What follows belongs to an exercise in optimizing a design on an open flow for small area; a production flow would make more cautious choices. Where RTL was checked, it was by simulation tests only, not by an equivalence proof against the original. The series may have gaps, and a smaller design here may also do less where the tests do not look. Only the layout flow was run in runs 2 and 8 to 11; the RTL was not checked for function there.

`run.sh`:
```
#!/bin/bash
# synth_recipe.tcl (not shown) runs the flow's synth.tcl, then flattens the netlist and writes it again
# the make line also repeats each setting of config.mk as NAME=value (left out here)
make -C /OpenROAD-flow-scripts/flow DESIGN_CONFIG=/design/flow/config.mk WORK_HOME=/design/flow/orfs CLKGATE_MAP_FILE= SYNTH_SCRIPT=/design/flow/synth_recipe.tcl finish
```
`config.mk`:
```
export PLATFORM = sky130hd
export DESIGN_NAME = op_code
export DESIGN_NICKNAME = op_code
export VERILOG_FILES = /design/flow/design.v
export SDC_FILE = /design/flow/constraint.sdc
export NUM_CORES = 8
export LEC_CHECK = 0
export CAP_MARGIN = 20
export CORE_MARGIN = 2
export CORE_UTILIZATION = 40
export SLEW_MARGIN = 20
```
`constraint.sdc`:
```
create_clock -name core_clock -period 320.0 [get_ports {clk}]
set_input_delay 64.0000 -clock core_clock [delete_from_list [all_inputs] [get_ports {clk}]]
set_output_delay 64.0000 -clock core_clock [all_outputs]
set_load 0.01 [all_outputs]
```
`design.v`:
```
`timescale 1ns / 1ps
module edge_detector_n(
    input clk, reset_p,
    input cp,
    output p_edge, n_edge
);
    reg ff_cur, ff_old;  
    always @(posedge clk or posedge reset_p)begin
        if(reset_p)begin
            ff_cur <= 0;
            ff_old <= 0;
        end
        else begin
            ff_old <= ff_cur;  
            ff_cur <= cp;
        end
    end
    assign p_edge = ({ff_cur, ff_old} == 2'b10) ? 1 : 0;  
    assign n_edge = ({ff_cur, ff_old} == 2'b01) ? 1 : 0;
endmodule
`timescale 1ns / 1ps
module bin_to_dec_result(   
    input [53:0] bin,    
    output reg [63:0] bcd   
);
    reg [5:0] i;   
    always @(bin) begin
        bcd = 0;
        for (i = 0; i < 54; i = i + 1) begin
            bcd = {bcd[62:0], bin[53-i]};   
            if (i < 53 && bcd[3:0] > 4'd4) bcd[3:0] = bcd[3:0] + 4'd3;
            if (i < 53 && bcd[7:4] > 4'd4) bcd[7:4] = bcd[7:4] + 4'd3;
            if (i < 53 && bcd[11:8] > 4'd4) bcd[11:8] = bcd[11:8] + 4'd3;
            if (i < 53 && bcd[15:12] > 4'd4) bcd[15:12] = bcd[15:12] + 4'd3;
            if (i < 53 && bcd[19:16] > 4'd4) bcd[19:16] = bcd[19:16] + 4'd3;
            if (i < 53 && bcd[23:20] > 4'd4) bcd[23:20] = bcd[23:20] + 4'd3;
            if (i < 53 && bcd[27:24] > 4'd4) bcd[27:24] = bcd[27:24] + 4'd3;
            if (i < 53 && bcd[31:28] > 4'd4) bcd[31:28] = bcd[31:28] + 4'd3;
            if (i < 53 && bcd[35:32] > 4'd4) bcd[35:32] = bcd[35:32] + 4'd3;
            if (i < 53 && bcd[39:36] > 4'd4) bcd[39:36] = bcd[39:36] + 4'd3;
            if (i < 53 && bcd[43:40] > 4'd4) bcd[43:40] = bcd[43:40] + 4'd3;
            if (i < 53 && bcd[47:44] > 4'd4) bcd[47:44] = bcd[47:44] + 4'd3;
            if (i < 53 && bcd[51:48] > 4'd4) bcd[51:48] = bcd[51:48] + 4'd3;
            if (i < 53 && bcd[55:52] > 4'd4) bcd[55:52] = bcd[55:52] + 4'd3;
            if (i < 53 && bcd[59:56] > 4'd4) bcd[59:56] = bcd[59:56] + 4'd3;
            if (i < 53 && bcd[63:60] > 4'd4) bcd[63:60] = bcd[63:60] + 4'd3;
        end
    end
endmodule
`timescale 1ns / 1ps
module op_code(
    input clk, reset_p,
    input [3:0] key_value,
    input key_valid,
    output [63:0] result_bcd,
    output [15:0] led
);
    reg [31:0] first_number;
    reg [31:0] second_number;
    reg [3:0] operator;   
    reg input_stage;      
    reg [53:0] result;
    assign led = result;
    bin_to_dec_result result_b2d(   
        .bin(result[53:0]),    
        .bcd(result_bcd)   
    );
    wire key_valid_pedge;
    edge_detector_n ed(
        .clk(clk), .reset_p(reset_p), .cp(key_valid),
        .p_edge(key_valid_pedge)
    );
    always @(posedge clk, posedge reset_p) begin
        if (reset_p) begin
            first_number <= 53'd0;
            second_number <= 53'd0;
            operator <= 4'd0;
            result <= 53'd0;
            input_stage <= 1'b0;   
        end 
        else if (key_valid_pedge) begin
            if (!input_stage) begin
                case (key_value)
                    4'h0: first_number <= (first_number * 10) + 1; 
                    4'h1: first_number <= (first_number * 10) + 2; 
                    4'h2: first_number <= (first_number * 10) + 3; 
                    4'h4: first_number <= (first_number * 10) + 4; 
                    4'h5: first_number <= (first_number * 10) + 5; 
                    4'h6: first_number <= (first_number * 10) + 6; 
                    4'h8: first_number <= (first_number * 10) + 7; 
                    4'h9: first_number <= (first_number * 10) + 8; 
                    4'ha: first_number <= (first_number * 10) + 9; 
                    4'hd: first_number <= (first_number * 10) + 0;
                    4'h3, 4'h7, 4'hb, 4'hf: begin  
                        operator <= key_value;
                        input_stage <= 1'b1;  
                    end
                    default: first_number <= 0;
                endcase
            end
            else begin
                case (key_value)
                    4'h0: second_number <= (second_number * 10) + 1;
                    4'h1: second_number <= (second_number * 10) + 2;
                    4'h2: second_number <= (second_number * 10) + 3;
                    4'h4: second_number <= (second_number * 10) + 4;
                    4'h5: second_number <= (second_number * 10) + 5;
                    4'h6: second_number <= (second_number * 10) + 6;
                    4'h8: second_number <= (second_number * 10) + 7;
                    4'h9: second_number <= (second_number * 10) + 8;
                    4'ha: second_number <= (second_number * 10) + 9;
                    4'hd: second_number <= (second_number * 10) + 0;
                    4'he: begin  
                        case (operator)
                            4'h3: result <= first_number + second_number;  
                            4'h7: result <= first_number - second_number;  
                            4'hb: result <= first_number * second_number;  
                            4'hf: result <= (second_number == 0) ? 54'd0 : first_number / second_number;  
                            default: result <= 53'd0;
                        endcase
                        first_number <= 16'd0;
                        second_number <= 16'd0;
                        operator <= 4'd0;
                        input_stage <= 0;
                    end
                    default: second_number <= 0;
                endcase
            end
        end
    end
endmodule
```
Figure 1. Cell density map (run 1).
The die is cut into 33 by 33 equal tiles; dark purple is low, yellow is high, 0 to 100% covered.
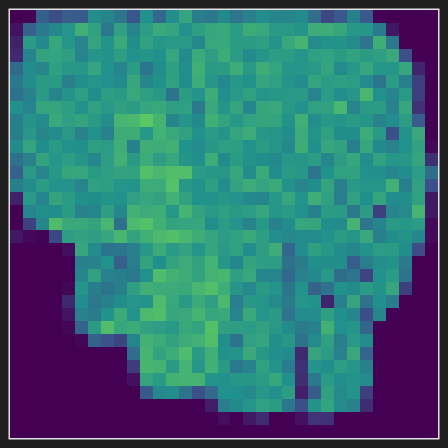
mean over tiles = 40%
emptiest ninth of the die = bottom left
fullest tile = 74%
nearly empty tiles = 21%

Figure 2. Worst path highlighted (run 1).
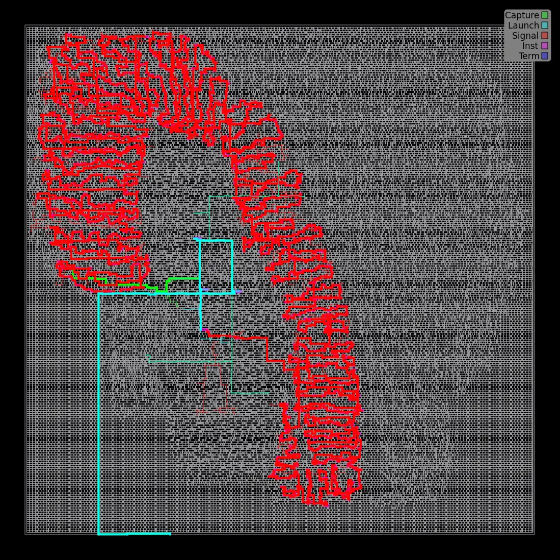
Tmin final: 288.17 ns
setup ws final: 31.83 ns
fin cells: 27,534
setup TNS: 0 ns
post-layout util: 42.06%

==> metrics.yaml, run 1 <==
clkSinkCount: 125
ys_types: 190
cts_tree: "done"
grt-busiest-layer: "met2"
place.gp.congestion: 0.9815
reg2reg_depth: 1353
die_area_sq_um: 426300
reg2reg_slack_ns: 31.83
grt.overflow.total: 0
dp_hpwl_mm: 429.3
cp_num_cells: 759
slew_violations: 0
worstSetupStartpoint: "second_number[27]$_DFFE_PP0P_"
cts_setup_buffers: 0
grt_pass1_vias: 157364
setup_viol: 0
clkLatencyLatePin_ns: 0.61
drt-pass1-iter-count: 7
drive_above_1_share_pct: 9.050
grt_use_met2_pct: 41.93
worst_pin_slew_ns: 1.247
reg2reg_from: "second_number[27]$_DFFE_PP0P_"
crit_end: "result[0]$_DFFE_PP0P_"
start_util_pct: 40.12
hold_depth: 0
status: "no timing/DRC/antenna violations"
Figure 3. Pin map (run 1).
Pins as bars across the die edge, other pins in gray.
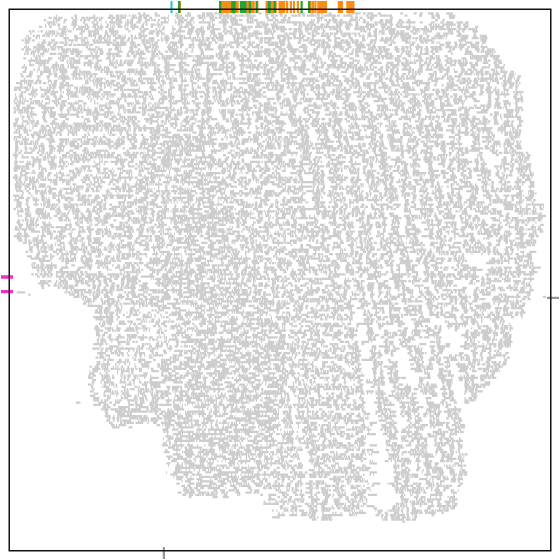
orange -> result_bcd  # pins 64, direction output, edge top
cyan -> key_valid  # pins 1, direction input, edge top
magenta -> key_value  # pins 4, direction input, edge left
green -> led  # pins 16, direction output, edge top
all pins by edge = 81 top, 4 left, 1 bottom, 1 right

## run 1: logic make-up (layout without fill, tap and decap cells)
family / after synthesis / count (layout) / share of synthesized area [%]
and+or+nand+nor: 7610 / 7610 / 22.11
AOI/OAI and AO/OA: 6687 / 6687 / 29.29
adders and majority gates: 3393 / 3393 / 29.02
buffers and inverters: 2474 / 2208 / 5.643
muxes: 1217 / 1217 / 8.045
xor gates and xnor gates: 739 / 739 / 4.038
DFF: 125 / 125 / 1.857
other: 1 / 35 / 0.002226
## run 1: synth_stat cells (all sizes together), types with 138 or more instances
master      n  area share, %
ha       2533             19
nand2    2015            4.5
nor2     1848            4.1
inv      1830            4.1
nor3     1258            3.8
a21oi    1168            3.5
o21a     1111            5.0
fa        857             10
o21ai     840            2.5
mux2      691            4.7
mux2i     526            3.3
clkbuf    487            1.1
o31ai     487            2.3
xnor2     473            2.6
and2      464            1.7
a21o      355            1.6
or2       355            1.3
nand3     332            1.0
a31oi     316            1.3
xor2      266            1.4
o211ai    239            1.1
a211oi    235            1.2
or3       217           0.84
nand2b    182           0.68
and3      165           0.64
o21bai    163           0.74
buf       147           0.45
nand4     142           0.53
a2111oi   138           0.98
nor2b     138           0.52
## run 1: stage by stage
step / std cells / cell area [sq um] / setup slack (ns)
2_1_floorplan: 22266 / 168500 / 47.16
3_3_place_gp: 27485 / 175800 / 41.98
3_5_place_dp: 27486 / 175800 / 36.25
4_1_cts: 27519 / 176500 / 35.14
5_1_grt: 27526 / 176600 / 8.810
6_report: 27534 / 176600 / 31.83
## run 1: layer usage
layer / vias up / part of all wire, %
met5: - / 0.014
met1: 79278 / 43
met3: 918 / 5.5
li1: 81747 / -
met4: 10 / 4.5
met2: 4095 / 47
## run 1: final cells by class
cell class / instances / area, sq um / share of cell area, %
multi-input combinational: 19667 / 156100 / 88.42
inverter: 1840 / 6915 / 3.916
tap: 5520 / 6907 / 3.911
sequential: 125 / 3129 / 1.772
timing repair buffer: 335 / 2766 / 1.566
clock buffer: 30 / 664.4 / 0.3762
clock inverter: 3 / 40.04 / 0.02267
antenna: 14 / 35.03 / 0.01984
## run 1: state kept, by name, summed over array words and instances, names as in the netlist
signal and flops:
input_stage 1, ed.ff_old 1, first_number 32, operator 4, ed.ff_cur 1, second_number 32
result 54
Figure 4. Sequential cells grouped by signal name (run 1).
The bar under the picture is 200 microns long.
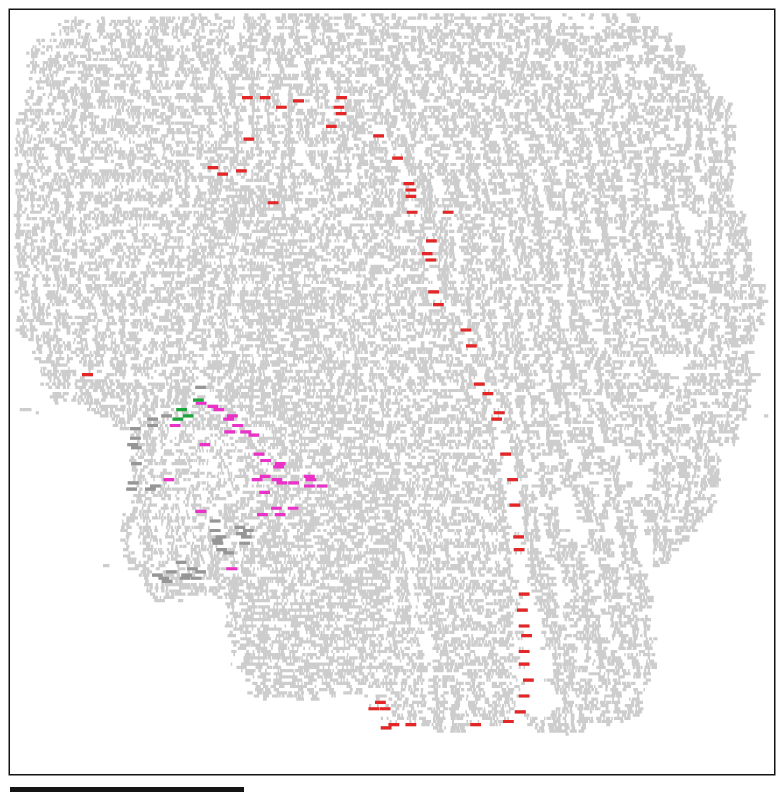

## Run 2: what changed since run 1
==> design.v (replaced) <==
`timescale 1ns / 1ps
module op_code(
    input clk, reset_p,
    input [3:0] key_value,
    input key_valid,
    output [63:0] result_bcd,
    output [15:0] led
);
    reg        kv_prev;
    reg        stage;       
    reg  [1:0] op;          
    reg        busy;
    reg        calc;        
    reg  [6:0] t;
    reg [31:0] U, V;
    reg [63:0] D;
    reg [15:0] L;
    reg        c;           
    assign result_bcd = D;
    assign led = L;
    wire ev = key_valid & ~kv_prev;
    wire [3:0] k = key_value;
    wire is_op  = (k[1:0] == 2'b11);
    wire is_clr = (k == 4'hc);
    wire is_eq  = (k == 4'he);
    wire is_dig = ~is_op & ~is_clr & ~is_eq;
    reg [2:0] p; reg q0, ci;
    always @(*) begin
        p = 3'd0; q0 = 1'b0; ci = 1'b0;
        case (k)
            4'h0: p = 3'd1;
            4'h1: p = 3'd2;
            4'h2: p = 3'd3;
            4'h4: p = 3'd4;
            4'h5: p = 3'd5;
            4'h6: p = 3'd6;
            4'h8: p = 3'd7;
            4'h9: begin p = 3'd7; q0 = 1'b1; end
            4'ha: begin p = 3'd7; q0 = 1'b1; ci = 1'b1; end
            default: ;
        endcase
    end
    wire ent        = ev & is_dig;
    wire start_move = ev & ~stage & is_op;
    wire start_calc = ev & stage & is_eq;
    wire uclr       = ev & (stage ? (is_clr | is_op) : (is_clr | is_eq));
    wire P0 = busy & ~t[6] & ~t[5];
    wire P1 = busy & ~t[6] &  t[5];
    wire P2 = busy &  t[6];
    wire t31 = (t[4:0] == 5'd31);
    wire opm  = busy & ~calc;
    wire mul  = calc & (op == 2'b10);
    wire div  = calc & (op == 2'b11);
    wire as   = calc & ~op[1];
    wire sub  = op[0];
    wire MOVE_m = P0 & mul;
    wire MOVE_a = P0 & as & ~t31;
    wire ADD    = P0 & as & t31;
    wire MULT   = P1 & mul;
    wire DIV    = P1 & div;
    wire CONV   = P2 & calc & ~(div & t[5]);
    genvar g;
    wire        selXD = DIV | ADD;
    wire [31:0] X = selXD ? {D[30:0], V[31]} : {U[30:0], ent & q0};
    wire        inv = DIV | (ADD & sub);
    wire [31:0] Y = ent  ? {U[28:0], p} :
                    MULT ? (D[31:0] & {32{V[31]}}) :
                           (U ^ {32{inv}});
    wire        cin = ent ? ci : inv;
    wire [32:0] cc;
    wire [31:0] S;
    assign cc[0] = cin;
    generate for (g = 0; g < 32; g = g + 1) begin : fa
        assign S[g] = X[g] ^ Y[g] ^ cc[g];
        assign cc[g+1] = (X[g] & Y[g]) | (cc[g] & (X[g] ^ Y[g]));
    end endgenerate
    wire        cout = cc[32];
    wire dz = (U == 32'd0);
    wire q  = D[31] | cout;
    wire qv = q & ~dz;
    wire s_as = (t < 7'd86) ? (sub ? ~c : ((t == 7'd85) & c)) : V[21];
    wire s = div ? V[31] : mul ? V[21] : s_as;
    wire [63:0] Dc;
    generate for (g = 0; g < 16; g = g + 1) begin : dd
        wire [3:0] a = D[4*g +: 4];
        wire ge5 = a[3] | (a[2] & (a[1] | a[0]));
        assign Dc[4*g+3] = ge5;
        assign Dc[4*g+2] = ge5 ? (a[3] & a[0]) : a[2];
        assign Dc[4*g+1] = ge5 ? ~(a[1] ^ a[0]) : a[1];
        assign Dc[4*g+0] = a[0] ^ ge5;
    end endgenerate
    wire [21:0] Va = {V[20:0], U[31]};
    wire [22:0] Vc;
    assign Vc[0] = MULT & cout;
    generate for (g = 0; g < 22; g = g + 1) begin : inc
        assign Vc[g+1] = Va[g] & Vc[g];
    end endgenerate
    wire [21:0] Vinc = Va ^ Vc[21:0];
    always @(posedge clk or posedge reset_p) begin
        if (reset_p) begin
            kv_prev <= 1'b0;
            stage <= 1'b0;
            busy <= 1'b0;
            calc <= 1'b0;
            t <= 7'd0;
            D <= 64'd0;
            L <= 16'd0;
        end else begin
            kv_prev <= key_valid;
            if (start_move) begin
                stage <= 1'b1;
                busy <= 1'b1;
                calc <= 1'b0;
                t <= 7'd0;
            end else if (start_calc) begin
                stage <= 1'b0;
                busy <= 1'b1;
                calc <= 1'b1;
                t <= 7'd0;
            end else if (busy) begin
                t <= t + 7'd1;
                if ((opm & t31 & ~t[5]) | (calc & t == 7'd117)) busy <= 1'b0;
            end
            if (start_calc | (P1 & t31) | ADD) D <= 64'd0;
            else if (CONV) D <= {Dc[62:0], s};
            else if (MOVE_m | MOVE_a) D <= {D[62:0], V[31]};
            else if (DIV) D[31:0] <= q ? S : {D[30:0], V[31]};
            if (CONV) L <= {L[14:0], s};
        end
    end
    always @(posedge clk) begin
        if (start_move) op <= k[3:2];
        if (ADD) c <= cout;
        if (reset_p | uclr) U <= 32'd0;
        else if (ent | MULT | ADD) U <= S;
        else if (opm | MOVE_m | CONV) U <= {U[30:0], 1'b0};
        if (DIV) V <= {V[30:0], qv};
        else if (opm | MOVE_m | MOVE_a | CONV | MULT) V <= {V[30:21], Vinc};
    end
endmodule
Figure 5. Sequential cells grouped by signal name (run 2).
The bar under the picture is 50 microns long.
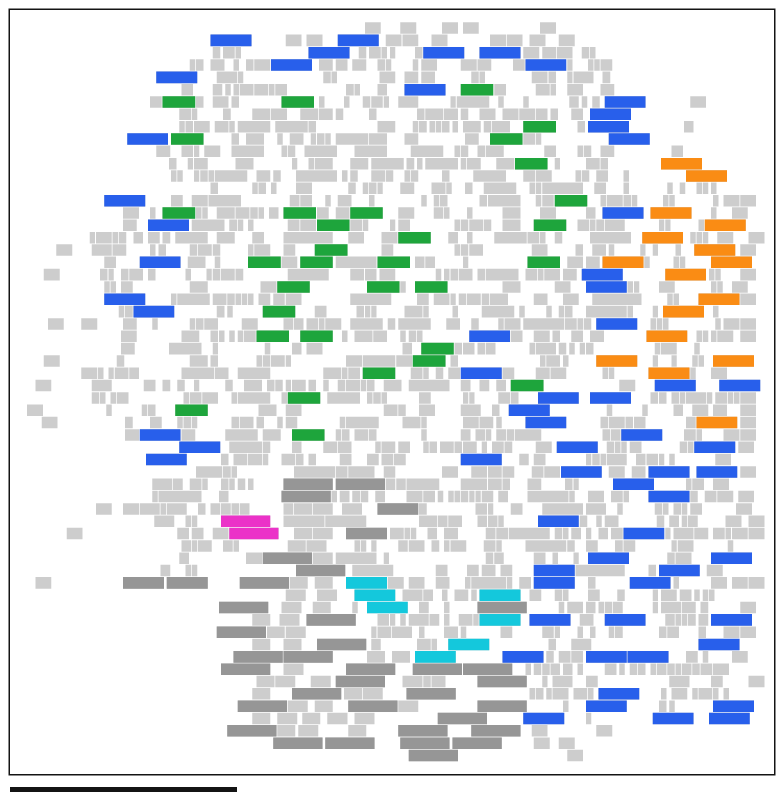
orange -> L  # flops 16
cyan -> t  # flops 7, where bottom middle
magenta -> op  # flops 2
green -> U  # flops 32
blue -> D  # flops 64, where widely spread
not colored = 37

Figure 6. Cell density map (run 2).
The die is cut into 17 by 17 equal tiles; dark purple is low, yellow is high, 0 to 100% covered.
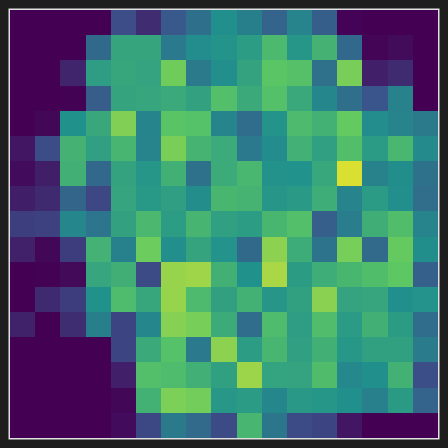
Core Area: 26,800 sq um
Initial Util: 40.41%
post-layout util: 46.54%

==> run 2 against run 1 <==
- design area shrank 93%
- first-iteration DRC count is 92% lower
- count of clock-buffer cells in the layout down 9
- wire length is 94% lower
- still clean
- utilization grew 4.5 points
- via count fell by 95%
- die area down 93%
- final cell count fell by 94%
- setup slack gained 200 ns
- sequential share of layout area rose by 30 points
- critical path depth decreased by 699
- hold slack lost 0.052 ns
==> metrics.yaml, run 2 <==
worstSetupStartpointType: "input pin"  # was register
stdcell_count: 1570  # was 27,534
cts_tree: "done"  # unchanged
die_area_sq_um: 28410  # was 426,300 sq um
status: "no timing/DRC/antenna violations"  # unchanged
grt_pass1_vias: 8801  # was 157,364
dp_hpwl_mm: 18.47  # was 429.3 mm
num_antenna_cells: 0  # was 14
pre_cts_ws_ns: 234.51  # was 36.25 ns
dp.cells: 1538  # was 27,486
clkSinkCount: 158  # was 125
grt.overflow.total: 0  # unchanged
reg_top3: "D x64, U x32, V x32"  # was result x54, first_number x32, second_number x32
reg2reg_depth: 63  # was 1,353
cts_setup_buffers: 0  # unchanged
worst_pin_slew_ns: 1.020  # was 1.247 ns
max_freq_mhz: 11.77  # was 3.470 MHz
regMostFlops: "D"  # was result
crit_arrival_ns: 85.15  # was 288.59 ns
yosysTopAreaCellShare_pct: 21.03  # was 18.81%
place.gp.congestion: 0.8136  # was 0.9815
drt-pass1-iter-count: 5  # was 7
min_period_ns: 84.98  # was 288.17 ns
yosys-top-cells-area: "dfrtp_1 21%, edfxtp_1 9.7%, dfxtp_1 5.9%"  # was ha_1 19%, fa_1 10%, o21a_1 4.9%
setup_tns_ns: 0  # unchanged
ys_types: 60  # was 190
timing.final.ws_setup_ns: 235.03  # was 31.83 ns
place_area_sq_um: 11860  # was 175,800 sq um
synthTopCellsByCount: "159 x nand2_1, 107 x nor2_1, 91 x dfrtp_1"  # was 2,533 x ha_1, 2,009 x nand2_1, 1,840 x nor2_1
largest_reg_flops: 64  # was 54
synth_top_cell_by_area: "dfrtp_1"  # was ha_1
drive_above_1_share_pct: 9.520  # was 9.050%
yosysMostFrequentCell: "nand2_1"  # was ha_1
run 2: final timing paths:
check                                 start                to  slack, ns
min reg2reg                 V[26]$_DFFE_PP_   V[27]$_DFFE_PP_       0.42
max reg2reg                t[1]$_DFFE_PP0P_   V[20]$_DFFE_PP_     297.93
max                               key_valid   V[20]$_DFFE_PP_     235.03
max in group asynchronous           reset_p    busy$_DFF_PP0_     254.69
min                         V[26]$_DFFE_PP_   V[27]$_DFFE_PP_       0.42
min in group asynchronous           reset_p  L[4]$_DFFE_PP0P_      64.16
run 2: cells by family (layout without fill, tap and decap cells):
group / Yosys count / after routing / synth area share [%]
compound gates: 307 / 307 / 19.28
xor+xnor: 22 / 22 / 1.779
fa+ha+maj: 76 / 76 / 11.00
buf+inv: 144 / 193 / 6.170
flops: 158 / 158 / 36.65
mux: 102 / 102 / 10.02
simple gates: 371 / 371 / 15.10
run 2: worst max-delay path: cells and delay by family:
kind | cells | cell delay [ns]
buffers and inverters | 2 | 1.09
muxes | 1 | 0.26
AOI/OAI and AO/OA | 2 | 0.53
and+or+nand+nor | 2 | 0.35
adders and majority gates | 53 | 18.89
run 2: per-layer routing:
layer	part of all wire, %	GRT usage, %	vias up
li1	-	-	4290
met4	1.4	5.660	0
met3	5.5	3.881	29
met2	45	33.39	268
met1	48	30.24	4475
met5	0	0	-
run 2: stage by stage:
step / util [%]
final: 46.54
after detailed placement: 44.23
after floorplan: -
after global placement: 44.23
after global routing: 46.54
after CTS: 46.54
run 2: final cells by class:
type	count	area, sq um
clock buffer	21	461.7
sequential	158	3969
clock inverter	11	155.1
timing repair buffer	106	1011
inverter	55	209.0
tap	341	426.7
fill	2527	14330
multi-input combinational	878	6240
Figure 7. Logic cells by family (run 2).
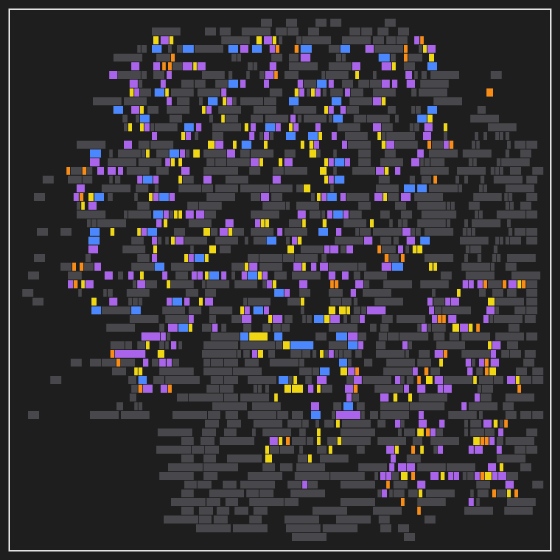

==> run 3: a larger rewrite; changed files in full <==
==> design.v <==
`timescale 1ns / 1ps
module op_code(
    input clk, reset_p,
    input [3:0] key_value,
    input key_valid,
    output [63:0] result_bcd,
    output [15:0] led
);
    reg        kv_prev;
    reg        stage;       
    reg  [1:0] op;          
    reg        busy;
    reg        calc;        
    reg  [6:0] t;
    reg [31:0] R1, R2;
    reg [63:0] D;
    reg [15:0] L;
    reg        c;           
    assign result_bcd = D;
    assign led = L;
    genvar g;
    wire ev = key_valid & ~kv_prev;
    wire [3:0] k = key_value;
    wire is_op  = (k[1:0] == 2'b11);
    wire is_clr = (k == 4'hc);
    wire is_eq  = (k == 4'he);
    wire is_dig = ~is_op & ~is_clr & ~is_eq;
    reg [2:0] p; reg q0, ci;
    always @(*) begin
        p = 3'd0; q0 = 1'b0; ci = 1'b0;
        case (k)
            4'h0: p = 3'd1;
            4'h1: p = 3'd2;
            4'h2: p = 3'd3;
            4'h4: p = 3'd4;
            4'h5: p = 3'd5;
            4'h6: p = 3'd6;
            4'h8: p = 3'd7;
            4'h9: begin p = 3'd7; q0 = 1'b1; end
            4'ha: begin p = 3'd7; q0 = 1'b1; ci = 1'b1; end
            default: ;
        endcase
    end
    wire ent        = ev & is_dig;
    wire start_move = ev & ~stage & is_op;
    wire start_calc = ev & stage & is_eq;
    wire uclr       = ev & (stage ? (is_clr | is_op) : (is_clr | is_eq));
    wire P0  = busy & ~t[6] & ~t[5];
    wire P1  = busy & ~t[6] &  t[5];
    wire P2  = busy &  t[6];
    wire t0  = (t[4:0] == 5'd0);
    wire t31 = (t[4:0] == 5'd31);
    wire opm = busy & ~calc;
    wire mul = calc & (op == 2'b10);
    wire div = calc & (op == 2'b11);
    wire as  = calc & ~op[1];
    wire sub = op[0];
    wire MOVE  = P0 & calc;
    wire MULT  = P1 & mul;
    wire DIV   = P1 & div;
    wire ADD   = P1 & as & t0;
    wire CONV  = P2 & ~(div & t[5]);
    wire CHAIN = opm | CONV;           
    wire        x0 = ent ? q0 : ((DIV | ADD) & R1[31]);
    wire [31:0] X = {R2[30:0], x0};
    wire        m = ~ent & (~MULT | R1[31]);
    wire [31:0] Y = ({32{ent}} & {R2[28:0], p}) | ({32{m}} & D[31:0]);
    wire        cin = ent ? ci : (DIV | (ADD & sub));
    wire [32:0] cc;
    wire [31:0] S;
    assign cc[0] = cin;
    generate for (g = 0; g < 32; g = g + 1) begin : fa
        assign S[g] = X[g] ^ Y[g] ^ cc[g];
        assign cc[g+1] = (X[g] & Y[g]) | (cc[g] & (X[g] ^ Y[g]));
    end endgenerate
    wire cout = cc[32];
    wire q = R2[31] | cout;            
    wire s_as = (t < 7'd86) ? (sub ? ~c : ((t == 7'd85) & c)) : R1[21];
    wire s = div ? R1[31] : mul ? R1[21] : s_as;
    wire [63:0] Dc;
    generate for (g = 0; g < 16; g = g + 1) begin : dd
        wire [3:0] a = D[4*g +: 4];
        wire ge5 = CONV & (a[3] | (a[2] & (a[1] | a[0])));
        assign Dc[4*g+3] = ge5 | a[3];
        assign Dc[4*g+2] = ge5 ? (a[3] & a[0]) : a[2];
        assign Dc[4*g+1] = ge5 ? ~(a[1] ^ a[0]) : a[1];
        assign Dc[4*g+0] = a[0] ^ ge5;
    end endgenerate
    wire d0 = CONV ? s : (R2[31] ^ (div | sub));
    wire r1in = DIV ? (q & c) : R2[31];
    wire [22:0] ic;
    assign ic[0] = MULT & cout;
    generate for (g = 0; g < 22; g = g + 1) begin : inc
        assign ic[g+1] = ic[g] & (g == 0 ? r1in : R1[g-1]);
    end endgenerate
    wire [31:0] R1sh = {R1[30:21], {R1[20:0], r1in} ^ ic[21:0]};
    wire D_sh   = MOVE | CONV;
    wire D_hold = ~D_sh & ~start_calc & ~(P1 & t31);
    wire R1_sh  = CHAIN | MULT | DIV | (MOVE & as & ~t0);
    wire R2_S   = ~reset_p & (ent | MULT | ADD | (DIV & q));
    wire R2_sh  = ~reset_p & (CHAIN | MOVE | (DIV & ~q));
    wire R2_hold = ~reset_p & ~uclr & ~R2_S & ~R2_sh;
    wire r2in   = (MOVE & as) & R1[31] | DIV & R1[31];
    always @(posedge clk or posedge reset_p) begin
        if (reset_p) begin
            kv_prev <= 1'b0;
            stage <= 1'b0;
            busy <= 1'b0;
            calc <= 1'b0;
            t <= 7'd0;
            D <= 64'd0;
            L <= 16'd0;
        end else begin
            kv_prev <= key_valid;
            if (start_move) begin
                stage <= 1'b1;
                busy <= 1'b1;
                calc <= 1'b0;
                t <= 7'd0;
            end else if (start_calc) begin
                stage <= 1'b0;
                busy <= 1'b1;
                calc <= 1'b1;
                t <= 7'd0;
            end else if (busy) begin
                t <= t + 7'd1;
                if ((opm & t31) | (calc & t == 7'd117)) busy <= 1'b0;
            end
            D <= ({64{D_sh}} & {Dc[62:0], d0}) | ({64{D_hold}} & D);
            if (CONV) L <= {L[14:0], s};
        end
    end
    always @(posedge clk) begin
        if (start_move) op <= k[3:2];
        if (ADD) c <= cout;
        else if (MOVE & div) c <= (c & ~t0) | R2[31];
        R2 <= ({32{R2_S}} & S) | ({32{R2_sh}} & {R2[30:0], r2in}) | ({32{R2_hold}} & R2);
        if (R1_sh) R1 <= R1sh;
    end
endmodule
Figure 8. Logic cells by family (run 3).
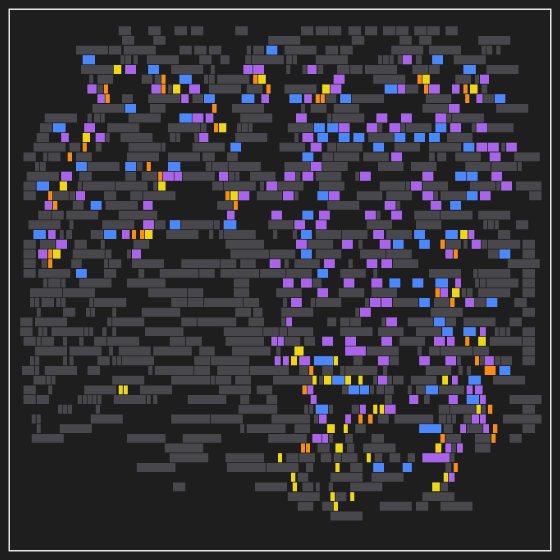
blue -> AND-OR and OR-AND gates  # cells 72, most used a22o_1
orange -> inverters  # cells 44, most used inv_1, where widely spread
purple -> inverting AOI/OAI gates  # cells 142, most used o21ai_2
yellow -> NOR gates  # cells 43, most used nor2b_1, where widely spread

Figure 9. Sequential cells grouped by signal name (run 3).
The bar under the picture is 50 microns long.
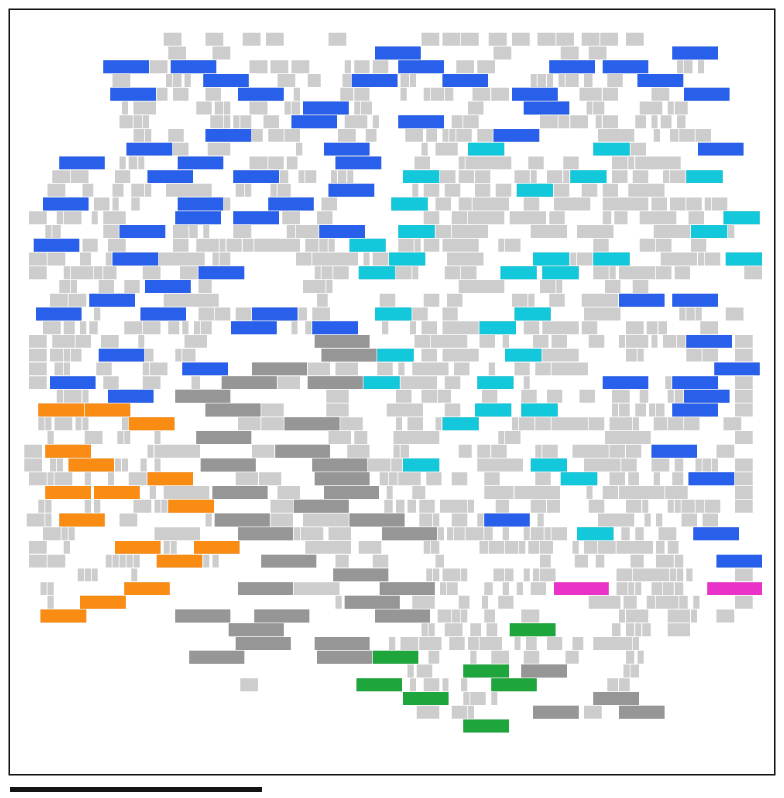
green -> t  # flops 7
blue -> D  # flops 64
cyan -> R2  # flops 32
magenta -> op  # flops 2
orange -> L  # flops 16
not colored = 37

==> run 3 against run 2 <==
- wire length decreased by 32%
- area after synthesis decreased by 20%
- synthesized cell count decreased by 31%
- critical endpoint is now R1[21]$_DFFE_PP_
- largest cell class unchanged
==> metrics.yaml, run 3 <==
status: "no timing/DRC/antenna violations"  # unchanged
crit_end: "R1[21]$_DFFE_PP_"  # was V[20]$_DFFE_PP_
yosys-top-cells-area: "dfrtp_1 26%, edfxtp_1 12%, dfxtp_1 7.4%"  # was dfrtp_1 21%, edfxtp_1 9.7%, dfxtp_1 5.9%
yosysMostFrequentCell: "nand2_1"  # unchanged
crit_arrival_ns: 83.78  # was 85.15 ns
cts_setup_buffers: 0  # unchanged
worst_pin_slew_ns: 1.016  # was 1.020 ns
timing.final.ws_setup_ns: 236.40  # was 235.03 ns
dp_hpwl_mm: 12.60  # was 18.47 mm
reg2reg_from: "busy$_DFF_PP0_"  # was t[1]$_DFFE_PP0P_
num_antenna_cells: 0  # unchanged
largest_reg_flops: 64  # unchanged
pre_cts_ws_ns: 235.86  # was 234.51 ns
clkSinkCount: 158  # unchanged
path_buf_inv: 3  # was 2
die_area_sq_um: 22900  # was 28,410 sq um
rr_endpoint: "R1[21]$_DFFE_PP_"  # was V[20]$_DFFE_PP_
worstSetupStartpointType: "input pin"  # unchanged
cp_num_cells: 64  # was 60
hold_end: "R1[26]$_DFFE_PP_"  # was V[27]$_DFFE_PP_
reg2reg_depth: 62  # was 63
drt-pass1-iter-count: 4  # was 5
start_util_pct: 41.04  # was 40.41%
max_freq_mhz: 11.96  # was 11.77 MHz
clkLatencyLatePin_ns: 0.43  # was 0.42 ns
setup_viol: 0  # unchanged
regMostFlops: "D"  # unchanged
## run 3: cell types whose count changed in the layout (fill, tap and decap cells not counted), moves of 41 or more
cell / delta
nor2_1: -88
a211oi_1: -61
a21oi_1: -59
mux2_2: -51
mux2i_1: -49
o21ai_2: +41
## run 3: worst register-to-register path, delay by kind of cell (launching register included)
family / cells / cell delay [ns]
AO/OA/AOI/OAI: 4 / 0.36
adder cells (fa/ha/maj): 53 / 17.57
XOR/XNOR: 1 / 0.16
flip-flops: 1 / 0.76
AND/OR/NAND/NOR: 3 / 0.85
buffers and inverters: 1 / 0.25
## run 3: cell families (layout without fill, tap and decap cells)
group | Yosys count | after routing | synth area share, %
compound gates | 214 | 214 | 20.22
xor+xnor | 24 | 24 | 2.422
fa+ha+maj | 77 | 77 | 13.87
buf+inv | 97 | 171 | 4.886
flops | 158 | 158 | 45.72
mux | 2 | 2 | 0.2306
simple gates | 245 | 245 | 12.66
## run 3: layer usage
metal | vias up | wire (microns) | global-route usage, %
li1 | 3088 | - | -
met1 | 3271 | 9845 | 26.59
met2 | 130 | 8920 | 27.83
met3 | 9 | 995 | 4.639
met4 | 0 | 111 | 4.019
met5 | - | 0 | 0
## run 3: cell type report
class	instances	area, sq um	share of cell area, %
Inverter	44	170.2	1.650
Timing Repair Buffer	95	928.4	9.005
Tap cell	275	344.1	3.337
Multi-Input combinational cell	562	4309	41.80
Clock buffer	21	483.0	4.684
Sequential cell	158	3969	38.50
Clock inverter	11	106.4	1.032
## run 3: per-stage QoR
stage	utilization, %	hold slack, ns	area (sq um)	std cells
floorplan	-	0.4003	8681	817
global placement	45.95	0.4037	9721	1134
detailed placement	45.95	0.4057	9721	1134
CTS	48.74	0.4212	10310	1166
global route	48.74	0.4250	10310	1166
finish	48.74	0.4175	10310	1166
Figure 10. Cell density map (run 3).
The die is cut into 15 by 15 equal tiles; dark purple is low, yellow is high, 0 to 100% covered.
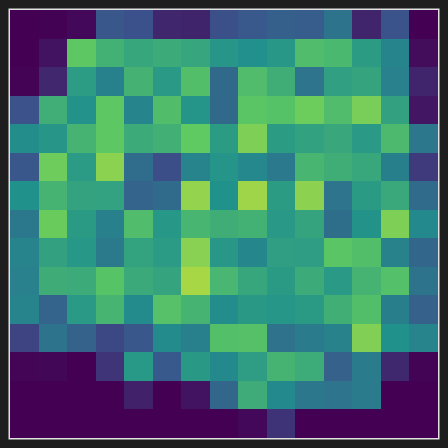

## Run 4: what changed since run 3
--- a/design.v
+++ b/design.v
@@ -77,17 +77,16 @@
     wire q = R2[31] | cout;            
-    wire s_as = (t < 7'd86) ? (sub ? ~c : ((t == 7'd85) & c)) : R1[21];
-    wire s = div ? R1[31] : mul ? R1[21] : s_as;
-    wire [63:0] Dc;
+    wire s = div ? R1[31] : R1[21];
+    wire [64:1] Dn;
     generate for (g = 0; g < 16; g = g + 1) begin : dd
         wire [3:0] a = D[4*g +: 4];
-        wire ge5 = CONV & (a[3] | (a[2] & (a[1] | a[0])));
-        assign Dc[4*g+3] = ge5 | a[3];
-        assign Dc[4*g+2] = ge5 ? (a[3] & a[0]) : a[2];
-        assign Dc[4*g+1] = ge5 ? ~(a[1] ^ a[0]) : a[1];
-        assign Dc[4*g+0] = a[0] ^ ge5;
+        wire ge5 = (g < 8 ? CONV : 1'b1) & (a[3] | (a[2] & (a[1] | a[0])));
+        assign Dn[4*g+4] = ge5 | a[3];
+        assign Dn[4*g+3] = ge5 ? (a[3] & a[0]) : a[2];
+        assign Dn[4*g+2] = ge5 ? ((a[1] & a[0]) | (a[3] & ~a[0])) : a[1];
+        assign Dn[4*g+1] = a[0] ^ ge5;
     end endgenerate
     wire d0 = CONV ? s : (R2[31] ^ (div | sub));
-    wire r1in = DIV ? (q & c) : R2[31];
+    wire r1in = DIV ? (q & c) : (MOVE | ADD) ? sub : R2[31];
     wire [22:0] ic;
-    assign ic[0] = MULT & cout;
+    assign ic[0] = (MULT | ADD) & cout;
     generate for (g = 0; g < 22; g = g + 1) begin : inc
@@ -96,9 +95,11 @@
     wire [31:0] R1sh = {R1[30:21], {R1[20:0], r1in} ^ ic[21:0]};
-    wire D_sh   = MOVE | CONV;
-    wire D_hold = ~D_sh & ~start_calc & ~(P1 & t31);
-    wire R1_sh  = CHAIN | MULT | DIV | (MOVE & as & ~t0);
-    wire R2_S   = ~reset_p & (ent | MULT | ADD | (DIV & q));
-    wire R2_sh  = ~reset_p & (CHAIN | MOVE | (DIV & ~q));
+    wire Dlo_sh  = MOVE | CONV;
+    wire Dclr    = P1 & t31;
+    wire Dlo_hold = ~Dlo_sh & ~Dclr;
+    wire Dhi_hold = ~CONV & ~Dclr;
+    wire R1_sh   = CHAIN | MULT | DIV | ADD | (MOVE & as & ~t0);
+    wire R2_S    = ~reset_p & (ent | MULT | ADD | (DIV & q));
+    wire R2_sh   = ~reset_p & (CHAIN | MOVE | (DIV & ~q));
     wire R2_hold = ~reset_p & ~uclr & ~R2_S & ~R2_sh;
-    wire r2in   = (MOVE & as) & R1[31] | DIV & R1[31];
+    wire r2in    = ((MOVE & as) | DIV) & R1[31];
     always @(posedge clk or posedge reset_p) begin
@@ -128,3 +129,4 @@
             end
-            D <= ({64{D_sh}} & {Dc[62:0], d0}) | ({64{D_hold}} & D);
+            D[31:0]  <= ({32{Dlo_sh}} & {Dn[31:1], d0}) | ({32{Dlo_hold}} & D[31:0]);
+            D[63:32] <= ({32{CONV}} & Dn[63:32]) | ({32{Dhi_hold}} & D[63:32]);
             if (CONV) L <= {L[14:0], s};
@@ -134,4 +136,3 @@
         if (start_move) op <= k[3:2];
-        if (ADD) c <= cout;
-        else if (MOVE & div) c <= (c & ~t0) | R2[31];
+        if (MOVE) c <= (c & ~t0) | R2[31];
         R2 <= ({32{R2_S}} & S) | ({32{R2_sh}} & {R2[30:0], r2in}) | ({32{R2_hold}} & R2);
==> flow/run.sh (new file) <==
#!/bin/bash
# Own layout flow: the standard ORFS flow with two changes
#  - synthesis maps the logic with an area-oriented ABC script (flow/abc.script);
#    registers are mapped before ABC runs, so they are the standard synthesis's
#  - port buffers use the smallest buffer cell (sky130_fd_sc_hd__buf_1)
# Each tool's full output is in orfs/logs/...; make's own output is in flow.log.
set -euo pipefail
W=$PWD
rm -rf "$W/scripts_mod"
cp -r "$FLOW_HOME/scripts" "$W/scripts_mod"
cp "$W/flow/abc.script" "$W/scripts_mod/abc_speed.script"
bash "$W/standard.sh" "SCRIPTS_DIR=$W/scripts_mod" \
    "BUFFER_PORTS_ARGS=-buffer_cell sky130_fd_sc_hd__buf_1" finish > "$W/flow.log" 2>&1
==> flow/abc.script (new file) <==
strash
dch -f
amap
topo
==> standard.sh (new file) <==
#!/bin/bash
# synth_recipe.tcl (not shown) runs the flow's synth.tcl, then flattens the netlist and writes it again
# the make line also repeats each setting of config.mk as NAME=value (left out here)
make -C /OpenROAD-flow-scripts/flow DESIGN_CONFIG=/design/flow/config.mk WORK_HOME=/design/flow/orfs CLKGATE_MAP_FILE= SYNTH_SCRIPT=/design/flow/synth_recipe.tcl "${@:-finish}"
removed: run.sh
Figure 11. Cell density map (run 4).
The die is cut into 14 by 14 equal tiles; dark purple is low, yellow is high, 0 to 100% covered.
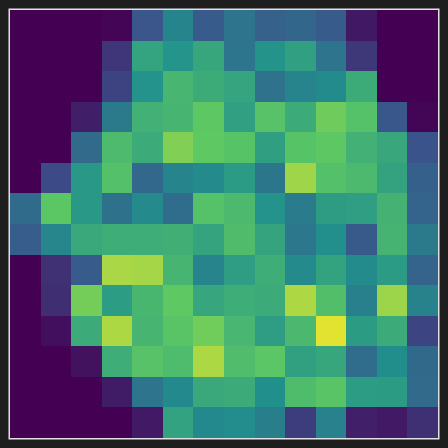
mean over tiles = 43%
emptiest ninth of the die = top left
fullest tile = 96%

Figure 12. Worst path highlighted (run 4).
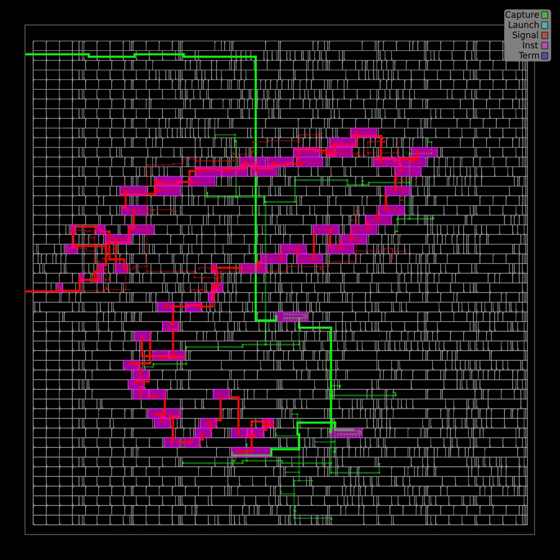
setup ws final: 236.35 ns
Tmin final: 83.65 ns

==> run 4 against run 3 <==
- area after synthesis is 11% lower
- register-to-register slack worse by 0.16 ns
- clock skew is 0.0031 ns lower
- setup slack worse by 0.048 ns
- via count is 4.4% lower
- die area is 10% lower
- design area is 12% lower
- global-route usage is 0.13 points lower
- fmax hardly changed
- synthesized cell count is 7.3% lower
- largest cell class is now sequential cells
- highest routed layer unchanged
==> metrics.yaml, run 4 <==
status: "no timing/DRC/antenna violations"  # unchanged
largest_reg_flops: 64  # unchanged
synth_top_cell_by_area: "dfrtp_1"  # unchanged
coreArea_sq_um: 18890  # was 21,150 sq um
max_freq_mhz: 11.95  # was 11.96 MHz
hold_depth: 0  # unchanged
dp_hpwl_mm: 11.83  # was 12.60 mm
pre_cts_ws_ns: 235.92  # was 235.86 ns
worstHoldStart: "R1[22]$_DFFE_PP_"  # was R1[25]$_DFFE_PP_
reg_top3: "D x64, R1 x32, R2 x32"  # unchanged
drt-pass1-iter-count: 6  # was 4
clkSinkCount: 158  # unchanged
yosysTopAreaCellShare_pct: 29.37  # was 26.23%
rr_endpoint: "R1[21]$_DFFE_PP_"  # unchanged
num_antenna_cells: 0  # unchanged
slew_violations: 0  # unchanged
setup_tns_ns: 0  # unchanged
reg2reg_depth: 65  # was 62
ys_types: 29  # was 55
die_area_sq_um: 20510  # was 22,900 sq um
wl_met1_mm: 8.674  # was 9.845 mm
wl_met2_mm: 7.810  # was 8.920 mm
setup_viol: 0  # unchanged
yosys-top-cells-area: "dfrtp_1 29%, edfxtp_1 14%, dfxtp_1 8.3%"  # was dfrtp_1 26%, edfxtp_1 12%, dfxtp_1 7.4%
grt_pass1_vias: 5769  # was 6,318
synthTopCellsByCount: "135 x clkinv_1, 91 x dfrtp_1, 86 x o21ai_0"  # was 146 x nand2_1, 91 x dfrtp_1, 46 x a22o_1
highest_layer: "met4"  # unchanged
grt.overflow.total: 0  # unchanged
crit_arrival_ns: 83.83  # was 83.78 ns
place.gp.congestion: 0.8189  # was 0.7891
yosysMostFrequentCell: "clkinv_1"  # was nand2_1
cts_tree: "done"  # unchanged
reg2reg_from: "t[5]$_DFFE_PP0P_"  # was busy$_DFF_PP0_
drive_above_1_share_pct: 5.293  # was 10.44%
regMostFlops: "D"  # unchanged
-- run 4: cell families after synthesis --
kind of cell	count (synthesis)	share of synthesized area (%)
buffers and inverters	135	6.535
adder cells (fa/ha/maj)	61	12.94
AO/OA/AOI/OAI	234	20.38
AND/OR/NAND/NOR	169	8.956
flip-flops	158	51.19
-- run 4: layer usage --
| layer | up-vias | global-route usage, % |
|---|---|---|
| li1 | 2995 | - |
| met2 | 184 | 26.67 |
| met1 | 3015 | 26.88 |
| met4 | 0 | 5.160 |
| met5 | - | 0 |
| met3 | 19 | 4.561 |
-- run 4: layout make-up --
class	count	area (sq um)
inverters	135	509.2
fillers	1799	9813
multi-input cells	464	3309
repair buffers	99	420.4
clock inverters	9	88.84
well taps	260	325.3
flip-flops and latches	158	3969
clock buffers	23	457.9
-- run 4: how the worst max path moves through the flow --
stage | from | slack [ns] | cells after the start | end
3_3_place_gp | key_value[3] | 236.04 | 67 | R1[21]$_DFFE_PP_
2_1_floorplan | key_value[2] | 236.60 | 66 | R1[21]$_DFFE_PP_
5_1_grt | key_value[3] | 235.35 | 67 | R1[21]$_DFFE_PP_
6_report | key_value[3] | 236.35 | 67 | R1[21]$_DFFE_PP_
4_1_cts | key_value[3] | 236.26 | 67 | R1[21]$_DFFE_PP_
3_5_place_dp | key_value[3] | 235.92 | 67 | R1[21]$_DFFE_PP_
-- run 4: critical path: cells and delay by family --
kind                       cells  cell delay (ns)
adders and majority gates     53            17.52
AOI/OAI and AO/OA              4             0.80
buffers and inverters          5             0.89
and+or+nand+nor                5             0.56
-- run 4: per-stage QoR --
step	hold WS [ns]	cell area (sq um)	std cells	util [%]
after detailed placement	0.4070	8533	1116	45.17
final	0.4244	9080	1148	48.06
after CTS	0.4194	9080	1148	48.06
after global placement	0.4023	8533	1116	45.17
after global routing	0.4286	9080	1148	48.06
after floorplan	0.4003	7754	757	-
Figure 13. Logic cells by family (run 4).
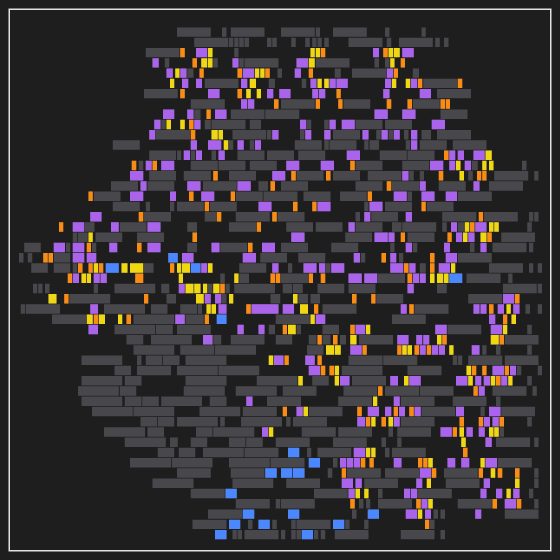

## Run 5: what changed since run 4
--- a/config.mk
+++ b/config.mk
@@ -9,3 +9,5 @@
 export CORE_MARGIN = 2
-export CORE_UTILIZATION = 40
+export CORE_UTILIZATION = 70
+export CTS_BUF_LIST = sky130_fd_sc_hd__clkbuf_8
+export CTS_CLUSTER_SIZE = 30
 export SLEW_MARGIN = 20
Figure 14. Logic cells by family (run 5).
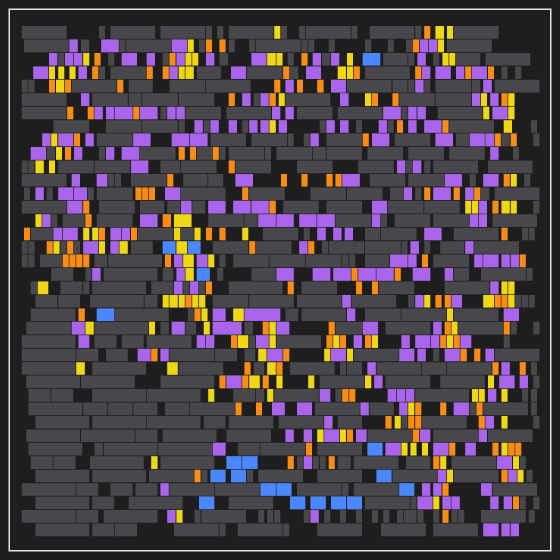
most common cell after layout, fill and taps aside: clkinv_1
fraction of area in multi-input gates: 37.79%
fin cells: 1,025

Figure 15. Worst path highlighted (run 5).
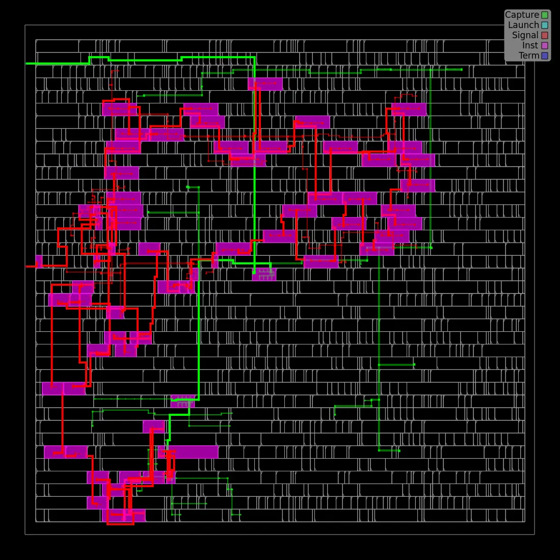
setup ws final: 235.12 ns
post-layout util: 80.89%
Tmin final: 84.88 ns

==> run 5 against run 4 <==
- global-route usage up 14 points
- area after synthesis is the same
- setup slack worse by 1.2 ns
- hold slack worse by 0.0020 ns
- design area is 3.4% lower
- wire length rose by 2.8%
- final cell count fell by 11%
- critical path depth decreased by 1
- via count grew 4.8%
- sequential share of layout area grew 1.6 points
- utilization increased by 33 points
- largest cell class unchanged
- highest routed layer unchanged
==> metrics.yaml, run 5 <==
status: "no timing/DRC/antenna violations"  # unchanged
ys_types: 29  # unchanged
place.gp.congestion: 0.9381  # was 0.8189
reg_top3: "D x64, R1 x32, R2 x32"  # unchanged
yosysSeqAreaShare_pct: 51.19  # unchanged
worstSetupStartpointType: "input pin"  # unchanged
grt_pass1_wl_mm: 29.24  # was 29.56 mm
largest_reg_flops: 64  # unchanged
yosys-top-cells-area: "dfrtp_1 29%, edfxtp_1 14%, dfxtp_1 8.3%"  # unchanged
drive_above_1_share_pct: 5.424  # was 5.293%
synthMuxAreaShare_pct: 0  # unchanged
yosys.area_share.adder_pct: 12.94  # unchanged
worst_pin_slew_ns: 0.9803  # was 0.8453 ns
path_buf_inv: 4  # was 5
clkSinkCount: 158  # unchanged
path_delay_family: "adder cells"  # unchanged
drt-pass1-iter-count: 6  # unchanged
hold_viol: 0  # unchanged
reg2reg_depth: 63  # was 65
final_area_sq_um: 8768  # was 9080 sq um
dp.cells: 993  # was 1,116
num_vias: 6514  # was 6,213
cp_num_cells: 66  # was 67
antenna_found_initial: 0  # unchanged
dp_hpwl_mm: 12.54  # was 11.83 mm
synth_top_family_by_area: "compound AO/OA/AOI/OAI gates"  # unchanged
cts_setup_buffers: 0  # unchanged
hold_depth: 0  # unchanged
grt_pass1_vias: 6150  # was 5,769
synth-seq-cells: 158  # unchanged
regMostFlops: "D"  # unchanged
clkLatencyLatePin_ns: 0.46  # was 0.43 ns
synthTopCellsByCount: "135 x clkinv_1, 91 x dfrtp_1, 86 x o21ai_0"  # unchanged
num_antenna_cells: 0  # unchanged
slew_violations: 0  # unchanged
setup_viol: 0  # unchanged
hold_class: "reg2reg"  # unchanged
synth-compound-area-share_pct: 20.38  # unchanged
max_freq_mhz: 11.78  # was 11.95 MHz
start_util_pct: 71.53  # was 41.04%
syn_inst: 757  # unchanged
setup_tns_ns: 0  # unchanged
yosysTopAreaCellShare_pct: 29.37  # unchanged
synth_simple_gate_area_share_pct: 8.956  # unchanged
synthToLayoutAreaGrowth_pct: 13.09  # was 17.11%
yosysMostFrequentCell: "clkinv_1"  # unchanged
place_area_sq_um: 8371  # was 8533 sq um
clockBufferDepth: 2  # unchanged
coreArea_sq_um: 10840  # was 18,890 sq um
die_area_sq_um: 11930  # was 20,510 sq um
grt.overflow.total: 0  # unchanged
cts_tree: "done"  # unchanged
pre_cts_ws_ns: 234.91  # was 235.92 ns
crit_arrival_ns: 85.11  # was 83.83 ns
synth_top_cell_by_area: "dfrtp_1"  # unchanged
synth_xor_area_share_pct: 0  # unchanged
run 5: cell count changes in the layout (fill, tap and decap cells not counted), sizes merged:
cell    change
buf         -3
bufinv      +1
clkbuf      -6
clkinv      +4
inv         +1
run 5: kinds of logic after synthesis:
family,after synthesis
and+or+nand+nor,169
buffers and inverters,135
adders and majority gates,61
AOI/OAI and AO/OA,234
DFF,158
run 5: metal layers:
metal | global-route usage (%) | vias to the layer above | wire, microns
li1 | - | 2978 | -
met1 | 41.27 | 3147 | 7121
met2 | 53.86 | 346 | 9181
met3 | 7.292 | 43 | 1454
met4 | 9.855 | 0 | 412
met5 | 0 | - | 0
run 5: worst paths after layout:
check	startpoint	endpoint	slack [ns]
worst max-delay path	key_value[3]	R1[21]$_DFFE_PP_	235.12
worst min-delay path	R1[23]$_DFFE_PP_	R1[24]$_DFFE_PP_	0.42
worst max register to register	kv_prev$_DFF_PP0_	R1[21]$_DFFE_PP_	299.22
worst min register to register	R1[23]$_DFFE_PP_	R1[24]$_DFFE_PP_	0.42
max in group asynchronous	reset_p	kv_prev$_DFF_PP0_	255.17
min in group asynchronous	reset_p	D[13]$_DFF_PP0_	63.60
run 5: metrics by stage:
step | hold WS, ns | utilization (%)
final | 0.4224 | 80.89
after global routing | 0.4350 | 80.89
after CTS | 0.4229 | 80.89
after detailed placement | 0.4056 | 77.22
after global placement | 0.4068 | 77.01
after floorplan | 0.4003 | -
run 5: cell type report:
class                      instances  area, sq um
clock buffer                      17        234.0
clock inverter                    15        163.9
fill                             704         2072
inverter                         135        508.0
multi-input combinational        464         3313
sequential                       158         3969
tap                              140        175.2
timing repair buffer              96        405.4
Figure 16. Sequential cells grouped by signal name (run 5).
The bar under the picture is 20 microns long.
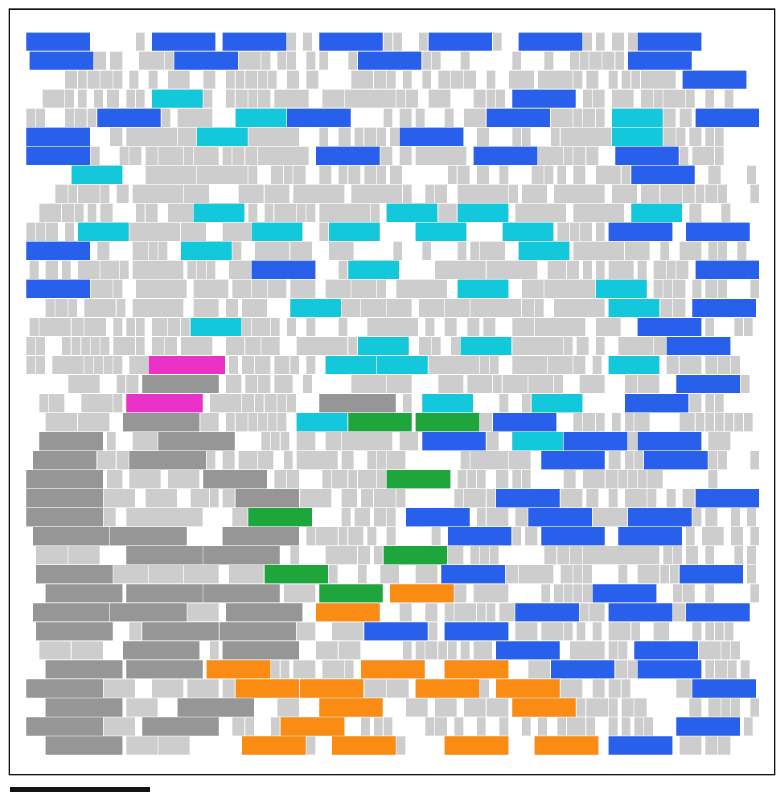

## Run 6: what changed since run 5
--- a/config.mk
+++ b/config.mk
@@ -9,5 +9,5 @@
 export CORE_MARGIN = 2
-export CORE_UTILIZATION = 70
+export CORE_UTILIZATION = 40
 export CTS_BUF_LIST = sky130_fd_sc_hd__clkbuf_8
-export CTS_CLUSTER_SIZE = 30
+export CTS_CLUSTER_SIZE = 20
 export SLEW_MARGIN = 20
Figure 17. Sequential cells grouped by signal name (run 6).
The bar under the picture is 50 microns long.
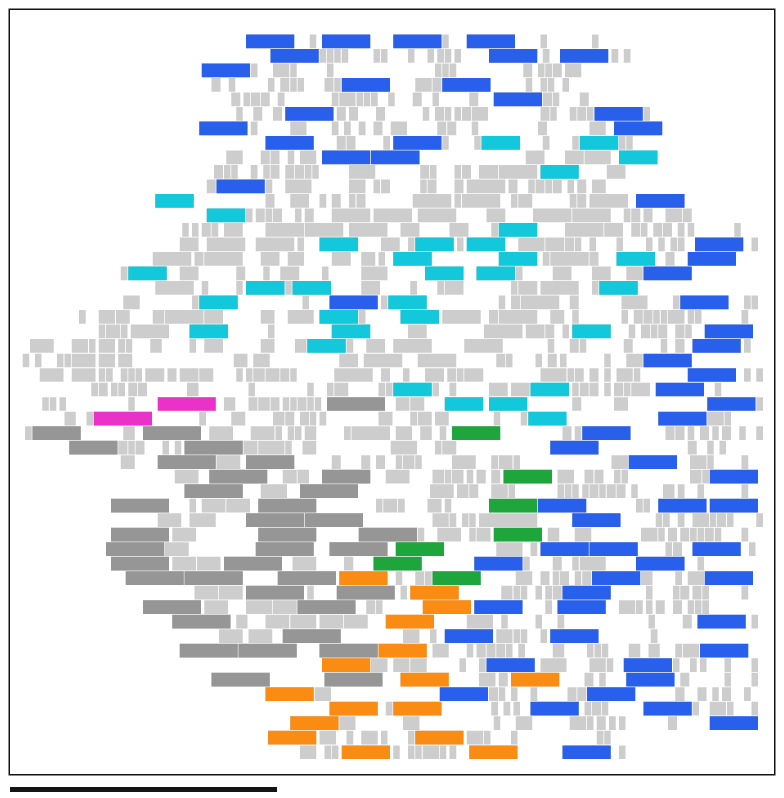
orange -> L  # flops 16, where bottom middle
blue -> D  # flops 64
green -> t  # flops 7
cyan -> R2  # flops 32
magenta -> op  # flops 2
not colored = 37

==> run 6 against run 5 <==
- critical path type unchanged
- global-route usage decreased by 14 points
- synthesized cell count unchanged
- final cell count increased by 12%
- largest cell class unchanged
- first-iteration DRC count decreased by 22%
- area after synthesis unchanged
- wire length decreased by 2.7%
- die area increased by 72%
- still clean on timing, DRC and antenna
==> metrics.yaml, run 6 <==
status: "no timing/DRC/antenna violations"  # unchanged
hold_class: "reg2reg"  # unchanged
drive_above_1_share_pct: 5.293  # was 5.424%
grt.overflow.total: 0  # unchanged
drt-pass1-iter-count: 6  # unchanged
worst_pin_slew_ns: 0.8407  # was 0.9803 ns
grt_pass1_vias: 5728  # was 6,150
clkSinkCount: 158  # unchanged
pre_cts_ws_ns: 235.92  # was 234.91 ns
ys_types: 29  # unchanged
crit_arrival_ns: 83.84  # was 85.11 ns
antenna_found_initial: 0  # unchanged
hold_end: "R1[23]$_DFFE_PP_"  # was R1[24]$_DFFE_PP_
yosys-top-cells-area: "dfrtp_1 29%, edfxtp_1 14%, dfxtp_1 8.3%"  # unchanged
cts_tree: "done"  # unchanged
num_vias: 6148  # was 6,514
place.gp.congestion: 0.8189  # was 0.9381
yosysTopAreaCellShare_pct: 29.37  # unchanged
final_util_pct: 47.05  # was 80.89%
clockBufferDepth: 2  # unchanged
grt_pass1_wl_mm: 29.40  # was 29.24 mm
yosysMostFrequentCell: "clkinv_1"  # unchanged
clkLatencyLatePin_ns: 0.46  # about the same
start_util_pct: 41.04  # was 71.53%
hold_depth: 0  # unchanged
die_area_sq_um: 20510  # was 11,930 sq um
yosysSeqAreaShare_pct: 51.19  # unchanged
num_antenna_cells: 0  # unchanged
coreArea_sq_um: 18890  # was 10,840 sq um
synthToLayoutAreaGrowth_pct: 14.64  # was 13.09%
synth_top_cell_by_area: "dfrtp_1"  # unchanged
dp_hpwl_mm: 11.83  # was 12.54 mm
synth-seq-cells: 158  # unchanged
min_period_ns: 83.62  # was 84.88 ns
slew_violations: 0  # unchanged
reg2reg_slack_ns: 299.71  # was 299.22 ns
setup_tns_ns: 0  # unchanged
reg2reg_depth: 65  # was 63
setup_viol: 0  # unchanged
reg2reg_from: "t[5]$_DFFE_PP0P_"  # was kv_prev$_DFF_PP0_
cts_setup_buffers: 0  # unchanged
max_freq_mhz: 11.96  # was 11.78 MHz
synthTopCellsByCount: "135 x clkinv_1, 91 x dfrtp_1, 86 x o21ai_0"  # unchanged
worstSetupStartpointType: "input pin"  # unchanged
rr_endpoint: "R1[21]$_DFFE_PP_"  # unchanged
worstHoldStart: "R1[22]$_DFFE_PP_"  # was R1[23]$_DFFE_PP_
largest_reg_flops: 64  # unchanged
timing.final.ws_setup_ns: 236.38  # was 235.12 ns
Figure 18. Cell density map (run 6).
The die is cut into 14 by 14 equal tiles; dark purple is low, yellow is high, 0 to 100% covered.
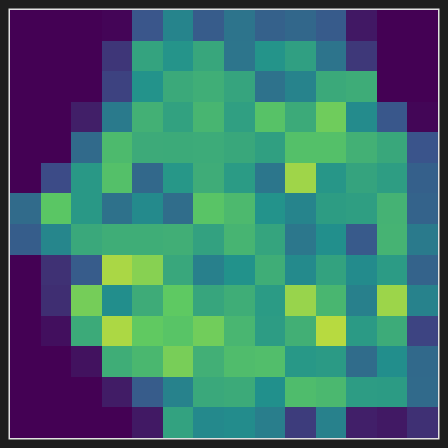
nearly empty tiles = 17%
emptiest ninth of the die = top left
mean over tiles = 42%
tiles over 75% full = 6.1%
fullest tile = 89%

## run 6: cell count changes in the layout (fill, tap and decap cells not counted), sizes merged
| cell | previous run | this run |
|---|---|---|
| buf | 96 | 99 |
| bufinv | 2 | 1 |
| clkbuf | 17 | 18 |
| clkinv | 140 | 136 |
| inv | 4 | 8 |
## run 6: worst max path at each step
stage | from | end
floorplan | key_value[2] | R1[21]$_DFFE_PP_
global placement | key_value[3] | R1[21]$_DFFE_PP_
detailed placement | key_value[3] | R1[21]$_DFFE_PP_
CTS | key_value[3] | R1[21]$_DFFE_PP_
global route | key_value[3] | R1[21]$_DFFE_PP_
finish | key_value[3] | R1[21]$_DFFE_PP_
## run 6: logic make-up after synthesis
logic type	count (synthesis)	synth area share, %
compound gates	234	20.38
simple gates	169	8.956
flops	158	51.19
buf+inv	135	6.535
fa+ha+maj	61	12.94
## run 6: layout make-up
type	count	share of cell area [%]
Tap cell	260	3.660
Inverter	135	5.729
Timing Repair Buffer	99	4.730
Multi-Input combinational cell	464	37.23
Clock inverter	14	1.211
Sequential cell	158	44.65
Clock buffer	18	2.787
## run 6: critical path: cells and delay by family
kind	cells	cell delay [ns]
AOI/OAI and AO/OA	4	0.80
adders and majority gates	53	17.51
buffers and inverters	5	0.90
and+or+nand+nor	5	0.56
## run 6: per-stage QoR
step	cells	cell area, sq um
global placement	1116	8533
CTS	1148	8889
detailed placement	1116	8533
global route	1148	8889
floorplan	757	7754
finish	1148	8889
## run 6: routing by layer
metal	share of wire [%]	global-route usage, %
met1	49	26.88
met2	44	26.39
met3	5.5	4.359
met4	1.1	5.624
met5	0	0
Figure 19. Logic cells by family (run 6).
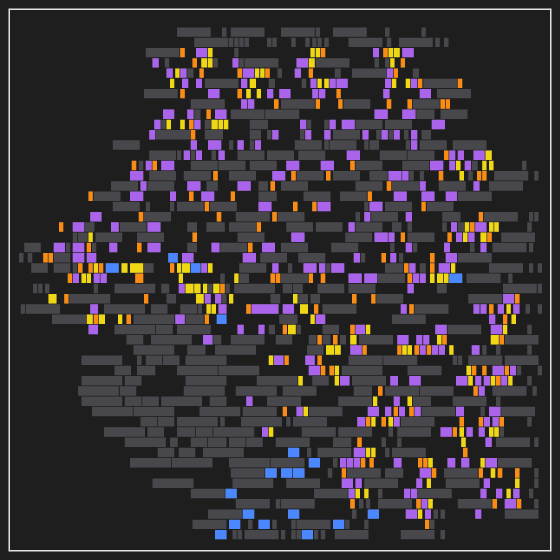

## Run 7: what changed since run 6
--- a/config.mk
+++ b/config.mk
@@ -7,3 +7,3 @@
 export LEC_CHECK = 0
-export CAP_MARGIN = 20
+export CAP_MARGIN = 0
 export CORE_MARGIN = 2
@@ -12,2 +12,3 @@
 export CTS_CLUSTER_SIZE = 20
-export SLEW_MARGIN = 20
+export GPL_TIMING_DRIVEN = 0
+export SLEW_MARGIN = 0
Figure 20. Logic cells by family (run 7).
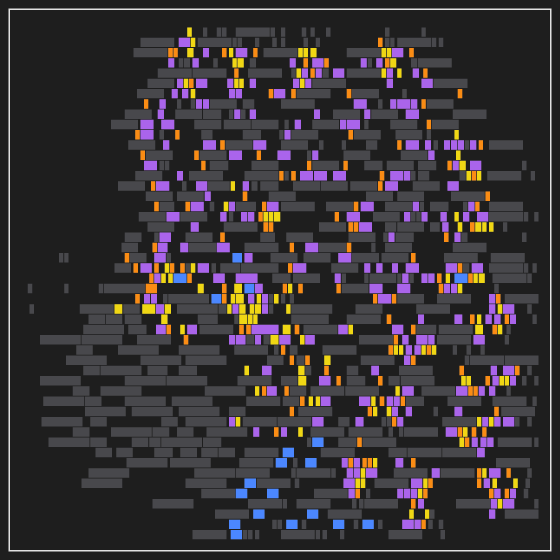
purple -> inverting AOI/OAI gates  # cells 215, most used o21ai_0
yellow -> NOR gates  # cells 108, most used nor2_1
orange -> inverters  # cells 135, most used clkinv_1
blue -> AND-OR and OR-AND gates  # cells 19, most used o22a_1

==> run 7 against run 6 <==
- via count about the same
- synthesized cell count stayed put
- die area did not move
- still clean
- largest cell class unchanged
- final cell count is 0.44% lower
- global-route usage shrank 0.62 points
==> metrics.yaml, run 7 <==
status: "no timing/DRC/antenna violations"  # unchanged
synthTopCellsByCount: "135 x clkinv_1, 91 x dfrtp_1, 86 x o21ai_0"  # unchanged
worstHoldStart: "R1[28]$_DFFE_PP_"  # was R1[22]$_DFFE_PP_
timing.final.ws_setup_ns: 235.37  # was 236.38 ns
reg_top3: "D x64, R1 x32, R2 x32"  # unchanged
place.gp.congestion: 0.8199  # was 0.8189
coreArea_sq_um: 18890  # unchanged
reg2reg_depth: 65  # unchanged
largest_reg_flops: 64  # unchanged
dp.cells: 1111  # was 1,116
crit_arrival_ns: 84.85  # was 83.84 ns
yosysTopAreaCellShare_pct: 29.37  # unchanged
grt_pass1_wl_mm: 28.59  # was 29.40 mm
reg2reg_from: "t[5]$_DFFE_PP0P_"  # unchanged
hold_class: "reg2reg"  # unchanged
clockBufferDepth: 2  # unchanged
yosysSeqAreaShare_pct: 51.19  # unchanged
hold_end: "R1[29]$_DFFE_PP_"  # was R1[23]$_DFFE_PP_
synth_top_cell_by_area: "dfrtp_1"  # unchanged
synth-seq-cells: 158  # unchanged
fillers: 1808  # was 1,832
synthToLayoutAreaGrowth_pct: 16.06  # was 14.64%
grt_pass1_vias: 5734  # was 5,728
num_vias: 6150  # was 6,148
layout_commonest_cell: "clkinv_1"  # unchanged
worstSetupStartpointType: "input pin"  # unchanged
dp_hpwl_mm: 11.66  # was 11.83 mm
pre_cts_ws_ns: 234.88  # was 235.92 ns
hold_depth: 0  # unchanged
drive_above_1_share_pct: 5.210  # was 5.293%
start_util_pct: 41.04  # unchanged
clkSinkCount: 158  # unchanged
reg2reg_slack_ns: 299.36  # was 299.71 ns
ys_types: 29  # unchanged
Figure 21. Cell density map (run 7).
The die is cut into 14 by 14 equal tiles; dark purple is low, yellow is high, 0 to 100% covered.
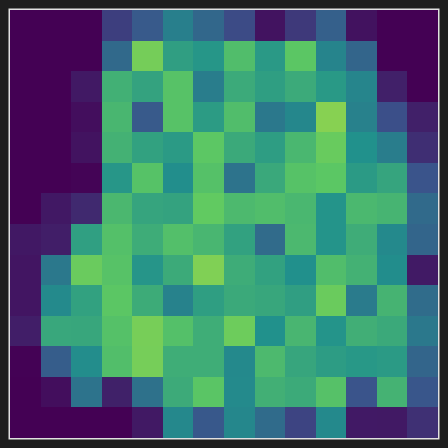
nearly empty tiles = 14%
emptiest ninth of the die = top left
fullest tile = 82%
densest ninth of the die = middle
mean over tiles = 42%
tiles over 75% full = 5.1%

==> run 7: cell counts after synthesis <==
No cell type changed its count.
==> run 7: how the worst max path moves through the flow <==
| stage | start | to | slack [ns] | depth (start not counted) |
|---|---|---|---|---|
| after floorplan | key_value[2] | R1[21]$_DFFE_PP_ | 236.60 | 66 |
| after global placement | key_value[3] | R2[3]$_DFF_P_ | 234.59 | 46 |
| after detailed placement | key_value[3] | R1[21]$_DFFE_PP_ | 234.88 | 66 |
| after CTS | key_value[3] | R1[21]$_DFFE_PP_ | 235.29 | 66 |
| after global routing | key_value[2] | R1[21]$_DFFE_PP_ | 234.48 | 67 |
| final | key_value[3] | R1[21]$_DFFE_PP_ | 235.37 | 66 |
==> run 7: layout make-up <==
type / count / area [sq um] / area share (%)
Clock buffer: 17 / 234.0 / 2.600
Clock inverter: 15 / 177.7 / 1.974
Inverter: 135 / 511.7 / 5.687
Multi-Input combinational cell: 464 / 3317 / 36.86
Sequential cell: 158 / 3969 / 44.10
Tap cell: 260 / 325.3 / 3.615
Timing Repair Buffer: 94 / 464.2 / 5.159
==> run 7: critical path, delay by kind of cell <==
kind	cells	cell delay (ns)
buffers and inverters	4	1.43
AOI/OAI and AO/OA	4	1.15
and+or+nand+nor	5	0.57
adders and majority gates	53	17.72
==> run 7: cell families after synthesis <==
logic type / share of synthesized area [%]
AO/OA/AOI/OAI: 20.38
AND/OR/NAND/NOR: 8.956
flip-flops: 51.19
buffers and inverters: 6.535
adder cells (fa/ha/maj): 12.94
==> run 7: per-layer routing <==
layer,global-route usage [%],wire length (microns),vias to the layer above
met5,0,0,-
met4,5.573,235,0
met3,4.192,848,18
met2,26.27,7635,157
met1,25.27,8292,3000
li1,-,-,2975
Figure 22. Sequential cells grouped by signal name (run 7).
The bar under the picture is 50 microns long.
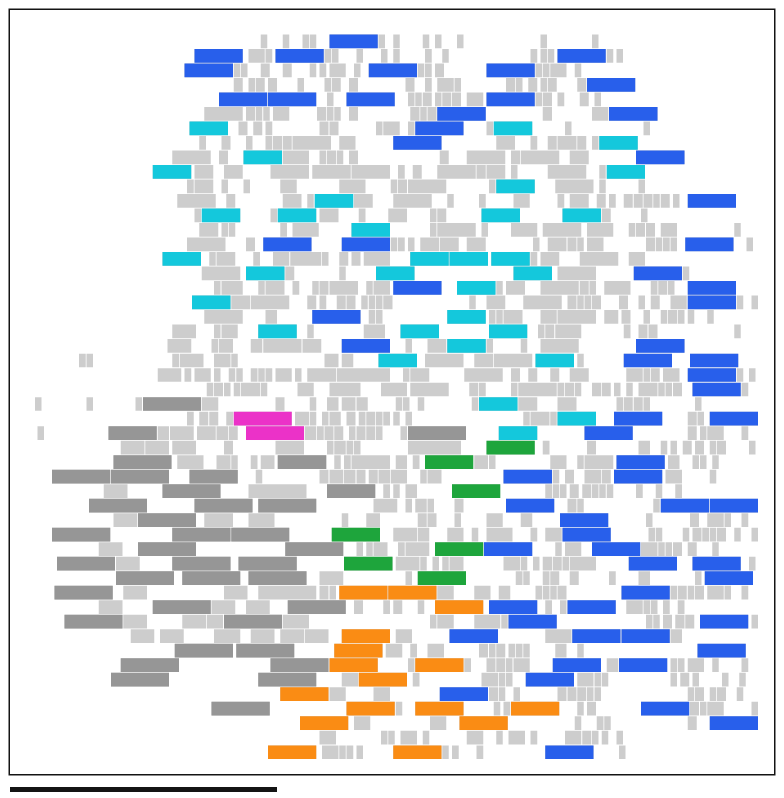

## Run 8: what changed since run 7
--- a/design.v
+++ b/design.v
@@ -12,3 +12,2 @@
     reg        busy;
-    reg        calc;        
     reg  [6:0] t;
@@ -52,3 +51,4 @@
     wire t31 = (t[4:0] == 5'd31);
-    wire opm = busy & ~calc;
+    wire opm  = busy & stage;          
+    wire calc = busy & ~stage;         
     wire mul = calc & (op == 2'b10);
@@ -109,3 +109,2 @@
             busy <= 1'b0;
-            calc <= 1'b0;
             t <= 7'd0;
@@ -118,3 +117,2 @@
                 busy <= 1'b1;
-                calc <= 1'b0;
                 t <= 7'd0;
@@ -123,3 +121,2 @@
                 busy <= 1'b1;
-                calc <= 1'b1;
                 t <= 7'd0;
==> flow/run.sh (replaced) <==
#!/bin/bash
# Own layout flow: the standard ORFS flow (standard.sh) with these changes
#  - synthesis maps the logic with an area-oriented ABC script (flow/abc.script);
#    registers are mapped before ABC runs, so they are the standard synthesis's
#  - extra ORFS variables from flow/make_args (one NAME=value per line), e.g.
#    the port buffer cell and the clock tree options
# Each tool's full output is in orfs/logs/...; make's own output is in flow.log.
set -euo pipefail
W=$PWD
rm -rf "$W/scripts_mod"
cp -r "$FLOW_HOME/scripts" "$W/scripts_mod"
cp "$W/flow/abc.script" "$W/scripts_mod/abc_speed.script"
args=("SCRIPTS_DIR=$W/scripts_mod")
if [[ -f "$W/flow/make_args" ]]; then
  while IFS= read -r line; do
    [[ -n "$line" && "$line" != \#* ]] && args+=("$line")
  done < "$W/flow/make_args"
fi
bash "$W/standard.sh" "${args[@]}" finish > "$W/flow.log" 2>&1
==> flow/make_args (new file) <==
BUFFER_PORTS_ARGS=-buffer_cell sky130_fd_sc_hd__buf_1
CTS_ARGS=-sink_clustering_enable -repair_clock_nets -buf_list sky130_fd_sc_hd__clkbuf_8 -root_buf sky130_fd_sc_hd__clkbuf_16 -sink_clustering_size 40 -sink_clustering_max_diameter 150 -sink_clustering_levels 1
--- a/config.mk
+++ b/config.mk
@@ -7,3 +7,3 @@
 export LEC_CHECK = 0
-export CAP_MARGIN = 0
+export CAP_MARGIN = 20
 export CORE_MARGIN = 2
@@ -12,3 +12,2 @@
 export CTS_CLUSTER_SIZE = 20
-export GPL_TIMING_DRIVEN = 0
-export SLEW_MARGIN = 0
+export SLEW_MARGIN = 20
Figure 23. Sequential cells grouped by signal name (run 8).
The bar under the picture is 50 microns long.
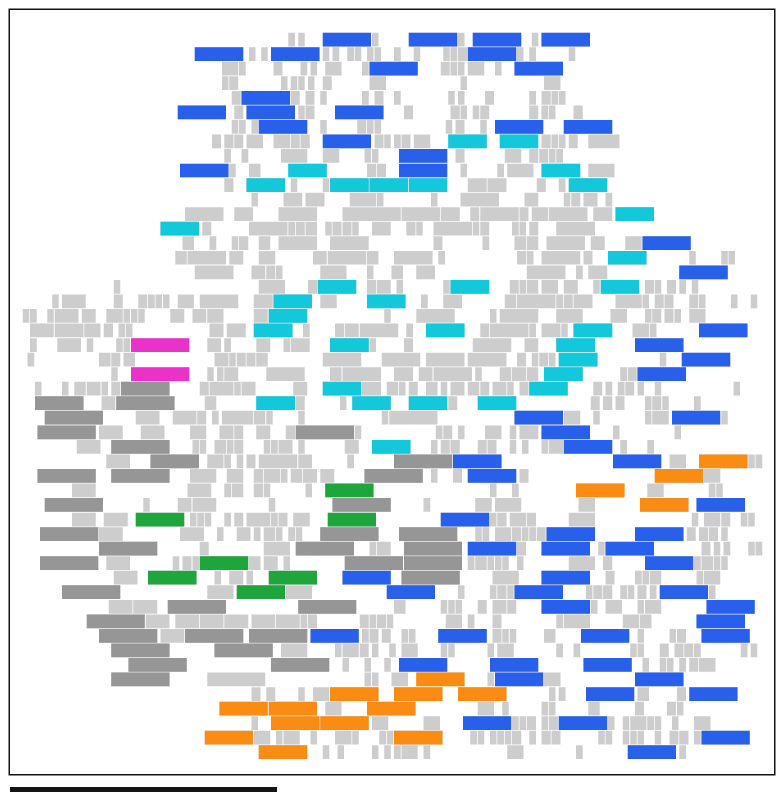
fraction of area in registers: 44.13%
Reg area: 3944 sq um
post-layout util: 47.46%

==> run 8 against run 7 <==
- non-clock buffer count rose by 5
- clock skew barely moved
- fmax rose by 0.49%
- final cell count did not move
- highest routed layer unchanged
==> metrics.yaml, run 8 <==
status: "no timing/DRC/antenna violations"  # unchanged
clockBufferDepth: 2  # unchanged
slew_violations: 0  # unchanged
pre_cts_ws_ns: 235.30  # was 234.88 ns
cts_setup_buffers: 0  # unchanged
yosys.area_share.adder_pct: 13.00  # was 12.94%
grt.overflow.total: 0  # unchanged
worstSetupStartpoint: "key_value[2]"  # was key_value[3]
worstSetupStartpointType: "input pin"  # unchanged
portBuffers: 86  # unchanged
drive_above_1_share_pct: 5.889  # was 5.210%
reg_top3: "D x64, R1 x32, R2 x32"  # unchanged
synth_simple_gate_area_share_pct: 8.285  # was 8.956%
postCtsHoldBufs: 0  # unchanged
reg2reg_from: "kv_prev$_DFF_PP0_"  # was t[5]$_DFFE_PP0P_
crit_top_cell: "fa_1"  # unchanged
worstHoldStart: "R1[23]$_DFFE_PP_"  # was R1[28]$_DFFE_PP_
yosysSeqAreaShare_pct: 51.10  # was 51.19%
synth_xor_area_share_pct: 0  # unchanged
synth-compound-area-share_pct: 21.29  # was 20.38%
num_vias: 6208  # was 6,150
holdWs_ns: 0.4222  # was 0.4312 ns
grt_pass1_vias: 5848  # was 5,734
clkTransAtPathRegs_ns: 0.09  # about the same
synthTopCellsByCount: "130 x clkinv_1, 90 x dfrtp_1, 88 x nor2_1, 88 x o21ai_0, 35 x edfxtp_1"  # was 135 x clkinv_1, 91 x dfrtp_1, 86 x o21ai_0
dp_hpwl_mm: 12.41  # was 11.66 mm
hold_class: "reg2reg"  # unchanged
worst_pin_slew_ns: 0.8881  # was 1.358 ns
clkSinkCount: 157  # was 158
cts_tree: "done"  # unchanged
place.gp.congestion: 0.8409  # was 0.8199
antenna_found_initial: 0  # unchanged
yosysTopAreaCellShare_pct: 29.18  # was 29.37%
syn_inst: 752  # was 757
ant_nets: 0  # unchanged
ys_types: 34  # was 29
grt_pass1_wl_mm: 30.06  # was 28.59 mm
yosys-top-cells-area: "dfrtp_1 29%, edfxtp_1 14%, dfxtp_1 8.3%"  # unchanged
layout_commonest_cell: "clkinv_1"  # unchanged
num_antenna_cells: 0  # unchanged
regMostFlops: "D"  # unchanged
hold_viol: 0  # unchanged
clkLatencyLatePin_ns: 0.39  # was 0.46 ns
max_freq_mhz: 11.87  # was 11.82 MHz
crit_required_ns: 320.15  # was 320.22 ns
synth_top_cell_by_area: "dfrtp_1"  # unchanged
coreArea_sq_um: 18830  # was 18,890 sq um
synthMuxAreaShare_pct: 0  # unchanged
start_util_pct: 40.98  # was 41.04%
largest_reg_flops: 64  # unchanged
yosysMostFrequentCell: "clkinv_1"  # unchanged
synthToLayoutAreaGrowth_pct: 15.81  # was 16.06%
setup_viol: 0  # unchanged
synth_top_family_by_area: "compound AO/OA/AOI/OAI gates"  # unchanged
Figure 24. Worst path highlighted (run 8).
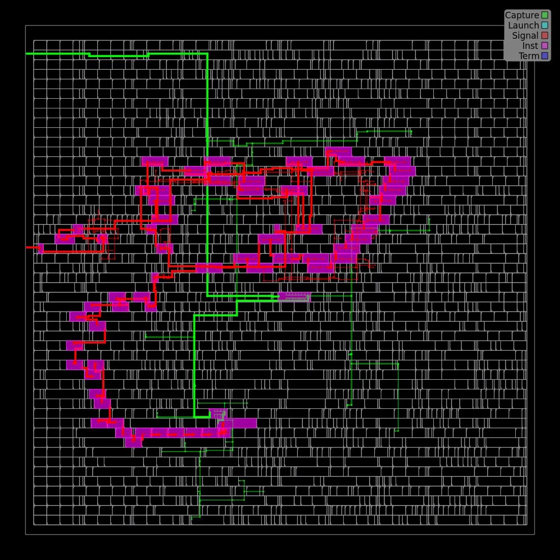
fin cells: 1,143
setup ws final: 235.78 ns
Tmin final: 84.22 ns

run 8: kinds of logic (layout without fill, tap and decap cells):
kind of cell | count (synthesis) | count (layout)
compound gates | 249 | 249
flops | 157 | 157
simple gates | 155 | 155
buf+inv | 130 | 261
fa+ha+maj | 61 | 61
run 8: cell type report:
class	instances	area, sq um
multi-input cells	465	3329
repair buffers	99	420.4
well taps	260	325.3
clock inverters	13	155.1
inverters	130	490.5
clock buffers	19	272.8
flip-flops and latches	157	3944
fillers	1771	9893
run 8: per-layer routing:
metal	GRT usage (%)	vias up	routed length [microns]	share of wire, %
met4	6.357	0	357	2.0
met3	3.890	23	739	4.1
li1	-	2978	-	-
met2	27.27	149	8004	44
met5	0	-	0	0
met1	27.47	3058	8939	50
run 8: final timing paths:
path / endpoint / slack, ns / cells after the start
worst max-delay path: R1[21]$_DFFE_PP_ / 235.78 / 67
worst min register to register: R1[24]$_DFFE_PP_ / 0.42 / 0
worst min-delay path: R1[24]$_DFFE_PP_ / 0.42 / 0
min in group asynchronous: kv_prev$_DFF_PP0_ / 63.68 / 2
max in group asynchronous: D[20]$_DFF_PP0_ / 255.11 / 3
worst max register to register: R1[21]$_DFFE_PP_ / 299.23 / 65
run 8: stage by stage:
step / utilization, % / std cells / instance area, sq um
final: 47.46 / 1143 / 8937
after global routing: 47.46 / 1143 / 8937
after CTS: 47.46 / 1143 / 8937
after detailed placement: 45.19 / 1111 / 8509
after global placement: 45.19 / 1111 / 8509
after floorplan: - / 752 / 7717
run 8: worst max-delay path, delay by kind of cell:
family	cells	cell delay, ns
adder cells (fa/ha/maj)	53	17.55
buffers and inverters	5	1.33
AO/OA/AOI/OAI	6	1.01
AND/OR/NAND/NOR	3	0.44
Figure 25. Cell density map (run 8).
The die is cut into 14 by 14 equal tiles; dark purple is low, yellow is high, 0 to 100% covered.
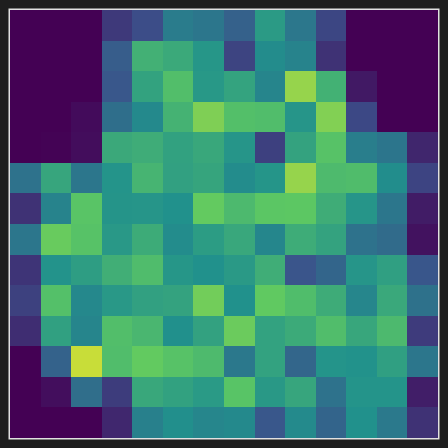

## Run 9: what changed since run 8
==> flow/make_args (replaced) <==
BUFFER_PORTS_ARGS=-buffer_cell sky130_fd_sc_hd__buf_1
DONT_USE_CELLS=sky130_fd_sc_hd__probe_p_8 sky130_fd_sc_hd__probec_p_8 sky130_fd_sc_hd__lpflow_bleeder_1 sky130_fd_sc_hd__lpflow_clkbufkapwr_1 sky130_fd_sc_hd__lpflow_clkbufkapwr_16 sky130_fd_sc_hd__lpflow_clkbufkapwr_2 sky130_fd_sc_hd__lpflow_clkbufkapwr_4 sky130_fd_sc_hd__lpflow_clkbufkapwr_8 sky130_fd_sc_hd__lpflow_clkinvkapwr_1 sky130_fd_sc_hd__lpflow_clkinvkapwr_16 sky130_fd_sc_hd__lpflow_clkinvkapwr_2 sky130_fd_sc_hd__lpflow_clkinvkapwr_4 sky130_fd_sc_hd__lpflow_clkinvkapwr_8 sky130_fd_sc_hd__lpflow_decapkapwr_12 sky130_fd_sc_hd__lpflow_decapkapwr_3 sky130_fd_sc_hd__lpflow_decapkapwr_4 sky130_fd_sc_hd__lpflow_decapkapwr_6 sky130_fd_sc_hd__lpflow_decapkapwr_8 sky130_fd_sc_hd__lpflow_inputiso0n_1 sky130_fd_sc_hd__lpflow_inputiso0p_1 sky130_fd_sc_hd__lpflow_inputiso1n_1 sky130_fd_sc_hd__lpflow_inputiso1p_1 sky130_fd_sc_hd__lpflow_inputisolatch_1 sky130_fd_sc_hd__lpflow_isobufsrc_1 sky130_fd_sc_hd__lpflow_isobufsrc_16 sky130_fd_sc_hd__lpflow_isobufsrc_2 sky130_fd_sc_hd__lpflow_isobufsrc_4 sky130_fd_sc_hd__lpflow_isobufsrc_8 sky130_fd_sc_hd__lpflow_isobufsrckapwr_16 sky130_fd_sc_hd__lpflow_lsbuf_lh_hl_isowell_tap_1 sky130_fd_sc_hd__lpflow_lsbuf_lh_hl_isowell_tap_2 sky130_fd_sc_hd__lpflow_lsbuf_lh_hl_isowell_tap_4 sky130_fd_sc_hd__lpflow_lsbuf_lh_isowell_4 sky130_fd_sc_hd__lpflow_lsbuf_lh_isowell_tap_1 sky130_fd_sc_hd__lpflow_lsbuf_lh_isowell_tap_2 sky130_fd_sc_hd__lpflow_lsbuf_lh_isowell_tap_4 sky130_fd_sc_hd__fill_1 sky130_fd_sc_hd__fill_2 sky130_fd_sc_hd__fill_4 sky130_fd_sc_hd__fill_8  sky130_fd_sc_hd__buf_6 sky130_fd_sc_hd__buf_8 sky130_fd_sc_hd__buf_12 sky130_fd_sc_hd__buf_16 sky130_fd_sc_hd__bufinv_8 sky130_fd_sc_hd__bufinv_16 sky130_fd_sc_hd__inv_6 sky130_fd_sc_hd__inv_8 sky130_fd_sc_hd__inv_12 sky130_fd_sc_hd__inv_16 sky130_fd_sc_hd__clkinv_8 sky130_fd_sc_hd__clkinv_16 sky130_fd_sc_hd__clkinvlp_4
Figure 26. Cell density map (run 9).
The die is cut into 14 by 14 equal tiles; dark purple is low, yellow is high, 0 to 100% covered.
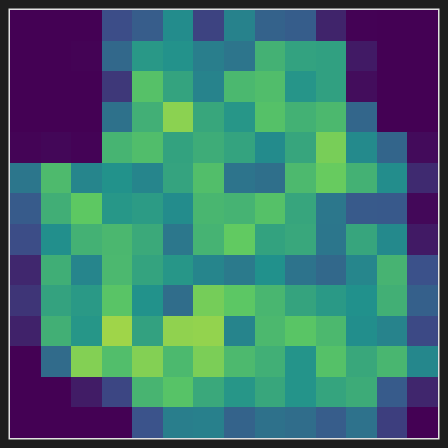
nearly empty tiles = 16%
tiles over 75% full = 5.6%
mean over tiles = 42%
emptiest ninth of the die = top left
fullest tile = 85%

==> run 9 against run 8 <==
- via count decreased by 0.81%
- non-clock buffer count increased by 1
- sequential share of layout area increased by 0.27 points
- largest cell class unchanged
==> metrics.yaml, run 9 <==
hold_class: "reg2reg"  # unchanged
worstSetupStartpointType: "input pin"  # unchanged
dp_hpwl_mm: 12.28  # was 12.41 mm
yosys.area_share.adder_pct: 13.00  # unchanged
drive_above_1_share_pct: 4.977  # was 5.889%
synthMuxAreaShare_pct: 0  # unchanged
synth_xor_area_share_pct: 0  # unchanged
crit_top_cell: "fa_1"  # unchanged
worst_pin_slew_ns: 1.025  # was 0.8881 ns
synth-compound-area-share_pct: 21.29  # unchanged
postCtsHoldBufs: 0  # unchanged
hold_depth: 0  # unchanged
crit_required_ns: 320.21  # was 320.15 ns
slew_violations: 0  # unchanged
num_vias: 6158  # was 6,208
coreArea_sq_um: 18830  # unchanged
grt-busiest-layer: "met2"  # was met1
reg_top3: "D x64, R1 x32, R2 x32"  # unchanged
start_util_pct: 40.98  # unchanged
synth-seq-cells: 157  # unchanged
antenna_found_initial: 0  # unchanged
cts_tree: "done"  # unchanged
grt_use_met3_pct: 3.387  # was 3.890%
status: "no timing/DRC/antenna violations"  # unchanged
clkSinkCount: 157  # unchanged
setup_tns_ns: 0  # unchanged
synth_top_family_by_area: "compound AO/OA/AOI/OAI gates"  # unchanged
Figure 27. Pin map (run 9).
Pins as bars across the die edge, other pins in gray.
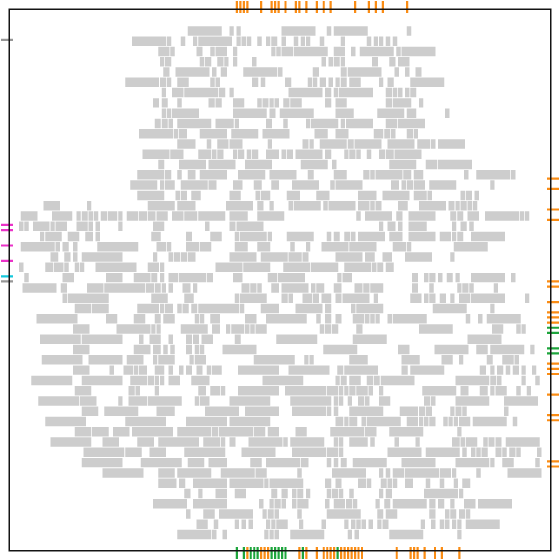
magenta -> key_value  # pins 4, direction input, edge left
cyan -> key_valid  # pins 1, direction input, edge left
orange -> result_bcd  # pins 64, direction output, edge 26 bottom, 20 top, 18 right
green -> led  # pins 16, direction output, edge 12 bottom, 4 right

## run 9: cell counts after synthesis
No cell type changed its count.
## run 9: layer usage
layer / vias to the layer above / share of wire (%)
met4: 0 / 1.9
met1: 3005 / 48
met2: 150 / 46
li1: 2978 / -
met3: 25 / 4.1
met5: - / 0
## run 9: worst paths after layout
kind | startpoint | end | slack, ns
max | key_value[0] | R1[21]$_DFFE_PP_ | 235.48
min | R1[23]$_DFFE_PP_ | R1[24]$_DFFE_PP_ | 0.43
max reg2reg | kv_prev$_DFF_PP0_ | R1[21]$_DFFE_PP_ | 298.88
min reg2reg | R1[23]$_DFFE_PP_ | R1[24]$_DFFE_PP_ | 0.43
max in group asynchronous | reset_p | D[18]$_DFF_PP0_ | 255.08
min in group asynchronous | reset_p | stage$_DFFE_PP0P_ | 63.81
## run 9: final cells by class
type                    instances  area [sq um]
fillers                      1799          9948
repair buffers                100         435.4
clock inverters                14         110.1
well taps                     260         325.3
flip-flops and latches        157          3944
inverters                     130         490.5
multi-input cells             465          3329
clock buffers                  18         247.7
## run 9: kinds of logic after synthesis
group,after synthesis
fa+ha+maj,61
flops,157
compound gates,249
buf+inv,130
simple gates,155
## run 9: through the flow
stage	setup WS (ns)	hold slack, ns	area (sq um)	cells	utilization, %
2_1_floorplan	235.18	0.4003	7717	752	-
3_3_place_gp	235.22	0.4053	8536	1112	45.33
3_5_place_dp	234.96	0.4062	8536	1112	45.33
4_1_cts	235.38	0.4224	8894	1144	47.23
5_1_grt	234.38	0.4371	8882	1144	47.17
6_report	235.48	0.4289	8882	1144	47.17
## run 9: critical path, delay by kind of cell
family | cells | cell delay [ns]
fa+ha+maj | 53 | 17.52
buf+inv | 4 | 1.78
compound gates | 6 | 1.02
simple gates | 2 | 0.37
Figure 28. Sequential cells grouped by signal name (run 9).
The bar under the picture is 50 microns long.
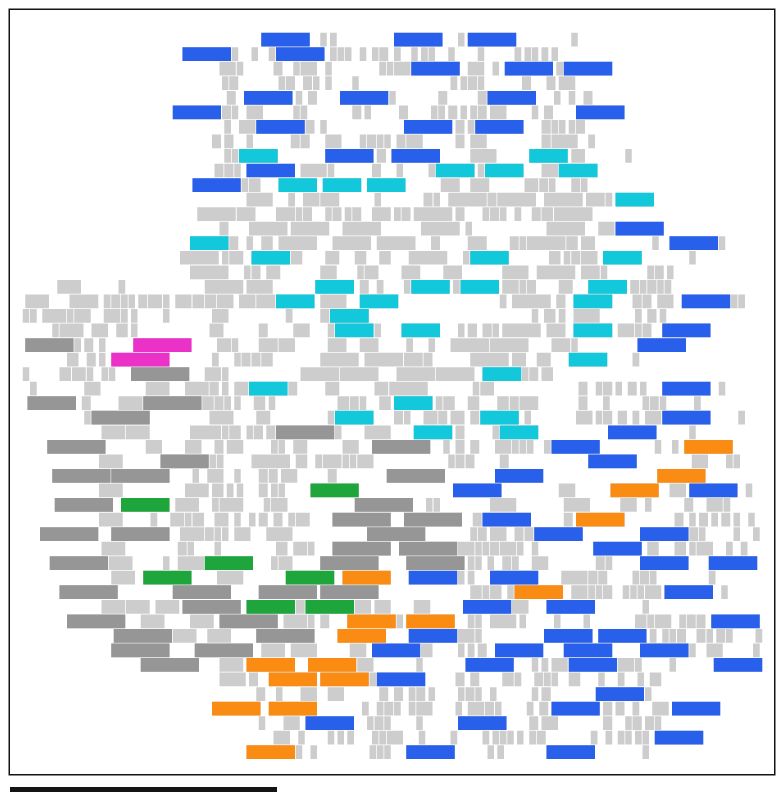

## Run 10: what changed since run 9
==> flow/make_args (replaced) <==
BUFFER_PORTS_ARGS=-buffer_cell sky130_fd_sc_hd__buf_1
DONT_USE_CELLS=sky130_fd_sc_hd__probe_p_8 sky130_fd_sc_hd__probec_p_8 sky130_fd_sc_hd__lpflow_bleeder_1 sky130_fd_sc_hd__lpflow_clkbufkapwr_1 sky130_fd_sc_hd__lpflow_clkbufkapwr_16 sky130_fd_sc_hd__lpflow_clkbufkapwr_2 sky130_fd_sc_hd__lpflow_clkbufkapwr_4 sky130_fd_sc_hd__lpflow_clkbufkapwr_8 sky130_fd_sc_hd__lpflow_clkinvkapwr_1 sky130_fd_sc_hd__lpflow_clkinvkapwr_16 sky130_fd_sc_hd__lpflow_clkinvkapwr_2 sky130_fd_sc_hd__lpflow_clkinvkapwr_4 sky130_fd_sc_hd__lpflow_clkinvkapwr_8 sky130_fd_sc_hd__lpflow_decapkapwr_12 sky130_fd_sc_hd__lpflow_decapkapwr_3 sky130_fd_sc_hd__lpflow_decapkapwr_4 sky130_fd_sc_hd__lpflow_decapkapwr_6 sky130_fd_sc_hd__lpflow_decapkapwr_8 sky130_fd_sc_hd__lpflow_inputiso0n_1 sky130_fd_sc_hd__lpflow_inputiso0p_1 sky130_fd_sc_hd__lpflow_inputiso1n_1 sky130_fd_sc_hd__lpflow_inputiso1p_1 sky130_fd_sc_hd__lpflow_inputisolatch_1 sky130_fd_sc_hd__lpflow_isobufsrc_1 sky130_fd_sc_hd__lpflow_isobufsrc_16 sky130_fd_sc_hd__lpflow_isobufsrc_2 sky130_fd_sc_hd__lpflow_isobufsrc_4 sky130_fd_sc_hd__lpflow_isobufsrc_8 sky130_fd_sc_hd__lpflow_isobufsrckapwr_16 sky130_fd_sc_hd__lpflow_lsbuf_lh_hl_isowell_tap_1 sky130_fd_sc_hd__lpflow_lsbuf_lh_hl_isowell_tap_2 sky130_fd_sc_hd__lpflow_lsbuf_lh_hl_isowell_tap_4 sky130_fd_sc_hd__lpflow_lsbuf_lh_isowell_4 sky130_fd_sc_hd__lpflow_lsbuf_lh_isowell_tap_1 sky130_fd_sc_hd__lpflow_lsbuf_lh_isowell_tap_2 sky130_fd_sc_hd__lpflow_lsbuf_lh_isowell_tap_4 sky130_fd_sc_hd__fill_1 sky130_fd_sc_hd__fill_2 sky130_fd_sc_hd__fill_4 sky130_fd_sc_hd__fill_8  sky130_fd_sc_hd__buf_6 sky130_fd_sc_hd__buf_8 sky130_fd_sc_hd__buf_12 sky130_fd_sc_hd__buf_16 sky130_fd_sc_hd__bufinv_8 sky130_fd_sc_hd__bufinv_16 sky130_fd_sc_hd__inv_6 sky130_fd_sc_hd__inv_8 sky130_fd_sc_hd__inv_12 sky130_fd_sc_hd__inv_16 sky130_fd_sc_hd__clkinv_8 sky130_fd_sc_hd__clkinv_16 sky130_fd_sc_hd__clkinvlp_4
CTS_ARGS=-sink_clustering_enable -repair_clock_nets -buf_list sky130_fd_sc_hd__clkbuf_8 -sink_clustering_size 20 -dont_use_dummy_load
Figure 29. Sequential cells grouped by signal name (run 10).
The bar under the picture is 50 microns long.
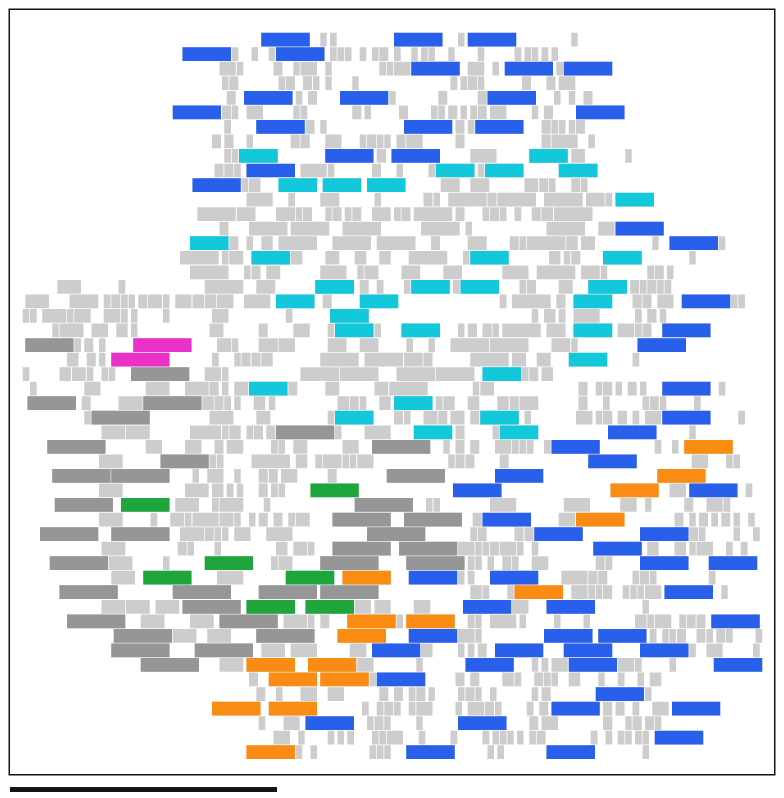
fraction of area in registers: 45.03%
post-layout util: 46.51%

Figure 30. Pin map (run 10).
Pins as bars across the die edge, other pins in gray.
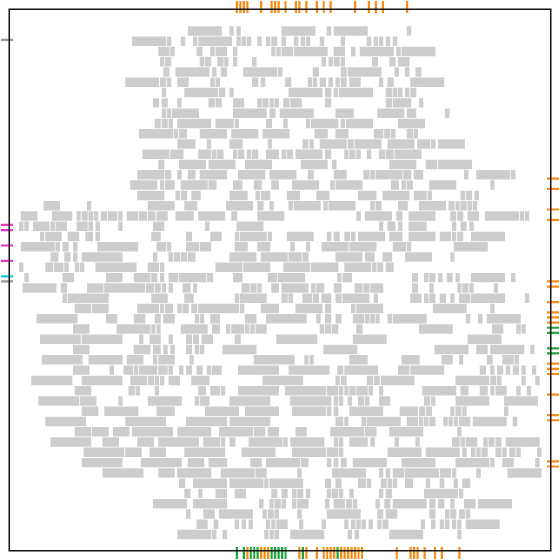
Die W: 142.9 microns
IO Port Bufs: 86
Die Height: 142.9 microns

==> run 10 against run 9 <==
- fmax hardly changed
- synthesized cell count did not move
- design area fell by 1.4%
- hold slack got worse by 0.0044 ns
- first-iteration DRC count increased by 2.4%
- non-clock buffer count unchanged
- largest cell class unchanged
==> metrics.yaml, run 10 <==
regMostFlops: "D"  # unchanged
hold_class: "reg2reg"  # unchanged
cts_tree: "done"  # unchanged
yosysTopAreaCellShare_pct: 29.18  # unchanged
dp_hpwl_mm: 12.28  # unchanged
setup_tns_ns: 0  # unchanged
num_vias: 6096  # was 6,158
max_freq_mhz: 11.83  # about the same
crit_required_ns: 320.21  # about the same
clkSinkCount: 157  # unchanged
clkTransAtPathRegs_ns: 0.08  # was 0.09 ns
grt.overflow.total: 0  # unchanged
layout_commonest_cell: "clkinv_1"  # unchanged
drt-pass1-iter-count: 5  # unchanged
synthTopCellsByCount: "130 x clkinv_1, 90 x dfrtp_1, 88 x nor2_1, 88 x o21ai_0, 35 x edfxtp_1"  # unchanged
crit_top_cell: "fa_1"  # unchanged
wl_met1_mm: 8.585  # was 8.598 mm
clockBufferDepth: 2  # unchanged
yosysMostFrequentCell: "clkinv_1"  # unchanged
largest_reg_flops: 64  # unchanged
grt_pass1_wl_mm: 29.67  # was 29.72 mm
grt_pass1_vias: 5885  # was 5,886
antenna_found_initial: 0  # unchanged
crit_arrival_ns: 84.74  # was 84.73 ns
worst_pin_slew_ns: 1.037  # was 1.025 ns
status: "no timing/DRC/antenna violations"  # unchanged
setup_viol: 0  # unchanged
postCtsHoldBufs: 0  # unchanged
cts_setup_buffers: 0  # unchanged
coreArea_sq_um: 18830  # unchanged
clkLatencyLatePin_ns: 0.46  # about the same
reg_top3: "D x64, R1 x32, R2 x32"  # unchanged
die_area_sq_um: 20420  # unchanged
drive_above_1_share_pct: 3.337  # was 4.977%
min_period_ns: 84.54  # was 84.52 ns
synthToLayoutAreaGrowth_pct: 13.49  # was 15.09%
worstSetupStartpointType: "input pin"  # unchanged
synth-seq-cells: 157  # unchanged
syn_inst: 752  # unchanged
start_util_pct: 40.98  # unchanged
ant_nets: 0  # unchanged
run 10: layout make-up:
type,instances,area [sq um],area share [%]
Sequential cell,157,3944,45.03
Inverter,130,490.5,5.600
Multi-Input combinational cell,465,3329,38.01
Clock buffer,17,234.0,2.671
Timing Repair Buffer,100,435.4,4.971
Tap cell,260,325.3,3.714
run 10: stage by stage:
step	instances	cell area, sq um
2_1_floorplan	752	7717
5_1_grt	1129	8758
6_report	1129	8758
3_5_place_dp	1112	8536
4_1_cts	1129	8770
3_3_place_gp	1112	8536
run 10: final timing paths:
kind,startpoint,endpoint,slack (ns),cells past startpoint
max,key_value[0],R1[21]$_DFFE_PP_,235.47,65
min,R1[24]$_DFFE_PP_,R1[25]$_DFFE_PP_,0.42,0
max reg2reg,kv_prev$_DFF_PP0_,R1[21]$_DFFE_PP_,298.88,64
min reg2reg,R1[24]$_DFFE_PP_,R1[25]$_DFFE_PP_,0.42,0
max in group asynchronous,reset_p,D[19]$_DFF_PP0_,255.08,3
min in group asynchronous,reset_p,stage$_DFFE_PP0P_,63.82,2
run 10: critical path: cells and delay by family:
kind                     cells  cell delay (ns)
adder cells (fa/ha/maj)     53            17.52
AND/OR/NAND/NOR              2             0.37
buffers and inverters        4             1.78
AO/OA/AOI/OAI                6             1.02
run 10: cell families after synthesis:
logic type	after synthesis	share of synthesized area, %
compound gates	249	21.29
flops	157	51.10
simple gates	155	8.285
buf+inv	130	6.323
fa+ha+maj	61	13.00
run 10: per-layer routing:
layer	up-vias	GRT usage [%]
li1	2966	-
met1	2964	26.14
met2	140	27.75
met3	26	3.991
met4	0	7.191
met5	-	0
Figure 31. Cell density map (run 10).
The die is cut into 14 by 14 equal tiles; dark purple is low, yellow is high, 0 to 100% covered.
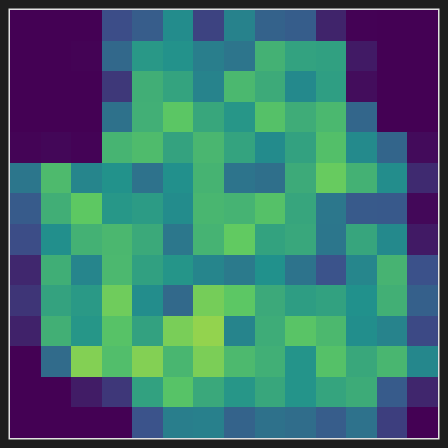

## Run 11: what changed since run 10
--- a/config.mk
+++ b/config.mk
@@ -9,3 +9,3 @@
 export CORE_MARGIN = 2
-export CORE_UTILIZATION = 40
+export CORE_UTILIZATION = 60
 export CTS_BUF_LIST = sky130_fd_sc_hd__clkbuf_8
Figure 32. Cell density map (run 11).
The die is cut into 12 by 12 equal tiles; dark purple is low, yellow is high, 0 to 100% covered.
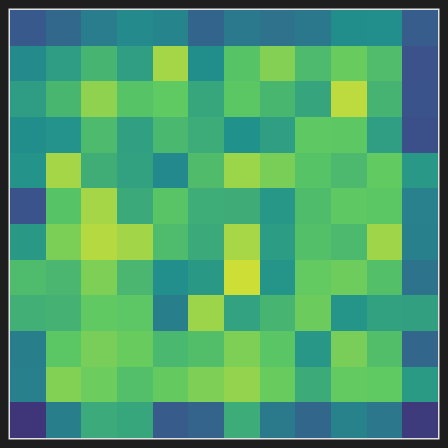
Core Area: 12,570 sq um
Initial Util: 61.40%
post-layout util: 68.74%

Figure 33. Logic cells by family (run 11).
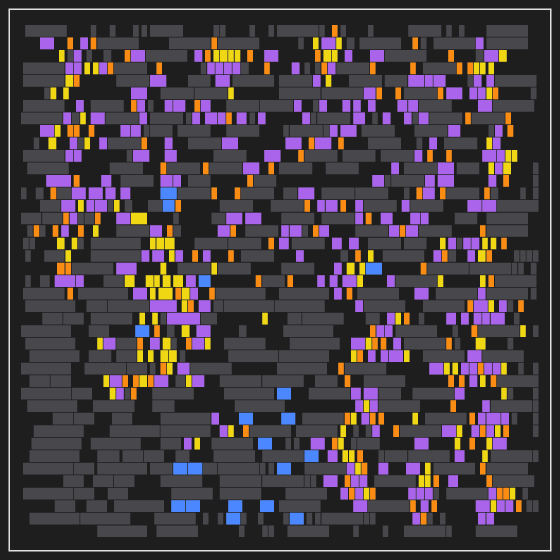
yellow -> NOR gates  # cells 111, most used nor2_1, where widely spread
orange -> inverters  # cells 130, most used clkinv_1, where widely spread
purple -> inverting AOI/OAI gates  # cells 230, most used o21ai_0, where widely spread
blue -> AND-OR and OR-AND gates  # cells 19, most used o22a_1

==> run 11 against run 10 <==
- still clean
- via count rose by 2.6%
- non-clock buffer count fell by 1
- final cell count fell by 7.9%
- hold slack got worse by 0.012 ns
- design area fell by 1.4%
- largest cell class unchanged
==> metrics.yaml, run 11 <==
pre_cts_ws_ns: 234.33  # was 234.96 ns
num_vias: 6253  # was 6,096
worstSetupStartpointType: "input pin"  # unchanged
hold_class: "reg2reg"  # unchanged
ys_types: 34  # unchanged
hold_viol: 0  # unchanged
reg2reg_slack_ns: 298.10  # was 298.88 ns
crit_required_ns: 320.19  # was 320.21 ns
clkTransAtPathRegs_ns: 0.07  # was 0.08 ns
place.gp.congestion: 0.9043  # was 0.8422
reg2reg_from: "kv_prev$_DFF_PP0_"  # unchanged
postCtsHoldBufs: 0  # unchanged
status: "no timing/DRC/antenna violations"  # unchanged
num_antenna_cells: 0  # unchanged
worstSetupStartpoint: "key_value[0]"  # unchanged
fillers: 1020  # was 1,811
crit_end: "R1[21]$_DFFE_PP_"  # unchanged
slew_violations: 0  # unchanged
grt_pass1_wl_mm: 29.55  # was 29.67 mm
max_freq_mhz: 11.72  # was 11.83 MHz
yosysSeqAreaShare_pct: 51.10  # unchanged
antenna_found_initial: 0  # unchanged
fp.dieH_microns: 117.4  # was 142.9 microns
reg_top3: "D x64, R1 x32, R2 x32"  # unchanged
cts_setup_buffers: 0  # unchanged
synth_top_cell_by_area: "dfrtp_1"  # unchanged
timing.final.ws_setup_ns: 234.71  # was 235.47 ns
path_delay_family: "adder cells"  # unchanged
cts_tree: "done"  # unchanged
cp_num_cells: 65  # unchanged
synth-seq-cells: 157  # unchanged
rr_endpoint: "R1[21]$_DFFE_PP_"  # unchanged
syn_inst: 752  # unchanged
die_x_microns: 117.4  # was 142.9 microns
yosysTopAreaCellShare_pct: 29.18  # unchanged
regMostFlops: "D"  # unchanged
drive_above_1_share_pct: 3.571  # was 3.337%
layout_commonest_cell: "clkinv_1"  # unchanged
crit_arrival_ns: 85.48  # was 84.74 ns
die_area_sq_um: 13790  # was 20,420 sq um
yosysMostFrequentCell: "clkinv_1"  # unchanged
clkSinkCount: 157  # unchanged
largest_reg_flops: 64  # unchanged
setup_tns_ns: 0  # unchanged
[run 11: cell type report]
| cell class | count | area [sq um] | share of cell area (%) |
|---|---|---|---|
| well taps | 172 | 215.2 | 2.491 |
| inverters | 130 | 489.2 | 5.663 |
| flip-flops and latches | 157 | 3944 | 45.65 |
| multi-input cells | 465 | 3334 | 38.60 |
| repair buffers | 99 | 422.9 | 4.895 |
| clock buffers | 17 | 234.0 | 2.708 |
[run 11: kinds of logic (layout without fill, tap and decap cells)]
| logic type | count (synthesis) | after routing | share of synthesized area, % |
|---|---|---|---|
| AO/OA/AOI/OAI | 249 | 249 | 21.29 |
| adder cells (fa/ha/maj) | 61 | 61 | 13.00 |
| buffers and inverters | 130 | 246 | 6.323 |
| flip-flops | 157 | 157 | 51.10 |
| AND/OR/NAND/NOR | 155 | 155 | 8.285 |
[run 11: worst min-delay path by stage]
stage                                   to  cells after the start
after floorplan           R1[23]$_DFFE_PP_                      0
after global placement    R1[23]$_DFFE_PP_                      0
after detailed placement  R1[30]$_DFFE_PP_                      0
after CTS                 R1[30]$_DFFE_PP_                      0
after global routing      R1[30]$_DFFE_PP_                      0
final                     R1[30]$_DFFE_PP_                      0
[run 11: through the flow]
| stage | utilization [%] | instance area, sq um | hold WS, ns | instances |
|---|---|---|---|---|
| floorplan | - | 7717 | 0.4003 | 752 |
| finish | 68.74 | 8640 | 0.4123 | 1040 |
| detailed placement | 66.96 | 8416 | 0.4045 | 1023 |
| global route | 68.74 | 8640 | 0.4161 | 1040 |
| CTS | 68.82 | 8650 | 0.4183 | 1040 |
| global placement | 66.96 | 8416 | 0.4079 | 1023 |
[run 11: layer usage]
layer / GRT usage (%) / vias to the layer above / routed length [microns]
li1: - / 2950 / -
met1: 38.11 / 3044 / 7968
met2: 40.13 / 227 / 8124
met3: 5.691 / 32 / 1090
met4: 9.714 / 0 / 318
met5: 0 / - / 0

==> static timing again, ports no longer ideal <==
No port has a modelled driver above. Below, the same layouts with a new extraction and two added sets of constraints.
Step 1, drivers: a clkbuf_16 drives clk and a buf_2 each remaining input, both assumed.
Step 2 also shifts input and output timing later by t, the mid clock arrival at the registers, as if the neighbouring blocks saw the same clock.
Three values: ideal ports, drivers, drivers and shift; two values: the first two.
run	shift t [ns]	setup WS [ns]	clock arrival spread, ns
run 1	0.689	31.835 / 31.835 / 31.835	0.053 / 0.053
run 2	0.469	235.025 / 235.053 / 234.585	0.015 / 0.015
run 3	0.461	236.397 / 236.412 / 235.951	0.016 / 0.016
run 4	0.469	236.349 / 236.368 / 235.899	0.012 / 0.013
run 5	0.495	235.117 / 235.133 / 234.637	0.014 / 0.013
run 6	0.493	236.377 / 236.394 / 235.900	0.017 / 0.017
run 7	0.491	235.370 / 235.379 / 234.887	0.015 / 0.015
run 8	0.426	235.782 / 235.807 / 235.380	0.017 / 0.017
run 9	0.484	235.480 / 235.499 / 235.015	0.029 / 0.029
run 10	0.482	235.465 / 235.483 / 235.002	0.044 / 0.043
run 11	0.473	234.710 / 234.722 / 234.249	0.023 / 0.023
After both steps every run listed still meets setup and hold. The setup slack of run 7, which loses most, moves by +0.009 ns with the drivers and by -0.483 ns with both steps.
